This is an optimization exercise on Yosys and OpenROAD, whose aim is small area, not a production implementation. The RTL was checked by simulation tests, not by an equivalence proof against the original design. The series may have gaps, and a smaller design here may also do less where the tests do not look.

run_1/power_grid.png
Bar = 100 um. Pins as bars on the die edge.
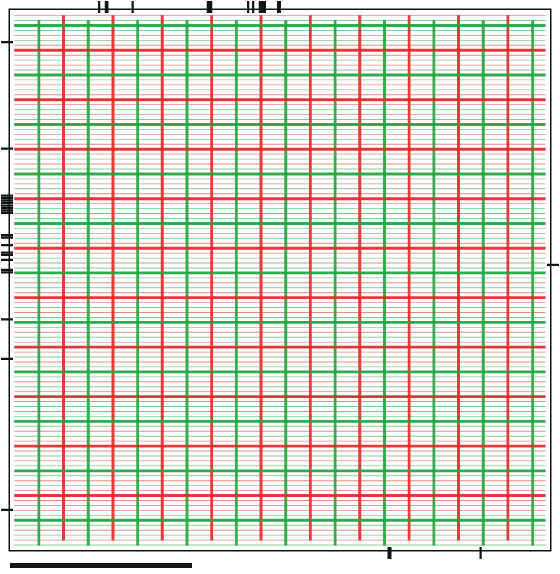
run_1/wires.png
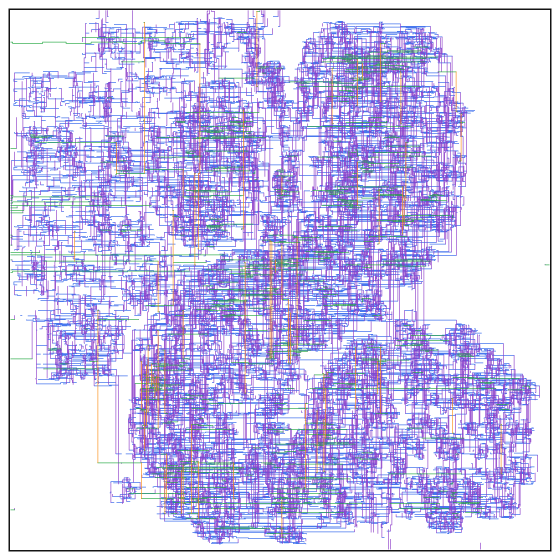
run_1/clocks.png
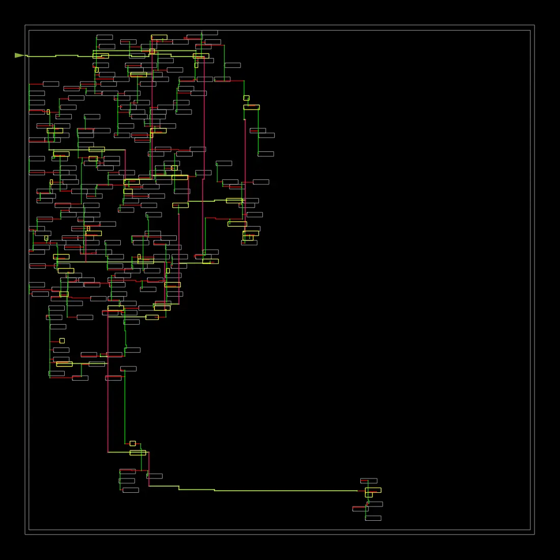
$ cat flow/run.sh
#!/bin/bash
# synth_recipe.tcl (not shown) runs the flow's synth.tcl, then flattens the netlist and writes it again
# the make line also repeats each setting of config.mk as NAME=value (left out here)
make -C /OpenROAD-flow-scripts/flow DESIGN_CONFIG=/design/flow/config.mk WORK_HOME=/design/flow/orfs CLKGATE_MAP_FILE= SYNTH_SCRIPT=/design/flow/synth_recipe.tcl finish
$ cat flow/config.mk
export PLATFORM = sky130hd
export DESIGN_NAME = top_microwave
export DESIGN_NICKNAME = top_microwave
export VERILOG_FILES = /design/flow/design.v
export SDC_FILE = /design/flow/constraint.sdc
export NUM_CORES = 4
export LEC_CHECK = 0
export CAP_MARGIN = 20
export CORE_MARGIN = 2
export CORE_UTILIZATION = 40
export PLACE_DENSITY = 0.6
export SLEW_MARGIN = 20
$ cat flow/constraint.sdc
create_clock -name core_clock -period 120.0 [get_ports {clk}]
set_input_delay 24.0000 -clock core_clock [delete_from_list [all_inputs] [get_ports {clk}]]
set_output_delay 24.0000 -clock core_clock [all_outputs]
set_load 0.01 [all_outputs]
$ cat flow/design.v
`timescale 1ns / 1ps
module clock_divider(
    input clk,               
    input reset,             
    output reg clk_1hz       
);
    parameter COUNT_MAX = 5_000 - 1;       
    reg [12:0] counter;
    always @(posedge clk, posedge reset) begin
        if (reset) begin
            counter <= 0;
            clk_1hz <= 0;
        end else begin
            if (counter == COUNT_MAX) begin
                counter <= 0;               
                clk_1hz <= ~clk_1hz;        
            end else begin
                counter <= counter + 1;
            end
        end
    end
endmodule
`timescale 1ns / 1ps
module my_button_debounce(
    input i_clk,                 
    input i_reset,               
    input i_btn,                 
    output reg o_btn_stable,     
    output reg o_btn_pulse       
);
    parameter DEBOUNCE_TIME = 100;    
    reg [$clog2(DEBOUNCE_TIME)-1:0] counter;
    reg btn_prev;
    always @(posedge i_clk, posedge i_reset) begin
        if (i_reset) begin
            counter <= 0;        
            btn_prev <= 0;       
            o_btn_stable <= 0;   
            o_btn_pulse <= 0;    
        end
        else begin
            btn_prev <= o_btn_stable;
            if (i_btn == o_btn_stable) begin
                counter <= 0;
            end 
            else begin
                if (counter == DEBOUNCE_TIME - 1) begin
                    o_btn_stable <= i_btn;   
                    counter <= 0;            
                end 
                else begin
                    counter <= counter + 1;  
                end
            end
            o_btn_pulse <= (~btn_prev) & o_btn_stable;
        end
    end
endmodule
`timescale 1ns / 1ps
module timer_manager(
    input clk,               
    input clk_1hz,           
    input reset,             
    input add_10sec,         
    input add_1min,          
    input set_30sec,         
    input start_timer,       
    input pause_timer,       
    input resume_timer,      
    input clear_timer,       
    output reg [11:0] set_time_sec,      
    output reg [11:0] remaining_sec,     
    output reg timer_running,            
    output reg timer_paused,             
    output reg timer_completed           
);
    parameter MAX_TIME = 3600;           
    reg timer_active;
    reg clk_1hz_prev;
    wire second_pulse = clk_1hz & ~clk_1hz_prev;     
    always @(posedge clk, posedge reset) begin
        if (reset) begin
            clk_1hz_prev <= 0;
        end else begin
            clk_1hz_prev <= clk_1hz;            
        end
    end
    always @(posedge clk, posedge reset) begin
        if (reset) begin
            set_time_sec <= 0;
        end else if (clear_timer) begin
            set_time_sec <= 0;                  
        end else begin
            if (add_10sec && (set_time_sec + 10 <= MAX_TIME)) begin
                set_time_sec <= set_time_sec + 10;
            end
            else if (add_1min && (set_time_sec + 60 <= MAX_TIME)) begin
                set_time_sec <= set_time_sec + 60;
            end
            else if (set_30sec) begin
                set_time_sec <= 30;
            end
        end
    end
    always @(posedge clk, posedge reset) begin
        if (reset) begin
            remaining_sec <= 0;
            timer_running <= 0;
            timer_paused <= 0;
            timer_completed <= 0;
            timer_active <= 0;
        end else if (clear_timer) begin
            remaining_sec <= 0;
            timer_running <= 0;
            timer_paused <= 0;
            timer_completed <= 0;
            timer_active <= 0;
        end else begin
            if (start_timer && set_time_sec > 0 && !timer_active) begin
                remaining_sec <= set_time_sec;       
                timer_running <= 1;                  
                timer_paused <= 0;
                timer_completed <= 0;
                timer_active <= 1;                   
            end
            else if (pause_timer && timer_running) begin
                timer_running <= 0;                  
                timer_paused <= 1;                   
            end
            else if (resume_timer && timer_paused) begin
                timer_running <= 1;                  
                timer_paused <= 0;                   
            end
            else if (second_pulse && timer_running) begin
                if (remaining_sec > 0) begin
                    remaining_sec <= remaining_sec - 1;      
                end else begin
                    timer_running <= 0;
                    timer_paused <= 0;
                    timer_completed <= 1;            
                    timer_active <= 0;               
                end
            end
            else if (timer_paused) begin
                if (add_10sec && (remaining_sec + 10 <= MAX_TIME)) begin
                    remaining_sec <= remaining_sec + 10;     
                end else if (add_1min && (remaining_sec + 60 <= MAX_TIME)) begin
                    remaining_sec <= remaining_sec + 60;     
                end
            end
        end
    end
endmodule
`timescale 1ns / 1ps
module state_controller(
    input clk,                   
    input clk_1hz,               
    input reset,                 
    input btnC_pulse,            
    input btnU_pulse,            
    input btnR_pulse,            
    input btnL_stable,           
    input btnD_pulse,            
    input door_open,             
    input timer_completed,       
    input [11:0] set_time_sec,   
    input [11:0] remaining_sec,  
    output reg add_10sec,        
    output reg add_1min,         
    output reg set_30sec,        
    output reg start_timer,      
    output reg pause_timer,      
    output reg resume_timer,     
    output reg clear_timer,      
    output reg door_toggle,      
    output reg button_beep,      
    output reg completion_alarm, 
    output reg motor_enable,     
    output reg display_blink,    
    output reg idle_animation,   
    output reg [2:0] current_state,   
    output reg [13:0] display_data    
);
    parameter IDLE = 3'b000;         
    parameter SETTING = 3'b001;      
    parameter RUNNING = 3'b010;      
    parameter PAUSED = 3'b011;       
    parameter COMPLETE = 3'b100;     
    reg [2:0] state;
    reg [2:0] next_state;            
    reg [12:0] btnC_timer;
    reg btnC_first_click;
    reg btnC_double_click;
    parameter DOUBLE_CLICK_WINDOW = 5_000;  
    reg btnL_prev;
    wire btnL_edge = btnL_stable & ~btnL_prev;   
    reg [3:0] blink_count;
    reg [12:0] blink_timer;
    reg blink_state;
    reg completion_alarm_active;
    parameter BLINK_PERIOD = 5_000;  
    parameter MAX_BLINKS = 10;       
    always @(posedge clk, posedge reset) begin
        if (reset) begin
            state <= IDLE;               
            current_state <= IDLE;       
            btnL_prev <= 0;              
        end else begin
            state <= next_state;         
            current_state <= next_state;  
            btnL_prev <= btnL_stable;    
        end
    end
    always @(posedge clk, posedge reset) begin
        if (reset) begin
            btnC_timer <= 0;
            btnC_first_click <= 0;
            btnC_double_click <= 0;
        end else begin
            btnC_double_click <= 0;      
            if (btnC_pulse && state == IDLE && set_time_sec == 0) begin
                if (!btnC_first_click) begin
                    btnC_first_click <= 1;
                    btnC_timer <= 0;
                end else if (btnC_timer < DOUBLE_CLICK_WINDOW) begin
                    btnC_double_click <= 1;
                    btnC_first_click <= 0;
                    btnC_timer <= 0;
                end
            end else if (btnC_first_click) begin
                if (btnC_timer < DOUBLE_CLICK_WINDOW) begin
                    btnC_timer <= btnC_timer + 1;   
                end else begin
                    btnC_first_click <= 0;
                    btnC_timer <= 0;
                end
            end
        end
    end
    always @(posedge clk, posedge reset) begin
        if (reset) begin
            blink_count <= 0;
            blink_timer <= 0;
            blink_state <= 0;
            completion_alarm_active <= 0;
        end else if (state == COMPLETE) begin
            if (blink_count < MAX_BLINKS) begin
                if (blink_timer < BLINK_PERIOD - 1) begin
                    blink_timer <= blink_timer + 1;     
                end else begin
                    blink_timer <= 0;                   
                    blink_state <= ~blink_state;        
                    blink_count <= blink_count + 1;     
                    if (blink_count == 0) begin
                        completion_alarm_active <= 1;
                    end
                end
            end else begin
                completion_alarm_active <= 0;
            end
        end else begin
            blink_count <= 0;
            blink_timer <= 0;
            blink_state <= 0;
            completion_alarm_active <= 0;
        end
    end
    always @(*) begin
        next_state = state;          
        case (state)
            IDLE: begin
                if (btnD_pulse) begin
                    next_state = IDLE;       
                end else if (btnU_pulse || btnR_pulse) begin
                    next_state = SETTING;    
                end else if (btnC_pulse && set_time_sec == 0) begin
                    next_state = btnC_double_click ? RUNNING : SETTING;
                end else if (btnC_pulse && set_time_sec > 0 && !door_open) begin
                    next_state = RUNNING;    
                end
            end
            SETTING: begin
                if (btnD_pulse) begin
                    next_state = IDLE;       
                end else if (btnC_pulse && set_time_sec > 0 && !door_open) begin
                    next_state = RUNNING;    
                end
            end
            RUNNING: begin
                if (btnD_pulse) begin
                    next_state = IDLE;       
                end else if (btnC_pulse || door_open) begin
                    next_state = PAUSED;     
                end else if (timer_completed) begin
                    next_state = COMPLETE;   
                end
            end
            PAUSED: begin
                if (btnD_pulse) begin
                    next_state = IDLE;       
                end else if (btnC_pulse && !door_open) begin
                    next_state = RUNNING;    
                end
            end
            COMPLETE: begin
                if (btnD_pulse || (blink_count >= MAX_BLINKS)) begin
                    next_state = IDLE;       
                end
            end
            default: next_state = IDLE;  
        endcase
    end
    always @(posedge clk, posedge reset) begin
        if (reset) begin
            add_10sec <= 0; add_1min <= 0; set_30sec <= 0;
            start_timer <= 0; pause_timer <= 0; resume_timer <= 0; clear_timer <= 0;
            door_toggle <= 0; button_beep <= 0; completion_alarm <= 0;
            motor_enable <= 0; display_blink <= 1; idle_animation <= 0;
        end else begin
            add_10sec <= 0; add_1min <= 0; set_30sec <= 0;
            start_timer <= 0; pause_timer <= 0; resume_timer <= 0; clear_timer <= 0;
            door_toggle <= 0; button_beep <= 0; completion_alarm <= 0;
            display_blink <= (state == COMPLETE) ? blink_state : 1'b1;   
            motor_enable <= (state == RUNNING) ? 1'b1 : 1'b0;            
            idle_animation <= (state == IDLE && set_time_sec == 0) ? 1'b1 : 1'b0;  
            completion_alarm <= completion_alarm_active;                  
            if (btnU_pulse) begin
                button_beep <= 1;            
                if (state == SETTING || state == PAUSED) begin
                    add_10sec <= 1;          
                end
            end
            if (btnR_pulse) begin
                button_beep <= 1;
                if (state == SETTING || state == PAUSED) begin
                    add_1min <= 1;
                end
            end
            door_toggle <= btnL_stable;      
            if (btnL_stable) begin
                button_beep <= 1;            
            end
            if (btnD_pulse) begin
                button_beep <= 1;
                clear_timer <= 1;            
            end
            if (btnC_pulse) begin
                button_beep <= 1;
                case (state)
                    IDLE: begin
                        if (set_time_sec == 0) begin
                            set_30sec <= 1;         
                            if (btnC_double_click) begin
                                start_timer <= 1;    
                            end
                        end else if (!door_open) begin
                            start_timer <= 1;       
                        end
                    end
                    SETTING: begin
                        if (set_time_sec > 0 && !door_open) begin
                            start_timer <= 1;       
                        end
                    end
                    RUNNING: begin
                        pause_timer <= 1;           
                    end
                    PAUSED: begin
                        if (!door_open) begin
                            resume_timer <= 1;      
                        end
                    end
                endcase
            end
            if (state == RUNNING && door_open) begin
                pause_timer <= 1;                
            end
        end
    end
    always @(*) begin
        case (state)
            IDLE:    display_data = 14'd0;           
            SETTING: display_data = set_time_sec;    
            RUNNING, PAUSED: display_data = remaining_sec;  
            COMPLETE: display_data = 14'd0;          
            default: display_data = 14'd0;           
        endcase
    end
endmodule
`timescale 1ns / 1ps
module fnd_controller(
    input clk,                   
    input reset,                 
    input [13:0] input_data,     
    input idle_animation,        
    output [7:0] seg_data,       
    output [3:0] an              
    );
    wire [1:0] w_sel;            
    wire [3:0] w_d1, w_d10, w_d100, w_d1000;   
    reg [12:0] animation_counter;
    reg [2:0] animation_pattern;
    reg [7:0] animation_seg_reg;         
    reg [3:0] animation_an_reg;          
    parameter ANIMATION_SPEED = 6_700;  
    fnd_digit_select u_fnd_digit_select(
        .clk(clk),
        .reset(reset),
        .sel(w_sel)              
    );
    bin2bcd u_bin2bcd(
        .in_data(input_data),    
        .d1(w_d1),               
        .d10(w_d10),             
        .d100(w_d100),           
        .d1000(w_d1000)          
    );
    wire [7:0] normal_seg_data;
    wire [3:0] normal_an;
    fnd_display u_fnd_display(
        .digit_sel(w_sel),       
        .d1(w_d1),               
        .d10(w_d10),             
        .d100(w_d100),           
        .d1000(w_d1000),         
        .an(normal_an),          
        .seg(normal_seg_data)    
    );
    always @(posedge clk, posedge reset) begin
        if (reset) begin
            animation_counter <= 0;
            animation_pattern <= 0;
        end else if (idle_animation) begin
            if (animation_counter < ANIMATION_SPEED - 1) begin
                animation_counter <= animation_counter + 1;
            end else begin
                animation_counter <= 0;
                if (animation_pattern < 5) begin
                    animation_pattern <= animation_pattern + 1;
                end else begin
                    animation_pattern <= 0;
                end
            end
        end else begin
            animation_counter <= 0;
            animation_pattern <= 0;
        end
    end
    always @(*) begin
        animation_seg_reg = 8'b11111111;   
        animation_an_reg = 4'b1111;        
        if (idle_animation) begin
            case (animation_pattern)
                3'd0: animation_seg_reg = 8'b11111110;   
                3'd1: animation_seg_reg = 8'b11111101;   
                3'd2: animation_seg_reg = 8'b11111011;   
                3'd3: animation_seg_reg = 8'b11110111;   
                3'd4: animation_seg_reg = 8'b11101111;   
                3'd5: animation_seg_reg = 8'b11011111;   
                default: animation_seg_reg = 8'b11111111;  
            endcase
            animation_an_reg = 4'b0000;   
        end
    end
    assign seg_data = idle_animation ? animation_seg_reg : normal_seg_data;
    assign an = idle_animation ? animation_an_reg : normal_an;
endmodule
module fnd_digit_select(
    input clk,                   
    input reset,                 
    output reg [1:0] sel         
    );
    reg [3:0] r_1ms_counter;
    reg [1:0] r_digit_sel;
    always @(posedge clk, posedge reset) begin
        if (reset) begin
            r_1ms_counter <= 0;
            r_digit_sel <= 0;
            sel <= 0;
        end else begin
            if (r_1ms_counter == 10 - 1) begin  
                r_1ms_counter <= 0;
                r_digit_sel <= r_digit_sel + 1;     
                sel <= r_digit_sel;
            end else begin
                r_1ms_counter <= r_1ms_counter + 1;
            end
        end
    end
endmodule
module bin2bcd(
    input [13:0] in_data,        
    output [3:0] d1,             
    output [3:0] d10,            
    output [3:0] d100,           
    output [3:0] d1000           
);
    assign d1 = in_data % 10;            
    assign d10 = (in_data / 10) % 10;    
    assign d100 = (in_data / 100) % 10;  
    assign d1000 = (in_data / 1000) % 10;  
endmodule
module fnd_display(
    input [1:0] digit_sel,       
    input [3:0] d1,              
    input [3:0] d10,             
    input [3:0] d100,            
    input [3:0] d1000,           
    output reg [3:0] an,         
    output reg [7:0] seg         
);
    reg [3:0] bcd_data;          
    always @(*) begin
        case (digit_sel)
            2'b00: begin bcd_data = d1; an = 4'b1110; end       
            2'b01: begin bcd_data = d10; an = 4'b1101; end      
            2'b10: begin bcd_data = d100; an = 4'b1011; end     
            2'b11: begin bcd_data = d1000; an = 4'b0111; end    
            default: begin bcd_data = 4'b0000; an = 4'b1111; end  
        endcase
    end
    always @(*) begin
        case (bcd_data)
            4'd0: seg = 8'b11000000;     
            4'd1: seg = 8'b11111001;     
            4'd2: seg = 8'b10100100;     
            4'd3: seg = 8'b10110000;     
            4'd4: seg = 8'b10011001;     
            4'd5: seg = 8'b10010010;     
            4'd6: seg = 8'b10000010;     
            4'd7: seg = 8'b11111000;     
            4'd8: seg = 8'b10000000;     
            4'd9: seg = 8'b10010000;     
            default: seg = 8'b11111111;  
        endcase
    end
endmodule
`timescale 1ns / 1ps
module servo_controller(
    input clk,               
    input reset,             
    input door_toggle,       
    output reg servo,        
    output reg door_open     
);
    parameter PWM_PERIOD = 200;       
    parameter PULSE_0_DEG = 5;        
    parameter PULSE_90_DEG = 25;      
    reg [7:0] pwm_counter;
    reg [4:0] pulse_width;
    reg door_toggle_prev;
    reg door_toggle_stable;
    reg [2:0] toggle_counter;
    wire door_toggle_edge = door_toggle_stable & ~door_toggle_prev;
    always @(posedge clk, posedge reset) begin
        if (reset) begin
            door_toggle_stable <= 0;
            toggle_counter <= 0;
        end else begin
            if (door_toggle == door_toggle_stable) begin
                toggle_counter <= 0;
            end else begin
                toggle_counter <= toggle_counter + 1;
                if (toggle_counter == 3'h7) begin   
                    door_toggle_stable <= door_toggle;
                    toggle_counter <= 0;
                end
            end
        end
    end
    always @(posedge clk, posedge reset) begin
        if (reset) begin
            door_toggle_prev <= 0;
        end else begin
            door_toggle_prev <= door_toggle_stable;
        end
    end
    always @(posedge clk, posedge reset) begin
        if (reset) begin
            door_open <= 0;
            pulse_width <= PULSE_0_DEG;   
        end else if (door_toggle_edge) begin   
            door_open <= ~door_open;
            if (door_open == 0) begin   
                pulse_width <= PULSE_90_DEG;
            end else begin              
                pulse_width <= PULSE_0_DEG;
            end
        end
    end
    always @(posedge clk, posedge reset) begin
        if (reset) begin
            pwm_counter <= 0;
            servo <= 0;
        end else begin
            if (pwm_counter < PWM_PERIOD - 1) begin
                pwm_counter <= pwm_counter + 1;
            end else begin
                pwm_counter <= 0;
            end
            servo <= (pwm_counter < pulse_width) ? 1'b1 : 1'b0;
        end
    end
endmodule
`timescale 1ns / 1ps
module buzzer_controller(
    input clk,               
    input reset,             
    input button_pressed,    
    input completion_alarm,  
    output reg buzzer        
);
    parameter BUTTON_FREQ_COUNT = 5;       
    parameter ALARM_FREQ_COUNT = 6;        
    parameter BUTTON_DURATION = 1_000;     
    parameter ALARM_DURATION = 10_000;     
    reg [2:0] freq_counter;
    reg [13:0] duration_counter;
    reg [2:0] current_freq_count;
    reg [13:0] current_duration;
    reg buzzer_active;
    reg buzzer_tone;
    always @(posedge clk, posedge reset) begin
        if (reset) begin
            buzzer_active <= 0;
            current_freq_count <= 0;
            current_duration <= 0;
            duration_counter <= 0;
        end else begin
            if (button_pressed && !buzzer_active) begin
                buzzer_active <= 1;
                current_freq_count <= BUTTON_FREQ_COUNT;
                current_duration <= BUTTON_DURATION;
                duration_counter <= 0;
            end
            else if (completion_alarm && !buzzer_active) begin
                buzzer_active <= 1;
                current_freq_count <= ALARM_FREQ_COUNT;
                current_duration <= ALARM_DURATION;
                duration_counter <= 0;
            end
            else if (buzzer_active) begin
                if (duration_counter < current_duration - 1) begin
                    duration_counter <= duration_counter + 1;
                end else begin
                    buzzer_active <= 0;   
                    duration_counter <= 0;
                end
            end
        end
    end
    always @(posedge clk, posedge reset) begin
        if (reset) begin
            freq_counter <= 0;
            buzzer_tone <= 0;
        end else if (buzzer_active) begin
            if (freq_counter < current_freq_count - 1) begin
                freq_counter <= freq_counter + 1;
            end else begin
                freq_counter <= 0;
                buzzer_tone <= ~buzzer_tone;   
            end
        end else begin
            freq_counter <= 0;
            buzzer_tone <= 0;
        end
    end
    always @(*) begin
        buzzer = buzzer_active ? buzzer_tone : 1'b0;
    end
endmodule
`timescale 1ns / 1ps
module simple_dcmotor(
    input clk,                   
    input reset,                 
    input motor_enable,          
    output PWM_OUT,              
    output [1:0] in1_in2         
);
    reg [3:0] r_DUTY_CYCLE;
    reg [3:0] r_counter_PWM;
    always @(posedge clk, posedge reset) begin
        if (reset) begin
            r_DUTY_CYCLE <= 5;   
        end else begin
            if (motor_enable) begin
                r_DUTY_CYCLE <= 4'd3;   
            end else begin
                r_DUTY_CYCLE <= 4'd0;    
            end
        end
    end
    always @(posedge clk, posedge reset) begin
        if (reset) begin
            r_counter_PWM <= 0;
        end else begin
            r_counter_PWM <= r_counter_PWM + 1;
            if (r_counter_PWM >= 9) begin
                r_counter_PWM <= 0;
            end
        end
    end
    assign PWM_OUT = r_counter_PWM < r_DUTY_CYCLE ? 1'b1 : 1'b0;
    assign in1_in2[0] = motor_enable ? 1'b1 : 1'b0;   
    assign in1_in2[1] = 1'b0;                          
endmodule
`timescale 1ns / 1ps
module top_microwave(
    input clk,               
    input reset,             
    input btnC,              
    input btnU,              
    input btnR,              
    input btnL,              
    input btnD,              
    output [7:0] seg,        
    output [3:0] an,         
    output PWM_OUT,          
    output [1:0] in1_in2,    
    output servo,            
    output buzzer,           
    output [15:0] led        
);
    wire w_clk_1hz;                          
    wire w_btnC_stable, w_btnC_pulse;        
    wire w_btnU_stable, w_btnU_pulse;        
    wire w_btnR_stable, w_btnR_pulse;        
    wire w_btnL_stable, w_btnL_pulse;        
    wire w_btnD_stable, w_btnD_pulse;        
    wire w_add_10sec, w_add_1min, w_set_30sec;       
    wire w_start_timer, w_pause_timer, w_resume_timer, w_clear_timer;  
    wire w_door_toggle;                      
    wire w_button_beep, w_completion_alarm;  
    wire w_motor_enable;                     
    wire w_display_blink, w_idle_animation;  
    wire [2:0] w_current_state;              
    wire [13:0] w_display_data;              
    wire [11:0] w_set_time_sec, w_remaining_sec;     
    wire w_timer_running, w_timer_paused, w_timer_completed;  
    wire w_door_open;                        
    clock_divider u_clock_divider(
        .clk(clk),
        .reset(reset),
        .clk_1hz(w_clk_1hz)                  
    );
    my_button_debounce u_btnC_debounce(
        .i_clk(clk), .i_reset(reset), .i_btn(btnC),
        .o_btn_stable(w_btnC_stable), .o_btn_pulse(w_btnC_pulse)
    );
    my_button_debounce u_btnU_debounce(
        .i_clk(clk), .i_reset(reset), .i_btn(btnU),
        .o_btn_stable(w_btnU_stable), .o_btn_pulse(w_btnU_pulse)
    );
    my_button_debounce u_btnR_debounce(
        .i_clk(clk), .i_reset(reset), .i_btn(btnR),
        .o_btn_stable(w_btnR_stable), .o_btn_pulse(w_btnR_pulse)
    );
    my_button_debounce u_btnL_debounce(
        .i_clk(clk), .i_reset(reset), .i_btn(btnL),
        .o_btn_stable(w_btnL_stable), .o_btn_pulse(w_btnL_pulse)
    );
    my_button_debounce u_btnD_debounce(
        .i_clk(clk), .i_reset(reset), .i_btn(btnD),
        .o_btn_stable(w_btnD_stable), .o_btn_pulse(w_btnD_pulse)
    );
    timer_manager u_timer_manager(
        .clk(clk), .clk_1hz(w_clk_1hz), .reset(reset),
        .add_10sec(w_add_10sec), .add_1min(w_add_1min), .set_30sec(w_set_30sec),
        .start_timer(w_start_timer), .pause_timer(w_pause_timer),
        .resume_timer(w_resume_timer), .clear_timer(w_clear_timer),
        .set_time_sec(w_set_time_sec), .remaining_sec(w_remaining_sec),
        .timer_running(w_timer_running), .timer_paused(w_timer_paused),
        .timer_completed(w_timer_completed)
    );
    state_controller u_state_controller(
        .clk(clk), .clk_1hz(w_clk_1hz), .reset(reset),
        .btnC_pulse(w_btnC_pulse), .btnU_pulse(w_btnU_pulse),
        .btnR_pulse(w_btnR_pulse), .btnL_stable(w_btnL_stable),
        .btnD_pulse(w_btnD_pulse),
        .door_open(w_door_open), .timer_completed(w_timer_completed),
        .set_time_sec(w_set_time_sec), .remaining_sec(w_remaining_sec),
        .add_10sec(w_add_10sec), .add_1min(w_add_1min), .set_30sec(w_set_30sec),
        .start_timer(w_start_timer), .pause_timer(w_pause_timer),
        .resume_timer(w_resume_timer), .clear_timer(w_clear_timer),
        .door_toggle(w_door_toggle), .button_beep(w_button_beep),
        .completion_alarm(w_completion_alarm), .motor_enable(w_motor_enable),
        .display_blink(w_display_blink), .idle_animation(w_idle_animation),
        .current_state(w_current_state), .display_data(w_display_data)
    );
    wire [13:0] final_display_data;
    assign final_display_data = w_display_blink ? w_display_data : 14'd0;
    fnd_controller u_fnd_controller(
        .clk(clk), .reset(reset),
        .input_data(final_display_data),         
        .idle_animation(w_idle_animation),       
        .seg_data(seg), .an(an)                  
    );
    servo_controller u_servo_controller(
        .clk(clk), .reset(reset),
        .door_toggle(w_door_toggle),             
        .servo(servo),                           
        .door_open(w_door_open)                  
    );
    buzzer_controller u_buzzer_controller(
        .clk(clk), .reset(reset),
        .button_pressed(w_button_beep),          
        .completion_alarm(w_completion_alarm),   
        .buzzer(buzzer)                          
    );
    simple_dcmotor u_simple_dcmotor(
        .clk(clk), .reset(reset),
        .motor_enable(w_motor_enable),           
        .PWM_OUT(PWM_OUT), .in1_in2(in1_in2)    
    );
    assign led[0] = w_btnL_stable;               
    assign led[1] = 1'b0;                        
    assign led[2] = w_door_toggle;               
    assign led[3] = w_door_open;                 
    assign led[6:4] = w_current_state;           
    assign led[7] = w_timer_running;             
    assign led[8] = w_motor_enable;              
    assign led[15:9] = w_remaining_sec[6:0];     
endmodule
==> impl_metrics.toml, run 1 <==
[timing]
setup_viol = 0
slew_headroom_pct = 21.77
fin_ws_ns = 18.84
max_freq_ghz = 0.009885
final-max-slew-violation-count = 0
hold_ws_ns = 0.3887
tightest_slew_ns = 1.164
finalCritPeriodShare_pct = 84.30
rsz0062_at_grt = "false"
fin_crit_ns = 101.16
tns_ns = 0
hold_violations = 0

[worst_hold_path]
hold_end = "u_btnR_debounce.o_btn_pulse$_DFF_PP0_"
hp-class = "reg -> reg"
worstHoldStart = "u_btnR_debounce.btn_prev$_DFF_PP0_"
hold_depth = 1

[synth]
synth.distinct_cells = 143
syn_avg_cell_area_um2 = 7.339
yosysTopAreaCell = "dfrtp_1"
synthArstFlopShare_pct = 100.0
synth.most_common_cell = "nor2_1"
synth_common_cells = "nor2_1, nand2_1, a21oi_1"
synthAdderAreaFrac_pct = 10.47
yosysSeqAreaShare_pct = 15.26
synth_top_area_share_pct = 14.95
ys.flop_type = "dfrtp_1"
yosys_warnings = 10
synthXorXnorAreaFrac_pct = 7.911
synth-simple-area-share_pct = 29.54
ys_ff_latch = 209
synthCells = 4674
syn_area_mm2 = 0.03430
synth_enable_flop_cells = 0
synthMuxAreaShare_pct = 3.075
synth_compound_area_share_pct = 29.96
synth_area_leaders = "dfrtp_1, ha_1, nor2_1"
synth_top_family_by_area = "compound AO/OA/AOI/OAI gates"

[setup_path]
arrival_ns = 77.16
crit_slowest_cell = "a2111oi_0"
r2r-end = "u_timer_manager.remaining_sec[8]$_DFFE_PP0P_"
rr_worst_depth = 19
rr_startpoint = "u_timer_manager.remaining_sec[3]$_DFFE_PP0P_"
crit_end = "seg[4]"
critPathMostFrequentCell = "ha_1"
cp_num_cells = 283
setup.worst_path.start = "u_fnd_controller.u_fnd_digit_select.sel[1]$_DFFE_PP0N_"
worstSetupPathType = "reg -> out"
worst-path-buf-inv = 9
start_kind = "flop"
cp_slowest_stage_delay_ns = 0.89
crit_required_ns = 96.00
worst_path_dominant_cell_family = "simple AND/OR/NAND/NOR gates"
endpoint_kind = "output pin"
reg2reg_slack_ns = 116.02
cp_max_fo = 49

[cells_and_area]
multi_input_area_mm2 = 0.02789
fin_area_mm2 = 0.03647
clkCellAreaFrac_pct = 2.261
layout_commonest_cell = "nor2_1"
design.seq.count = 209
ff_latch_area_mm2 = 0.005236
fillers = 8619
postLayoutCoreUtil_pct = 42.90
nNonClkInverters = 146
layout.nets = 4929
area_growth_pct = 6.310
seq_share_pct = 14.36
largest_register_ffs = 14
buf_share_pct = 1.455
drive_gt1_share_pct = 6.569
top_register = "u_buzzer_controller.duration_counter"
layout_common_cells = "nor2_1, nand2_1, a21oi_1, o21ai_0, ha_1"
nClkBuffers = 33
multi_input_cells = 4198
multi_input_area_share_pct = 76.47
final_cells = 5803
largest_cell_class = "multi-input gates"
signal_buffers = 59
n_antenna_cell = 1

[floorplan]
nWellTaps = 1144
die_area_mm2 = 0.08812
ios = 40
initial_utilization_pct = 40.35
row_count = 107

[route]
drc = 0
drt_iter0_drc = 3145
avgViaCountPerCell = 6.051
first_pass_iters = 8
met3_length_mm = 5.745
detail-route-antenna-nets = 0
wl_met1_mm = 48.49
wl_met2_mm = 46.04
top_layer = "met4"

[placement]
place_area_mm2 = 0.03563
dp.cells = 5755
hpwl_mm = 79.80
pre_cts_ws_ns = 20.44
gp_congestion = 0.9538
io_buffers = 36

[grt]
top_usage_layer = "met2"
grt_antenna_before_repair = 0
grt_pass1_wl_mm = 165.4
use_met2_pct = 36.08
gr-usage-met1_pct = 31.09
global_route.usage.met3_pct = 2.165
grt_max_degree = 94
grt_pass1_vias = 31650
overflow = 0

[cts]
cts_hold_buf = 0
post_cts_resized = 0
tritoncts = "built"
clockBufferDepth = 3
htree_levels = 1
root_buffer = "clkbuf_16"
clkTransAtPathRegs_ns = 0.06
cts_sinks = 209
clk_latency_ns = 0.55
post-cts-setup-buffer-count = 0

[flow_run]
cap_violations = 0

[run_status]
status = "timing/DRC/antenna clean"
Back to the opening pictures, power_grid.png:
| color | net |
|---|---|
| red | VDD |
| green | VSS |
met1 rails: 108
met4 straps: 21
met5 straps: 21
rows: 107
core area: 0.08501 mm^2
chip height: 296.8 um
die width: 296.8 um

Back to the opening pictures, wires.png:
| color | layer | wire length |
|---|---|---|
| purple | metal 2 | 46.0 mm |
| orange | metal 4 | 2030 um |
| blue | metal 1 | 48.5 mm |
| green | metal 3 | 5750 um |
routed len/inst: 17.63 um
total wire length: 102.3 mm
routed via count: 35.11k
overall global routing resource usage: 21.98%

Back to the opening pictures, clocks.png:
total CTS buffers: 25
clock skew: 0.01335 ns

## Run 2: files that changed since run 1, shown whole
==> flow/design.v <==
`timescale 1ns / 1ps
module my_button_debounce #(
    parameter PULSE = 1
)(
    input i_clk,
    input i_reset,
    input i_btn,
    output reg o_btn_stable,
    output o_btn_pulse
);
    reg [6:0] counter;
    always @(posedge i_clk, posedge i_reset) begin
        if (i_reset) begin
            counter <= 0;
            o_btn_stable <= 0;
        end else if (i_btn == o_btn_stable) begin
            counter <= 0;
        end else if (counter == 7'd99) begin
            o_btn_stable <= i_btn;
            counter <= 0;
        end else begin
            counter <= counter + 1'b1;
        end
    end
    generate
        if (PULSE) begin : g_pulse
            reg btn_prev, pulse;
            always @(posedge i_clk, posedge i_reset) begin
                if (i_reset) begin
                    btn_prev <= 0;
                    pulse <= 0;
                end else begin
                    btn_prev <= o_btn_stable;
                    pulse <= ~btn_prev & o_btn_stable;
                end
            end
            assign o_btn_pulse = pulse;
        end else begin : g_nopulse
            assign o_btn_pulse = 1'b0;
        end
    endgenerate
endmodule
`timescale 1ns / 1ps
module top_microwave(
    input clk,
    input reset,
    input btnC,
    input btnU,
    input btnR,
    input btnL,
    input btnD,
    output [7:0] seg,
    output [3:0] an,
    output PWM_OUT,
    output [1:0] in1_in2,
    output servo,
    output buzzer,
    output [15:0] led
);
    localparam IDLE = 3'd0, SETTING = 3'd1, RUNNING = 3'd2, PAUSED = 3'd3, COMPLETE = 3'd4;
    reg [3:0] c10;
    reg [4:0] c20;
    reg [5:0] c50;
    wire c10_wrap = (c10 == 4'd9);
    wire f0 = (c20 == 5'd19) || (c20 == 5'd20);      
    always @(posedge clk, posedge reset) begin
        if (reset) begin
            c10 <= 0;
            c20 <= 5'd20;
            c50 <= 0;
        end else begin
            c10 <= c10_wrap ? 4'd0 : c10 + 1'b1;
            if (c10_wrap) begin
                c20 <= f0 ? 5'd0 : c20 + 1'b1;
                if (c20 == 5'd18)
                    c50 <= (c50 == 6'd49) ? 6'd0 : c50 + 1'b1;
            end
        end
    end
    wire first = (c20 == 5'd20) && (c10 == 4'd0);
    wire c10_lt5 = (c10 < 4'd5);
    wire pwm_lt5 = f0 && c10_lt5;
    wire pwm_lt25 = f0 || (c20 == 5'd0) || ((c20 == 5'd1) && c10_lt5);
    wire sec_pulse = (c50 == 6'd25) && (c20 == 5'd19) && (c10 == 4'd0);
    wire [1:0] sel = c20[1:0];
    wire C_s, C_p, U_s, U_p, R_s, R_p, L_s, L_p, D_s, D_p;
    my_button_debounce #(.PULSE(1)) u_btnC(.i_clk(clk), .i_reset(reset), .i_btn(btnC), .o_btn_stable(C_s), .o_btn_pulse(C_p));
    my_button_debounce #(.PULSE(1)) u_btnU(.i_clk(clk), .i_reset(reset), .i_btn(btnU), .o_btn_stable(U_s), .o_btn_pulse(U_p));
    my_button_debounce #(.PULSE(1)) u_btnR(.i_clk(clk), .i_reset(reset), .i_btn(btnR), .o_btn_stable(R_s), .o_btn_pulse(R_p));
    my_button_debounce #(.PULSE(0)) u_btnL(.i_clk(clk), .i_reset(reset), .i_btn(btnL), .o_btn_stable(L_s), .o_btn_pulse(L_p));
    my_button_debounce #(.PULSE(1)) u_btnD(.i_clk(clk), .i_reset(reset), .i_btn(btnD), .o_btn_stable(D_s), .o_btn_pulse(D_p));
    reg door_toggle;
    reg [3:0] dk;
    reg door_open;
    reg servo_r;
    always @(posedge clk, posedge reset) begin
        if (reset) begin
            door_toggle <= 0;
            dk <= 0;
            door_open <= 0;
            servo_r <= 0;
        end else begin
            door_toggle <= L_s;
            if (L_s & ~door_toggle)
                dk <= 4'd1;
            else if (dk == 4'd9) begin
                dk <= 4'd0;
                door_open <= ~door_open;
            end else if (dk != 4'd0)
                dk <= dk + 1'b1;
            servo_r <= door_open ? pwm_lt25 : pwm_lt5;
        end
    end
    assign servo = servo_r;
    reg [2:0] state;
    reg [1:0] s2;
    reg [3:0] s1, s0;
    reg [1:0] r3;
    reg [3:0] r2, r1, r0;
    reg t_run, t_pause, t_done;
    wire t_active = t_run | t_pause;
    reg add10, add60, set30, start, pause, resume, clear;
    reg beep, completion_alarm, motor_enable, idle_anim;
    reg [12:0] X;
    reg [3:0] Y;
    reg alarm_act;
    wire set_zero = (s2 == 2'd0) && (s1 == 4'd0) && (s0 == 4'd0);
    wire set_can10 = !((s2 == 2'd3) && (s1 == 4'd6));                                   
    wire set_can60 = !((s2 == 2'd3) && ((s1 == 4'd6) || ((s1 == 4'd5) && (s0 >= 4'd5))));  
    wire rem_zero = (r3 == 2'd0) && (r2 == 4'd0) && (r1 == 4'd0) && (r0 == 4'd0);
    wire rem_can10 = !((r3 == 2'd3) && ((r2 >= 4'd6) || ((r2 == 4'd5) && (r1 == 4'd9) && (r0 != 4'd0))));
    wire rem_can60 = !((r3 == 2'd3) && ((r2 >= 4'd6) || ((r2 == 4'd5) && ((r1 > 4'd4) || ((r1 == 4'd4) && (r0 != 4'd0))))));
    wire st_idle = (state == IDLE);
    wire st_set = (state == SETTING);
    wire st_run = (state == RUNNING);
    wire st_pause = (state == PAUSED);
    wire st_done = (state == COMPLETE);
    reg [2:0] next_state;
    always @(*) begin
        next_state = state;
        case (state)
            IDLE: begin
                if (D_p) next_state = IDLE;
                else if (U_p || R_p) next_state = SETTING;
                else if (C_p && set_zero) next_state = SETTING;
                else if (C_p && !door_open) next_state = RUNNING;
            end
            SETTING: begin
                if (D_p) next_state = IDLE;
                else if (C_p && !set_zero && !door_open) next_state = RUNNING;
            end
            RUNNING: begin
                if (D_p) next_state = IDLE;
                else if (C_p || door_open) next_state = PAUSED;
                else if (t_done) next_state = COMPLETE;
            end
            PAUSED: begin
                if (D_p) next_state = IDLE;
                else if (C_p && !door_open) next_state = RUNNING;
            end
            COMPLETE: begin
                if (D_p || (Y >= 4'd10)) next_state = IDLE;
            end
            default: next_state = IDLE;
        endcase
    end
    always @(posedge clk, posedge reset) begin
        if (reset) begin
            state <= IDLE;
            add10 <= 0; add60 <= 0; set30 <= 0; start <= 0; pause <= 0; resume <= 0; clear <= 0;
            beep <= 0; completion_alarm <= 0; motor_enable <= 0; idle_anim <= 0;
        end else begin
            state <= next_state;
            add10 <= U_p && (st_set || st_pause);
            add60 <= R_p && (st_set || st_pause);
            set30 <= C_p && st_idle && set_zero;
            start <= C_p && (st_idle || st_set) && !set_zero && !door_open;
            pause <= st_run && (C_p || door_open);
            resume <= C_p && st_pause && !door_open;
            clear <= D_p;
            beep <= C_p || U_p || R_p || L_s || D_p;
            completion_alarm <= alarm_act;
            motor_enable <= st_run;
            idle_anim <= st_idle && set_zero;
        end
    end
    always @(posedge clk, posedge reset) begin
        if (reset) begin
            X <= 0;
            Y <= 0;
            alarm_act <= 0;
        end else begin
            alarm_act <= st_done && (Y < 4'd10) && (alarm_act || ((X == 13'd4999) && (Y == 4'd0)));
            if (idle_anim) begin
                if (X == 13'd6699) begin
                    X <= 0;
                    Y <= (Y == 4'd5) ? 4'd0 : Y + 1'b1;
                end else
                    X <= X + 1'b1;
            end else if (st_done) begin
                if (Y < 4'd10) begin
                    if (X == 13'd4999) begin
                        X <= 0;
                        Y <= Y + 1'b1;
                    end else
                        X <= X + 1'b1;
                end
            end else begin
                X <= 0;
                Y <= 0;
            end
        end
    end
    always @(posedge clk, posedge reset) begin
        if (reset) begin
            s2 <= 0; s1 <= 0; s0 <= 0;
        end else if (clear) begin
            s2 <= 0; s1 <= 0; s0 <= 0;
        end else if (add10 && set_can10) begin
            if (s0 == 4'd9) begin
                s0 <= 0;
                if (s1 == 4'd9) begin s1 <= 0; s2 <= s2 + 1'b1; end
                else s1 <= s1 + 1'b1;
            end else
                s0 <= s0 + 1'b1;
        end else if (add60 && set_can60) begin
            if (s0 >= 4'd4) begin
                s0 <= s0 - 4'd4;
                if (s1 == 4'd9) begin s1 <= 0; s2 <= s2 + 1'b1; end
                else s1 <= s1 + 1'b1;
            end else
                s0 <= s0 + 4'd6;
        end else if (set30) begin
            s2 <= 0; s1 <= 0; s0 <= 4'd3;
        end
    end
    always @(posedge clk, posedge reset) begin
        if (reset) begin
            r3 <= 0; r2 <= 0; r1 <= 0; r0 <= 0;
            t_run <= 0; t_pause <= 0; t_done <= 0;
        end else if (clear) begin
            r3 <= 0; r2 <= 0; r1 <= 0; r0 <= 0;
            t_run <= 0; t_pause <= 0; t_done <= 0;
        end else if (start && !set_zero && !t_active) begin
            r3 <= s2; r2 <= s1; r1 <= s0; r0 <= 0;
            t_run <= 1; t_pause <= 0; t_done <= 0;
        end else if (pause && t_run) begin
            t_run <= 0; t_pause <= 1;
        end else if (resume && t_pause) begin
            t_run <= 1; t_pause <= 0;
        end else if (sec_pulse && t_run) begin
            if (!rem_zero) begin
                if (r0 == 4'd0) begin
                    r0 <= 4'd9;
                    if (r1 == 4'd0) begin
                        r1 <= 4'd9;
                        if (r2 == 4'd0) begin r2 <= 4'd9; r3 <= r3 - 1'b1; end
                        else r2 <= r2 - 1'b1;
                    end else
                        r1 <= r1 - 1'b1;
                end else
                    r0 <= r0 - 1'b1;
            end else begin
                t_run <= 0; t_pause <= 0; t_done <= 1;
            end
        end else if (t_pause) begin
            if (add10 && rem_can10) begin
                if (r1 == 4'd9) begin
                    r1 <= 0;
                    if (r2 == 4'd9) begin r2 <= 0; r3 <= r3 + 1'b1; end
                    else r2 <= r2 + 1'b1;
                end else
                    r1 <= r1 + 1'b1;
            end else if (add60 && rem_can60) begin
                if (r1 >= 4'd4) begin
                    r1 <= r1 - 4'd4;
                    if (r2 == 4'd9) begin r2 <= 0; r3 <= r3 + 1'b1; end
                    else r2 <= r2 + 1'b1;
                end else
                    r1 <= r1 + 4'd6;
            end
        end
    end
    reg me_d;
    always @(posedge clk, posedge reset) begin
        if (reset) me_d <= 0;
        else me_d <= motor_enable;
    end
    assign PWM_OUT = first ? c10_lt5 : (me_d && (c10 < 4'd3));
    assign in1_in2 = {1'b0, motor_enable};
    reg b_act, b_alarm;
    reg [2:0] bf;
    reg [10:0] bq;
    wire b_end = b_alarm ? ((bq == 11'd1666) && (bf == 3'd3)) : ((bq == 11'd199) && (bf == 3'd4));
    wire bf_wrap = b_alarm ? (bf == 3'd5) : (bf == 3'd4);
    always @(posedge clk, posedge reset) begin
        if (reset) begin
            b_act <= 0; b_alarm <= 0; bf <= 0; bq <= 0;
        end else if (!b_act) begin
            bf <= 0; bq <= 0;
            if (beep) begin b_act <= 1; b_alarm <= 0; end
            else if (completion_alarm) begin b_act <= 1; b_alarm <= 1; end
        end else if (b_end) begin
            b_act <= 0; bf <= 0; bq <= 0;
        end else if (bf_wrap) begin
            bf <= 0; bq <= bq + 1'b1;
        end else
            bf <= bf + 1'b1;
    end
    assign buzzer = b_act & bq[0];
    reg [3:0] digit;
    always @(*) begin
        digit = 4'd0;
        if (st_set) begin
            case (sel)
                2'd0: digit = 4'd0;
                2'd1: digit = s0;
                2'd2: digit = s1;
                default: digit = {2'b00, s2};
            endcase
        end else if (st_run || st_pause) begin
            case (sel)
                2'd0: digit = r0;
                2'd1: digit = r1;
                2'd2: digit = r2;
                default: digit = {2'b00, r3};
            endcase
        end
    end
    reg [7:0] seg_n;
    always @(*) begin
        case (digit)
            4'd0: seg_n = 8'b11000000;
            4'd1: seg_n = 8'b11111001;
            4'd2: seg_n = 8'b10100100;
            4'd3: seg_n = 8'b10110000;
            4'd4: seg_n = 8'b10011001;
            4'd5: seg_n = 8'b10010010;
            4'd6: seg_n = 8'b10000010;
            4'd7: seg_n = 8'b11111000;
            4'd8: seg_n = 8'b10000000;
            4'd9: seg_n = 8'b10010000;
            default: seg_n = 8'b11111111;
        endcase
    end
    reg [7:0] seg_a;
    always @(*) begin
        case (Y[2:0])
            3'd0: seg_a = 8'b11111110;
            3'd1: seg_a = 8'b11111101;
            3'd2: seg_a = 8'b11111011;
            3'd3: seg_a = 8'b11110111;
            3'd4: seg_a = 8'b11101111;
            3'd5: seg_a = 8'b11011111;
            default: seg_a = 8'b11111111;
        endcase
    end
    assign seg = idle_anim ? seg_a : seg_n;
    assign an = idle_anim ? 4'b0000 : ~(4'b0001 << sel);
    wire [6:0] rem_lo = r3 * 7'd104 + r2 * 7'd100 + r1 * 7'd10 + r0;
    assign led[0] = L_s;
    assign led[1] = 1'b0;
    assign led[2] = door_toggle;
    assign led[3] = door_open;
    assign led[6:4] = state;
    assign led[7] = t_run;
    assign led[8] = motor_enable;
    assign led[15:9] = rem_lo;
endmodule
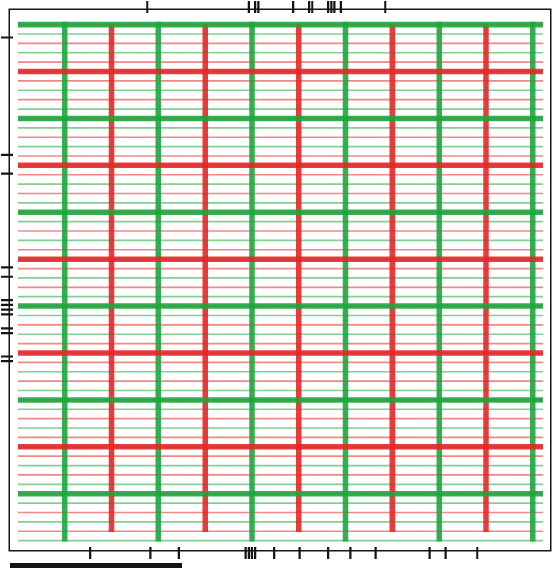
run_2/power_grid.png
Bar = 50 um. Pins as bars on the die edge.
| color | net |
|---|---|
| green | VSS |
| red | VDD |
rows: 55
met1 rails: 56
signal pins: 40
met4 straps: 11

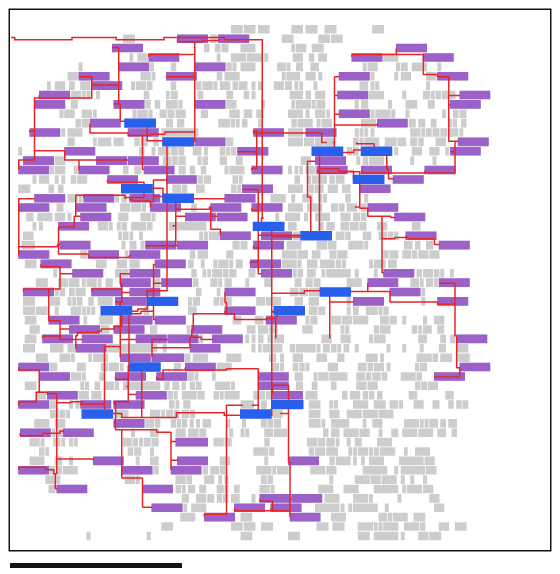
run_2/clk_routes.png
Bar = 50 um.
[blue] clock drivers | count: 17
[red] clock wires | length: 2040 um
[purple] flip-flops | count: 146
flops lie: all over the die

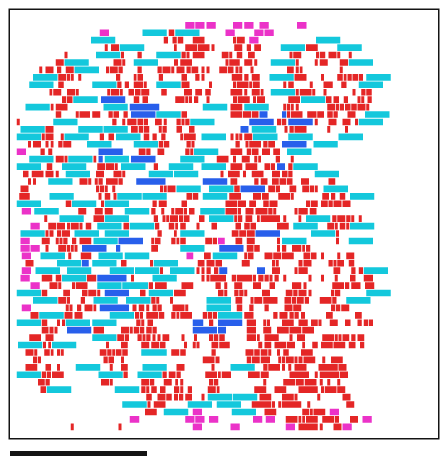
run_2/placement_by_type.png
Bar = 50 um.
| color | class | cells | share of their area |
|---|---|---|---|
| blue | clock drivers and dummy loads | 32 | 6.2% |
| red | combinational and other logic | 827 | 54% |
| magenta | other buffers and delay cells | 38 | 3.7% |
| cyan | flops | 146 | 36% |

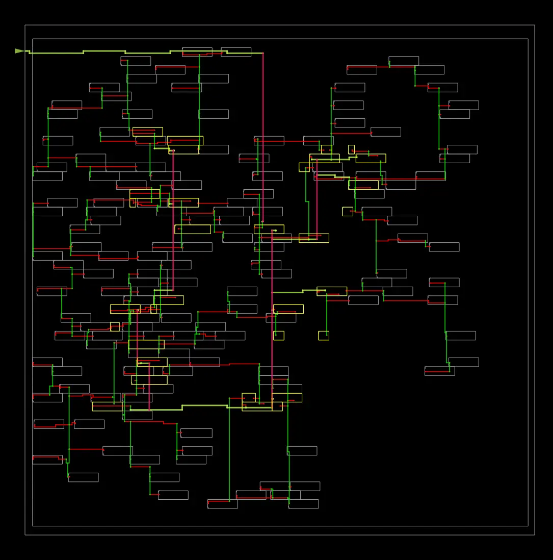
run_2/clocks.png
Clock buffer cells: 17
total CTS buffers: 17
clock sink total: 146
clock skew: 0.01084 ns

==> run 2 against run 1 <==
  * Critical endpoint is now led[15]
  * Routed wire length decreased by 80%
  * Die area decreased by 72%
  * Cell count decreased by 77%
  * Critical path type unchanged
  * Global-route usage decreased by 4.1 points
  * Sequential share of layout area increased by 20 points
  * Worst hold slack about the same
  * Register-to-register slack improved by 1.0 ns
  * Core utilization increased by 3.3 points
==> impl_metrics.toml, run 2 <==
[grt]
grt_pass1_vias = 7231
grt_antenna_before_repair = 0
grt_pass1_wl_mm = 35.64
grt_max_degree = 78
global_route.usage.met3_pct = 2.575
overflow = 0
use_met2_pct = 29.01
top_usage_layer = "met2"
gr-usage-met1_pct = 24.42
grt_use_total_pct = 17.90

[cells_and_area]
multi_input_area_share_pct = 49.32
area_growth_pct = 13.12
buf_share_pct = 3.564
ff_latch_area_mm2 = 0.003656
multi_input_area_mm2 = 0.005194
n_antenna_cell = 0
top_register = "X"
nNonClkInverters = 74
layout_common_cells = "dfrtp_1, nor2_1, nand2_1, ha_1, inv_1"
fin_area_mm2 = 0.01053
final_cells = 1356
fillers = 2207
signal_buffers = 38
design.seq.count = 146
layout.nets = 1119
drive_gt1_share_pct = 6.040
largest_cell_class = "multi-input gates"
postLayoutCoreUtil_pct = 46.23
layout_commonest_cell = "dfrtp_1"

[cts]
cts_hold_buf = 0
clockBufferDepth = 2
tritoncts = "built"
clkTransAtPathRegs_ns = 0.06
htree_levels = 4
post-cts-setup-buffer-count = 0
post_cts_resized = 0
root_buffer = "clkbuf_16"

[synth]
synth_top_family_by_area = "simple AND/OR/NAND/NOR gates"
synthAdderAreaFrac_pct = 11.58
syn_area_mm2 = 0.009310
synth_area_leaders = "dfrtp_1, ha_1, nor2_1"
synthCells = 1009
synthMuxAreaShare_pct = 1.451
ys.flop_type = "dfrtp_1"
syn_avg_cell_area_um2 = 9.227
synthArstFlopShare_pct = 100.0
yosysTopAreaCell = "dfrtp_1"
synth.most_common_cell = "dfrtp_1"
yosysSeqAreaShare_pct = 39.27
synth_enable_flop_cells = 0
yosys_warnings = 3
synth-simple-area-share_pct = 20.60
synthXorXnorAreaFrac_pct = 5.927
synth_common_cells = "dfrtp_1, nor2_1, ha_1, nand2_1, inv_1"
synth_top_area_share_pct = 38.70

[floorplan]
initial_utilization_pct = 40.87
row_count = 55
die_x_um = 156.6
nWellTaps = 313
die_area_mm2 = 0.02451
ios = 40

[timing]
fin_ws_ns = 92.03
setup_viol = 0
tightest_slew_ns = 1.008
rsz0062_at_grt = "false"
hold_violations = 0
hold_ws_ns = 0.3885
fin_crit_ns = 27.97
max_freq_ghz = 0.03575
finalCritPeriodShare_pct = 23.31
tns_ns = 0
slew_headroom_pct = 32.37
final-max-slew-violation-count = 0

[setup_path]
reg2reg_slack_ns = 117.04
rr_startpoint = "c20[0]$_DFFE_PP0N_"
cp_max_fo = 8
crit_end = "led[15]"
arrival_ns = 3.97
start_kind = "flop"
setup.worst_path.start = "r1[1]$_DFFE_PP0P_"
rr_worst_depth = 7
cp_slowest_stage_delay_ns = 0.55
r2r-end = "r2[1]$_DFFE_PP0P_"
cp_num_cells = 11
critPathMostFrequentCell = "ha_1"
worstSetupPathType = "reg -> out"
crit_required_ns = 96.00
worst_path_dominant_cell_family = "adder cells"
worst-path-buf-inv = 3
crit_slowest_cell = "clkdlybuf4s50_1"

[placement]
hpwl_mm = 14.66
place_area_mm2 = 0.009899
dp.cells = 1324
pre_cts_ws_ns = 92.44
io_buffers = 36

[worst_hold_path]
hp-class = "reg -> reg"
hold_depth = 0
worstHoldStart = "alarm_act$_DFF_PP0_"

[route]
drc = 0
top_layer = "met4"
detail-route-antenna-nets = 0
wl_met2_mm = 9.630
met3_length_um = 580
wl_met1_mm = 9.927
drt_iter0_drc = 567
routed_wl_mm = 20.58

[run_status]
status = "timing/DRC/antenna clean"
## Run 3: files that changed since run 2, shown whole
removed: flow/run.sh
==> flow/design.v <==
`timescale 1ns / 1ps
module my_button_debounce #(
    parameter PULSE = 1
)(
    input i_clk,
    input i_reset,
    input i_btn,
    output reg o_btn_stable,
    output o_btn_pulse
);
    reg [6:0] counter;
    always @(posedge i_clk, posedge i_reset) begin
        if (i_reset) begin
            counter <= 0;
            o_btn_stable <= 0;
        end else if (i_btn == o_btn_stable) begin
            counter <= 0;
        end else if (counter == 7'd7) begin            
            o_btn_stable <= i_btn;
            counter <= 0;
        end else begin
            counter <= {counter[5:0], ~(counter[6] ^ counter[0])};
        end
    end
    generate
        if (PULSE) begin : g_pulse
            reg btn_prev, pulse;
            always @(posedge i_clk, posedge i_reset) begin
                if (i_reset) begin
                    btn_prev <= 0;
                    pulse <= 0;
                end else begin
                    btn_prev <= o_btn_stable;
                    pulse <= ~btn_prev & o_btn_stable;
                end
            end
            assign o_btn_pulse = pulse;
        end else begin : g_nopulse
            assign o_btn_pulse = 1'b0;
        end
    endgenerate
endmodule
`timescale 1ns / 1ps
module top_microwave(
    input clk,
    input reset,
    input btnC,
    input btnU,
    input btnR,
    input btnL,
    input btnD,
    output [7:0] seg,
    output [3:0] an,
    output PWM_OUT,
    output [1:0] in1_in2,
    output servo,
    output buzzer,
    output [15:0] led
);
    localparam IDLE = 3'd0, SETTING = 3'd1, RUNNING = 3'd2, PAUSED = 3'd3, COMPLETE = 3'd4;
    reg [3:0] c10;
    reg [4:0] c20;
    reg [5:0] c50;
    wire c10_wrap = (c10 == 4'd9);
    wire f0 = (c20 == 5'd19) || (c20 == 5'd20);      
    always @(posedge clk, posedge reset) begin
        if (reset) begin
            c10 <= 0;
            c20 <= 5'd20;
            c50 <= 0;
        end else begin
            c10 <= c10_wrap ? 4'd0 : c10 + 1'b1;
            if (c10_wrap) begin
                c20 <= f0 ? 5'd0 : c20 + 1'b1;
                if (c20 == 5'd18)
                    c50 <= (c50 == 6'd51) ? 6'd0 : {c50[4:0], ~(c50[5] ^ c50[0])};
            end
        end
    end
    wire c10_lt5 = (c10 < 4'd5);
    wire pwm_lt5 = f0 && c10_lt5;
    wire pwm_lt25 = f0 || (c20 == 5'd0) || ((c20 == 5'd1) && c10_lt5);
    wire sec_pulse = (c50 == 6'd27) && (c20 == 5'd19) && (c10 == 4'd0);
    wire [1:0] sel = c20[1:0];
    wire C_s, C_p, U_s, U_p, R_s, R_p, L_s, L_p, D_s, D_p;
    my_button_debounce #(.PULSE(1)) u_btnC(.i_clk(clk), .i_reset(reset), .i_btn(btnC), .o_btn_stable(C_s), .o_btn_pulse(C_p));
    my_button_debounce #(.PULSE(1)) u_btnU(.i_clk(clk), .i_reset(reset), .i_btn(btnU), .o_btn_stable(U_s), .o_btn_pulse(U_p));
    my_button_debounce #(.PULSE(1)) u_btnR(.i_clk(clk), .i_reset(reset), .i_btn(btnR), .o_btn_stable(R_s), .o_btn_pulse(R_p));
    my_button_debounce #(.PULSE(0)) u_btnL(.i_clk(clk), .i_reset(reset), .i_btn(btnL), .o_btn_stable(L_s), .o_btn_pulse(L_p));
    my_button_debounce #(.PULSE(1)) u_btnD(.i_clk(clk), .i_reset(reset), .i_btn(btnD), .o_btn_stable(D_s), .o_btn_pulse(D_p));
    reg door_toggle;
    reg [3:0] dk;
    reg door_open;
    reg servo_r;
    always @(posedge clk, posedge reset) begin
        if (reset) begin
            door_toggle <= 0;
            dk <= 0;
            door_open <= 0;
            servo_r <= 0;
        end else begin
            door_toggle <= L_s;
            if (L_s & ~door_toggle)
                dk <= 4'd1;
            else if (dk == 4'd9) begin
                dk <= 4'd0;
                door_open <= ~door_open;
            end else if (dk != 4'd0)
                dk <= dk + 1'b1;
            servo_r <= door_open ? pwm_lt25 : pwm_lt5;
        end
    end
    assign servo = servo_r;
    reg [2:0] state;
    reg [1:0] s2;
    reg [3:0] s1, s0;
    reg [1:0] r3;
    reg [3:0] r2, r1, r0;
    reg [1:0] tm;
    wire t_run = (tm == 2'b01);
    wire t_pause = (tm == 2'b10);
    wire t_done = (tm == 2'b11);
    reg add10, add60, set30, start, pause, resume, clear;
    reg beep, completion_alarm, motor_enable, idle_anim;
    reg [12:0] X;
    reg [3:0] Y;
    reg alarm_act;
    wire set_zero = (s2 == 2'd0) && (s1 == 4'd0) && (s0 == 4'd0);
    wire set_can10 = !((s2 == 2'd3) && (s1 == 4'd6));                                   
    wire set_can60 = !((s2 == 2'd3) && ((s1 == 4'd6) || ((s1 == 4'd5) && (s0 >= 4'd5))));  
    wire rem_zero = (r3 == 2'd0) && (r2 == 4'd0) && (r1 == 4'd0) && (r0 == 4'd0);
    wire rem_can10 = !((r3 == 2'd3) && ((r2 >= 4'd6) || ((r2 == 4'd5) && (r1 == 4'd9) && (r0 != 4'd0))));
    wire rem_can60 = !((r3 == 2'd3) && ((r2 >= 4'd6) || ((r2 == 4'd5) && ((r1 > 4'd4) || ((r1 == 4'd4) && (r0 != 4'd0))))));
    wire st_idle = (state == IDLE);
    wire st_set = (state == SETTING);
    wire st_run = (state == RUNNING);
    wire st_pause = (state == PAUSED);
    wire st_done = (state == COMPLETE);
    reg [2:0] next_state;
    always @(*) begin
        next_state = state;
        case (state)
            IDLE: begin
                if (D_p) next_state = IDLE;
                else if (U_p || R_p) next_state = SETTING;
                else if (C_p && set_zero) next_state = SETTING;
                else if (C_p && !door_open) next_state = RUNNING;
            end
            SETTING: begin
                if (D_p) next_state = IDLE;
                else if (C_p && !set_zero && !door_open) next_state = RUNNING;
            end
            RUNNING: begin
                if (D_p) next_state = IDLE;
                else if (C_p || door_open) next_state = PAUSED;
                else if (t_done) next_state = COMPLETE;
            end
            PAUSED: begin
                if (D_p) next_state = IDLE;
                else if (C_p && !door_open) next_state = RUNNING;
            end
            COMPLETE: begin
                if (D_p || (Y >= 4'd10)) next_state = IDLE;
            end
            default: next_state = IDLE;
        endcase
    end
    always @(posedge clk, posedge reset) begin
        if (reset) begin
            state <= IDLE;
            add10 <= 0; add60 <= 0; set30 <= 0; start <= 0; pause <= 0; resume <= 0; clear <= 0;
            beep <= 0; completion_alarm <= 0; motor_enable <= 0; idle_anim <= 0;
        end else begin
            state <= next_state;
            add10 <= U_p && (st_set || st_pause);
            add60 <= R_p && (st_set || st_pause);
            set30 <= C_p && st_idle && set_zero;
            start <= C_p && (st_idle || st_set) && !set_zero && !door_open;
            pause <= st_run && (C_p || door_open);
            resume <= C_p && st_pause && !door_open;
            clear <= D_p;
            beep <= C_p || U_p || R_p || L_s || D_p;
            completion_alarm <= alarm_act;
            motor_enable <= st_run;
            idle_anim <= st_idle && set_zero;
        end
    end
    wire [12:0] X_step = {X[11:0], ~(X[12] ^ X[4] ^ X[1] ^ X[0])};
    always @(posedge clk, posedge reset) begin
        if (reset) begin
            X <= 0;
            Y <= 0;
            alarm_act <= 0;
        end else begin
            alarm_act <= st_done && (Y < 4'd10) && (alarm_act || ((X == 13'd3001) && (Y == 4'd0)));
            if (idle_anim) begin
                if (X == 13'd6196) begin
                    X <= 0;
                    Y <= (Y == 4'd5) ? 4'd0 : Y + 1'b1;
                end else
                    X <= X_step;
            end else if (st_done) begin
                if (Y < 4'd10) begin
                    if (X == 13'd3001) begin
                        X <= 0;
                        Y <= Y + 1'b1;
                    end else
                        X <= X_step;
                end
            end else begin
                X <= 0;
                Y <= 0;
            end
        end
    end
    always @(posedge clk, posedge reset) begin
        if (reset) begin
            s2 <= 0; s1 <= 0; s0 <= 0;
        end else if (clear) begin
            s2 <= 0; s1 <= 0; s0 <= 0;
        end else if (add10 && set_can10) begin
            if (s0 == 4'd9) begin
                s0 <= 0;
                if (s1 == 4'd9) begin s1 <= 0; s2 <= s2 + 1'b1; end
                else s1 <= s1 + 1'b1;
            end else
                s0 <= s0 + 1'b1;
        end else if (add60 && set_can60) begin
            if (s0 >= 4'd4) begin
                s0 <= s0 - 4'd4;
                if (s1 == 4'd9) begin s1 <= 0; s2 <= s2 + 1'b1; end
                else s1 <= s1 + 1'b1;
            end else
                s0 <= s0 + 4'd6;
        end else if (set30) begin
            s2 <= 0; s1 <= 0; s0 <= 4'd3;
        end
    end
    always @(posedge clk, posedge reset) begin
        if (reset) begin
            r3 <= 0; r2 <= 0; r1 <= 0; r0 <= 0;
            tm <= 2'b00;
        end else if (clear) begin
            r3 <= 0; r2 <= 0; r1 <= 0; r0 <= 0;
            tm <= 2'b00;
        end else begin
            case (tm)
                2'b01: begin
                    if (pause)
                        tm <= 2'b10;
                    else if (sec_pulse) begin
                        if (rem_zero)
                            tm <= 2'b11;
                        else begin
                            r0 <= (r0 == 4'd0) ? 4'd9 : r0 - 1'b1;
                            if (r0 == 4'd0) begin
                                r1 <= (r1 == 4'd0) ? 4'd9 : r1 - 1'b1;
                                if (r1 == 4'd0) begin
                                    r2 <= (r2 == 4'd0) ? 4'd9 : r2 - 1'b1;
                                    if (r2 == 4'd0) r3 <= r3 - 1'b1;
                                end
                            end
                        end
                    end
                end
                2'b10: begin
                    if (resume)
                        tm <= 2'b01;
                    else if ((add10 && rem_can10) || (add60 && rem_can60)) begin
                        if (add10 && rem_can10) begin
                            r1 <= (r1 == 4'd9) ? 4'd0 : r1 + 1'b1;
                            if (r1 == 4'd9) begin
                                r2 <= (r2 == 4'd9) ? 4'd0 : r2 + 1'b1;
                                if (r2 == 4'd9) r3 <= r3 + 1'b1;
                            end
                        end else begin
                            r1 <= (r1 >= 4'd4) ? r1 - 4'd4 : r1 + 4'd6;
                            if (r1 >= 4'd4) begin
                                r2 <= (r2 == 4'd9) ? 4'd0 : r2 + 1'b1;
                                if (r2 == 4'd9) r3 <= r3 + 1'b1;
                            end
                        end
                    end
                end
                default: begin
                    if (start && !set_zero) begin
                        r3 <= s2; r2 <= s1; r1 <= s0; r0 <= 0;
                        tm <= 2'b01;
                    end
                end
            endcase
        end
    end
    reg pwm_r;
    always @(posedge clk, posedge reset) begin
        if (reset) pwm_r <= 1'b1;
        else pwm_r <= motor_enable && ((c10 == 4'd9) || (c10 == 4'd0) || (c10 == 4'd1));
    end
    assign PWM_OUT = pwm_r;
    assign in1_in2 = {1'b0, motor_enable};
    reg [2:0] bf;        
    reg b_alarm;
    reg [10:0] bq;       
    reg tone;
    wire b_idle = (bf == 3'd7);
    wire b_end = b_alarm ? ((bq == 11'd1742) && (bf == 3'd3)) : ((bq == 11'd1428) && (bf == 3'd4));
    wire bf_wrap = b_alarm ? (bf == 3'd5) : (bf == 3'd4);
    always @(posedge clk, posedge reset) begin
        if (reset) begin
            bf <= 3'd7; b_alarm <= 0; bq <= 0; tone <= 0;
        end else if (b_idle) begin
            if (beep) begin bf <= 3'd0; b_alarm <= 0; end
            else if (completion_alarm) begin bf <= 3'd0; b_alarm <= 1; end
        end else if (b_end) begin
            bf <= 3'd7; bq <= 0; tone <= 0;
        end else if (bf_wrap) begin
            bf <= 0; bq <= {bq[9:0], ~(bq[10] ^ bq[1])}; tone <= ~tone;
        end else
            bf <= bf + 1'b1;
    end
    assign buzzer = tone;
    reg [3:0] digit;
    always @(*) begin
        digit = 4'd0;
        if (st_set) begin
            case (sel)
                2'd0: digit = 4'd0;
                2'd1: digit = s0;
                2'd2: digit = s1;
                default: digit = {2'b00, s2};
            endcase
        end else if (st_run || st_pause) begin
            case (sel)
                2'd0: digit = r0;
                2'd1: digit = r1;
                2'd2: digit = r2;
                default: digit = {2'b00, r3};
            endcase
        end
    end
    wire dA = digit[3], dB = digit[2], dC = digit[1], dD = digit[0];
    wire sa = dA | dC | (dB & dD) | (~dB & ~dD);
    wire sb = ~dB | (~dC & ~dD) | (dC & dD);
    wire sc = dB | ~dC | dD;
    wire sd = dA | (~dB & ~dD) | (~dB & dC) | (dC & ~dD) | (dB & ~dC & dD);
    wire se = (~dB & ~dD) | (dC & ~dD);
    wire sf = dA | (~dC & ~dD) | (dB & ~dC) | (dB & ~dD);
    wire sg = dA | (~dB & dC) | (dB & ~dC) | (dC & ~dD);
    wire [7:0] seg_n = {1'b1, ~sg, ~sf, ~se, ~sd, ~sc, ~sb, ~sa};
    wire [7:0] seg_a = {2'b11,
                        ~(Y[2] & Y[0]),
                        ~(Y[2] & ~Y[0]),
                        ~(Y[1] & Y[0]),
                        ~(Y[1] & ~Y[0]),
                        ~(~Y[2] & ~Y[1] & Y[0]),
                        ~(~Y[2] & ~Y[1] & ~Y[0])};
    assign seg = idle_anim ? seg_a : seg_n;
    assign an = idle_anim ? 4'b0000 : ~(4'b0001 << sel);
    wire [6:0] rem_lo = r3 * 7'd104 + r2 * 7'd100 + r1 * 7'd10 + r0;
    assign led[0] = L_s;
    assign led[1] = 1'b0;
    assign led[2] = door_toggle;
    assign led[3] = door_open;
    assign led[6:4] = state;
    assign led[7] = t_run;
    assign led[8] = motor_enable;
    assign led[15:9] = rem_lo;
endmodule
==> flow/flow/run.sh <==
#!/bin/bash
# Own layout flow: the standard ORFS flow (standard.sh) with
#  - synthesis: the standard script, but no adder-cell mapping and an
#    area-oriented abc script (flow/synth.tcl, flow/area.abc);
#  - port buffers: buf_1 instead of the default choice;
#  - CTS: clkbuf_8 buffers, no dummy loads.
# Every tool's output goes to logs under orfs/logs/ (ORFS) and to flow.log here.
set -euo pipefail
here="$(pwd)"
bash standard.sh \
  SYNTH_SCRIPT="$here/flow/synth.tcl" \
  ADDER_MAP_FILE= \
  BUFFER_PORTS_ARGS="-buffer_cell sky130_fd_sc_hd__buf_1" \
  CTS_ARGS="-sink_clustering_enable -repair_clock_nets -buf_list sky130_fd_sc_hd__clkbuf_8 -dont_use_dummy_load" \
  finish > "$here/flow.log" 2>&1
==> flow/flow/area.abc <==
strash
&get -n
&deepsyn -T 60
&put
dch -f
amap
topo
==> flow/flow/synth.tcl <==
# The standard synthesis (synth_recipe.tcl), with only abc's script replaced by
# an area-oriented one read from area.abc beside this file. Registers are
# untouched: abc only remaps the combinational logic between them.
set my_area_abc [file join [file dirname [file normalize [info script]]] area.abc]
proc synth {args} { yosys synth -nofsm -noshare {*}$args }
proc abc {args} {
  set i [lsearch -exact $args -script]
  if { $i >= 0 } { lset args [expr { $i + 1 }] $::my_area_abc }
  yosys abc {*}$args
}
source $::env(SCRIPTS_DIR)/synth.tcl
# left out here: clear keep_hierarchy, flatten, clean up, hide names made inside functions, write 1_2_yosys.v
==> flow/standard.sh <==
#!/bin/bash
# synth_recipe.tcl (not shown) runs the flow's synth.tcl, then flattens the netlist and writes it again
# the make line also repeats each setting of config.mk as NAME=value (left out here)
make -C /OpenROAD-flow-scripts/flow DESIGN_CONFIG=/design/flow/config.mk WORK_HOME=/design/flow/orfs CLKGATE_MAP_FILE= SYNTH_SCRIPT=/design/flow/synth_recipe.tcl "${@:-finish}"
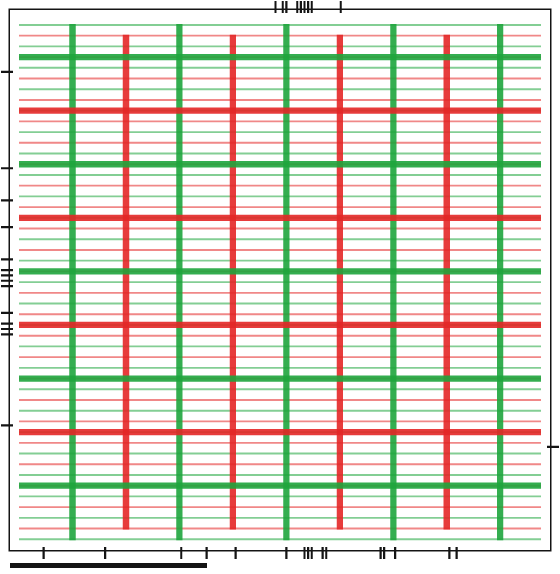
run_3/power_grid.png
Bar = 50 um. Pins as bars on the die edge.
| color | net |
|---|---|
| red | VDD |
| green | VSS |
rows: 48
met1 rails: 49
die width: 137.1 um
chip height: 137.1 um
core area: 0.01730 mm^2

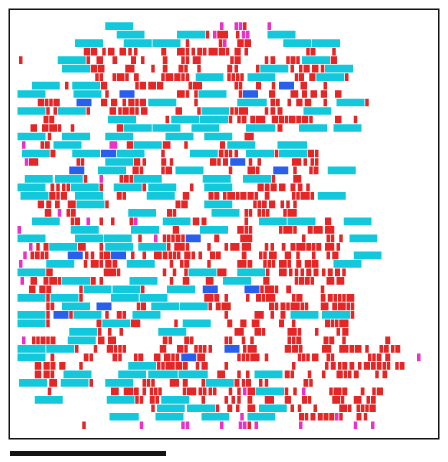
run_3/placement_by_type.png
Bar = 50 um.
| color | class | cells | share of their area |
|---|---|---|---|
| magenta | other buffers and delay cells | 37 | 1.9% |
| red | combinational and other logic | 690 | 46% |
| cyan | flops | 145 | 49% |
| blue | clock drivers | 17 | 3.2% |
Design Area, Final: 0.007675 mm^2
Layout Utilization: 44.37%
# rows: 48
sequential cell area share: 47.38%

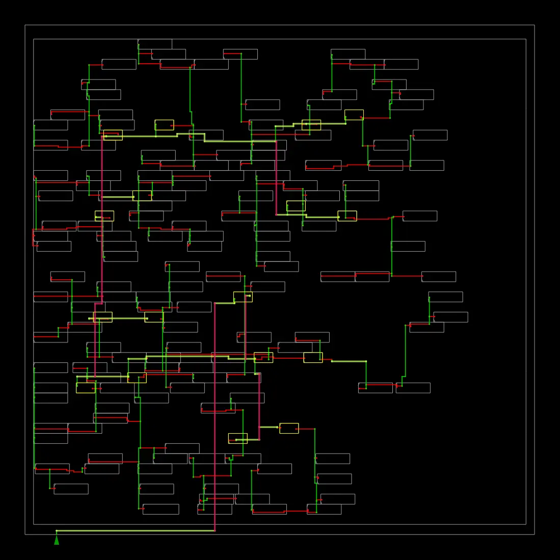
run_3/clocks.png
num sequential: 145
Clock Latency Late Sink: 0.44 ns

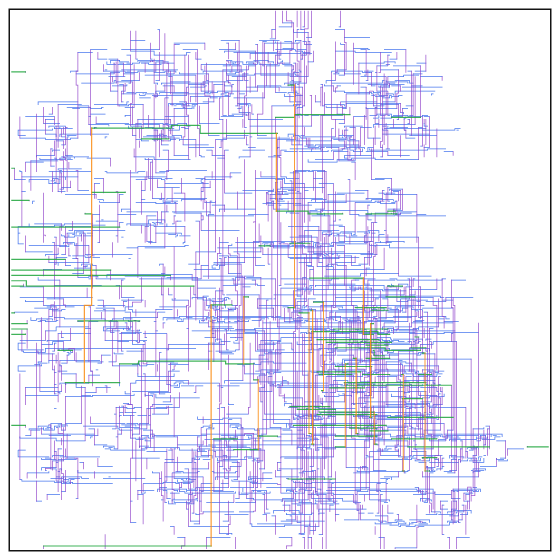
run_3/wires.png
| color | layer | wire length |
|---|---|---|
| purple | metal 2 | 7420 um |
| blue | metal 1 | 7650 um |
| orange | metal 4 | 466 um |
| green | metal 3 | 875 um |
overall global routing resource usage: 19.14%
routed via count: 5975

==> run 3 against run 2 <==
  * Routed wire length shrank 20%
  * Still clean
  * First-iteration DRC count shrank 17%
  * Worst hold slack lost 0.0053 ns
  * Critical path type unchanged
  * Core utilization shrank 1.9 points
==> impl_metrics.toml, run 3 <==
[run_status]
status = "timing/DRC/antenna clean"

[route]
detail-route-antenna-nets = 0
drc = 0
top_layer = "met4"
drt-wirelength-per-cell_um = 14.73
avgViaCountPerCell = 5.364
wl_met1_mm = 7.652
first_pass_iters = 5
wl_met2_mm = 7.421
met3_length_um = 874
routed_wl_mm = 16.41
drt_iter0_drc = 468

[synth]
synth_area_leaders = "dfrtp_1, nor2_1, clkinv_1"
ys.flop_type = "dfrtp_1"
syn_avg_cell_area_um2 = 8.392
syn_area_mm2 = 0.007083
synth_enable_flop_cells = 0
synthArstFlopShare_pct = 100.0
synth_top_area_share_pct = 49.11
synth-simple-area-share_pct = 21.25
synthAdderAreaFrac_pct = 0
yosysTopAreaCell = "dfrtp_1"
synth_top_family_by_area = "simple AND/OR/NAND/NOR gates"
ys_ff_latch = 145
yosysSeqAreaShare_pct = 51.33
synth_common_cells = "nor2_1, clkinv_1, dfrtp_1"
synthMuxAreaShare_pct = 0
synth_compound_area_share_pct = 18.88
yosys_warnings = 3
synthXorXnorAreaFrac_pct = 0
synthCells = 844
synth.most_common_cell = "nor2_1"
synth.distinct_cells = 42

[timing]
rsz0062_at_grt = "false"
fin_ws_ns = 92.25
skew_ns = 0.01984
tns_ns = 0
tightest_slew_ns = 0.9737
hold_violations = 0
setup_viol = 0
max_freq_ghz = 0.03604
hold_ws_ns = 0.3832
fin_crit_ns = 27.75
final-max-slew-violation-count = 0
slew_headroom_pct = 34.24
finalCritPeriodShare_pct = 23.12

[cts]
htree_levels = 4
post_cts_resized = 0
numCtsBuffers = 17
clockBufferDepth = 2
cts_hold_buf = 0
post-cts-setup-buffer-count = 0
clkTransAtPathRegs_ns = 0.07
tritoncts = "built"
cts_sinks = 145
root_buffer = "clkbuf_8"

[cells_and_area]
multi_input_cells = 551
largestRegisters = "X: 13 flops, bq: 11 flops"
layout.nets = 898
clkCellAreaFrac_pct = 3.049
drive_gt1_share_pct = 2.812
top_register = "X"
layout_common_cells = "nor2_1, dfrtp_1, clkinv_1, nand2_1, a21oi_1"
buf_share_pct = 1.858
layout_commonest_cell = "nor2_1"
multi_input_area_share_pct = 37.19
signal_buffers = 37
area_growth_pct = 8.355
multi_input_area_mm2 = 0.002854
nClkBuffers = 17
fillers = 1724
largest_cell_class = "registers"
n_antenna_cell = 0
final_cells = 1114
nNonClkInverters = 139
largest_register_ffs = 13
ff_latch_area_mm2 = 0.003636

[setup_path]
arrival_ns = 3.75
crit_slowest_cell = "dfrtp_1"
endpoint_kind = "output pin"
worst-path-buf-inv = 4
critPathMostFrequentCell = "nor2_1"
reg2reg_slack_ns = 114.78
cp_slowest_stage_delay_ns = 0.41
crit_required_ns = 96.00
path_cells = "clkinv_1 > nor2_1 > clkinv_1 > o21ai_0 > clkinv_1 > a22oi_1 > nand2_1 > o21a_1 > a21oi_1 > nand2_1 > o21ai_0 > nor2_1 > nor2_1 > o22ai_1 > o22ai_1 > nor2_1 > a21oi_1 > nand2_1 > o21ai_0 > buf_1"
cp_max_fo = 8
setup.worst_path.start = "r1[2]$_DFFE_PP0P_"
start_kind = "flop"
crit_end = "led[15]"
rr_startpoint = "r1[3]$_DFFE_PP0P_"
worst_path_dominant_cell_family = "compound AO/OA/AOI/OAI gates"
r2r-end = "r2[1]$_DFFE_PP0P_"
rr_worst_depth = 27
worstSetupPathType = "reg -> out"
cp_num_cells = 20

[floorplan]
nWellTaps = 225
ios = 40
die_area_mm2 = 0.01879
initial_utilization_pct = 40.95

[grt]
global_route.usage.met3_pct = 4.815
grt_max_degree = 84
overflow = 0
grt_pass1_wl_mm = 27.88
grt_antenna_before_repair = 0
gr-usage-met1_pct = 25.83
top_usage_layer = "met2"
grt_pass1_vias = 5631
use_met2_pct = 29.41

[worst_hold_path]
hold_depth = 0
hp-class = "reg -> reg"
hold_end = "u_btnD.g_pulse.btn_prev$_DFF_PP0_"
worstHoldStart = "u_btnD.o_btn_stable$_DFFE_PP0P_"

[flow_run]
cap_violations = 0

[placement]
gp_congestion = 0.9838
place_area_mm2 = 0.007441
dp.cells = 1097
hpwl_mm = 12.35
io_buffers = 36
pre_cts_ws_ns = 92.72

## separate check: timing with driven ports
How much do the figures lean on ideal ports? The routed layouts below were timed once more, with nothing changed but the port constraints. Step 1 sets driving cells, clkbuf_16 on the clock port and buf_2 on the other inputs (assumed; they add their load-dependent delay and slew). Step 2 times the ports against the registers' clock, not the clock port: input delays grow and output delays shrink by t, the midpoint of the rising clock arrivals with the driver on. a / b / c = ideal ports / drivers / drivers and shift; a / b = the first two.
run	shift t [ns]	setup slack, ns	worst hold slack (ns)	worst register clock-pin slew, ns
run 1	0.609	18.839 / 18.778 / 19.386	0.389 / 0.389 / 0.389	0.07 / 0.07
run 2	0.462	92.027 / 91.986 / 92.448	0.388 / 0.388 / 0.388	0.07 / 0.07
run 3	0.469	92.251 / 92.216 / 92.685	0.383 / 0.383 / 0.383	0.08 / 0.08
After both steps every run listed still meets setup and hold.
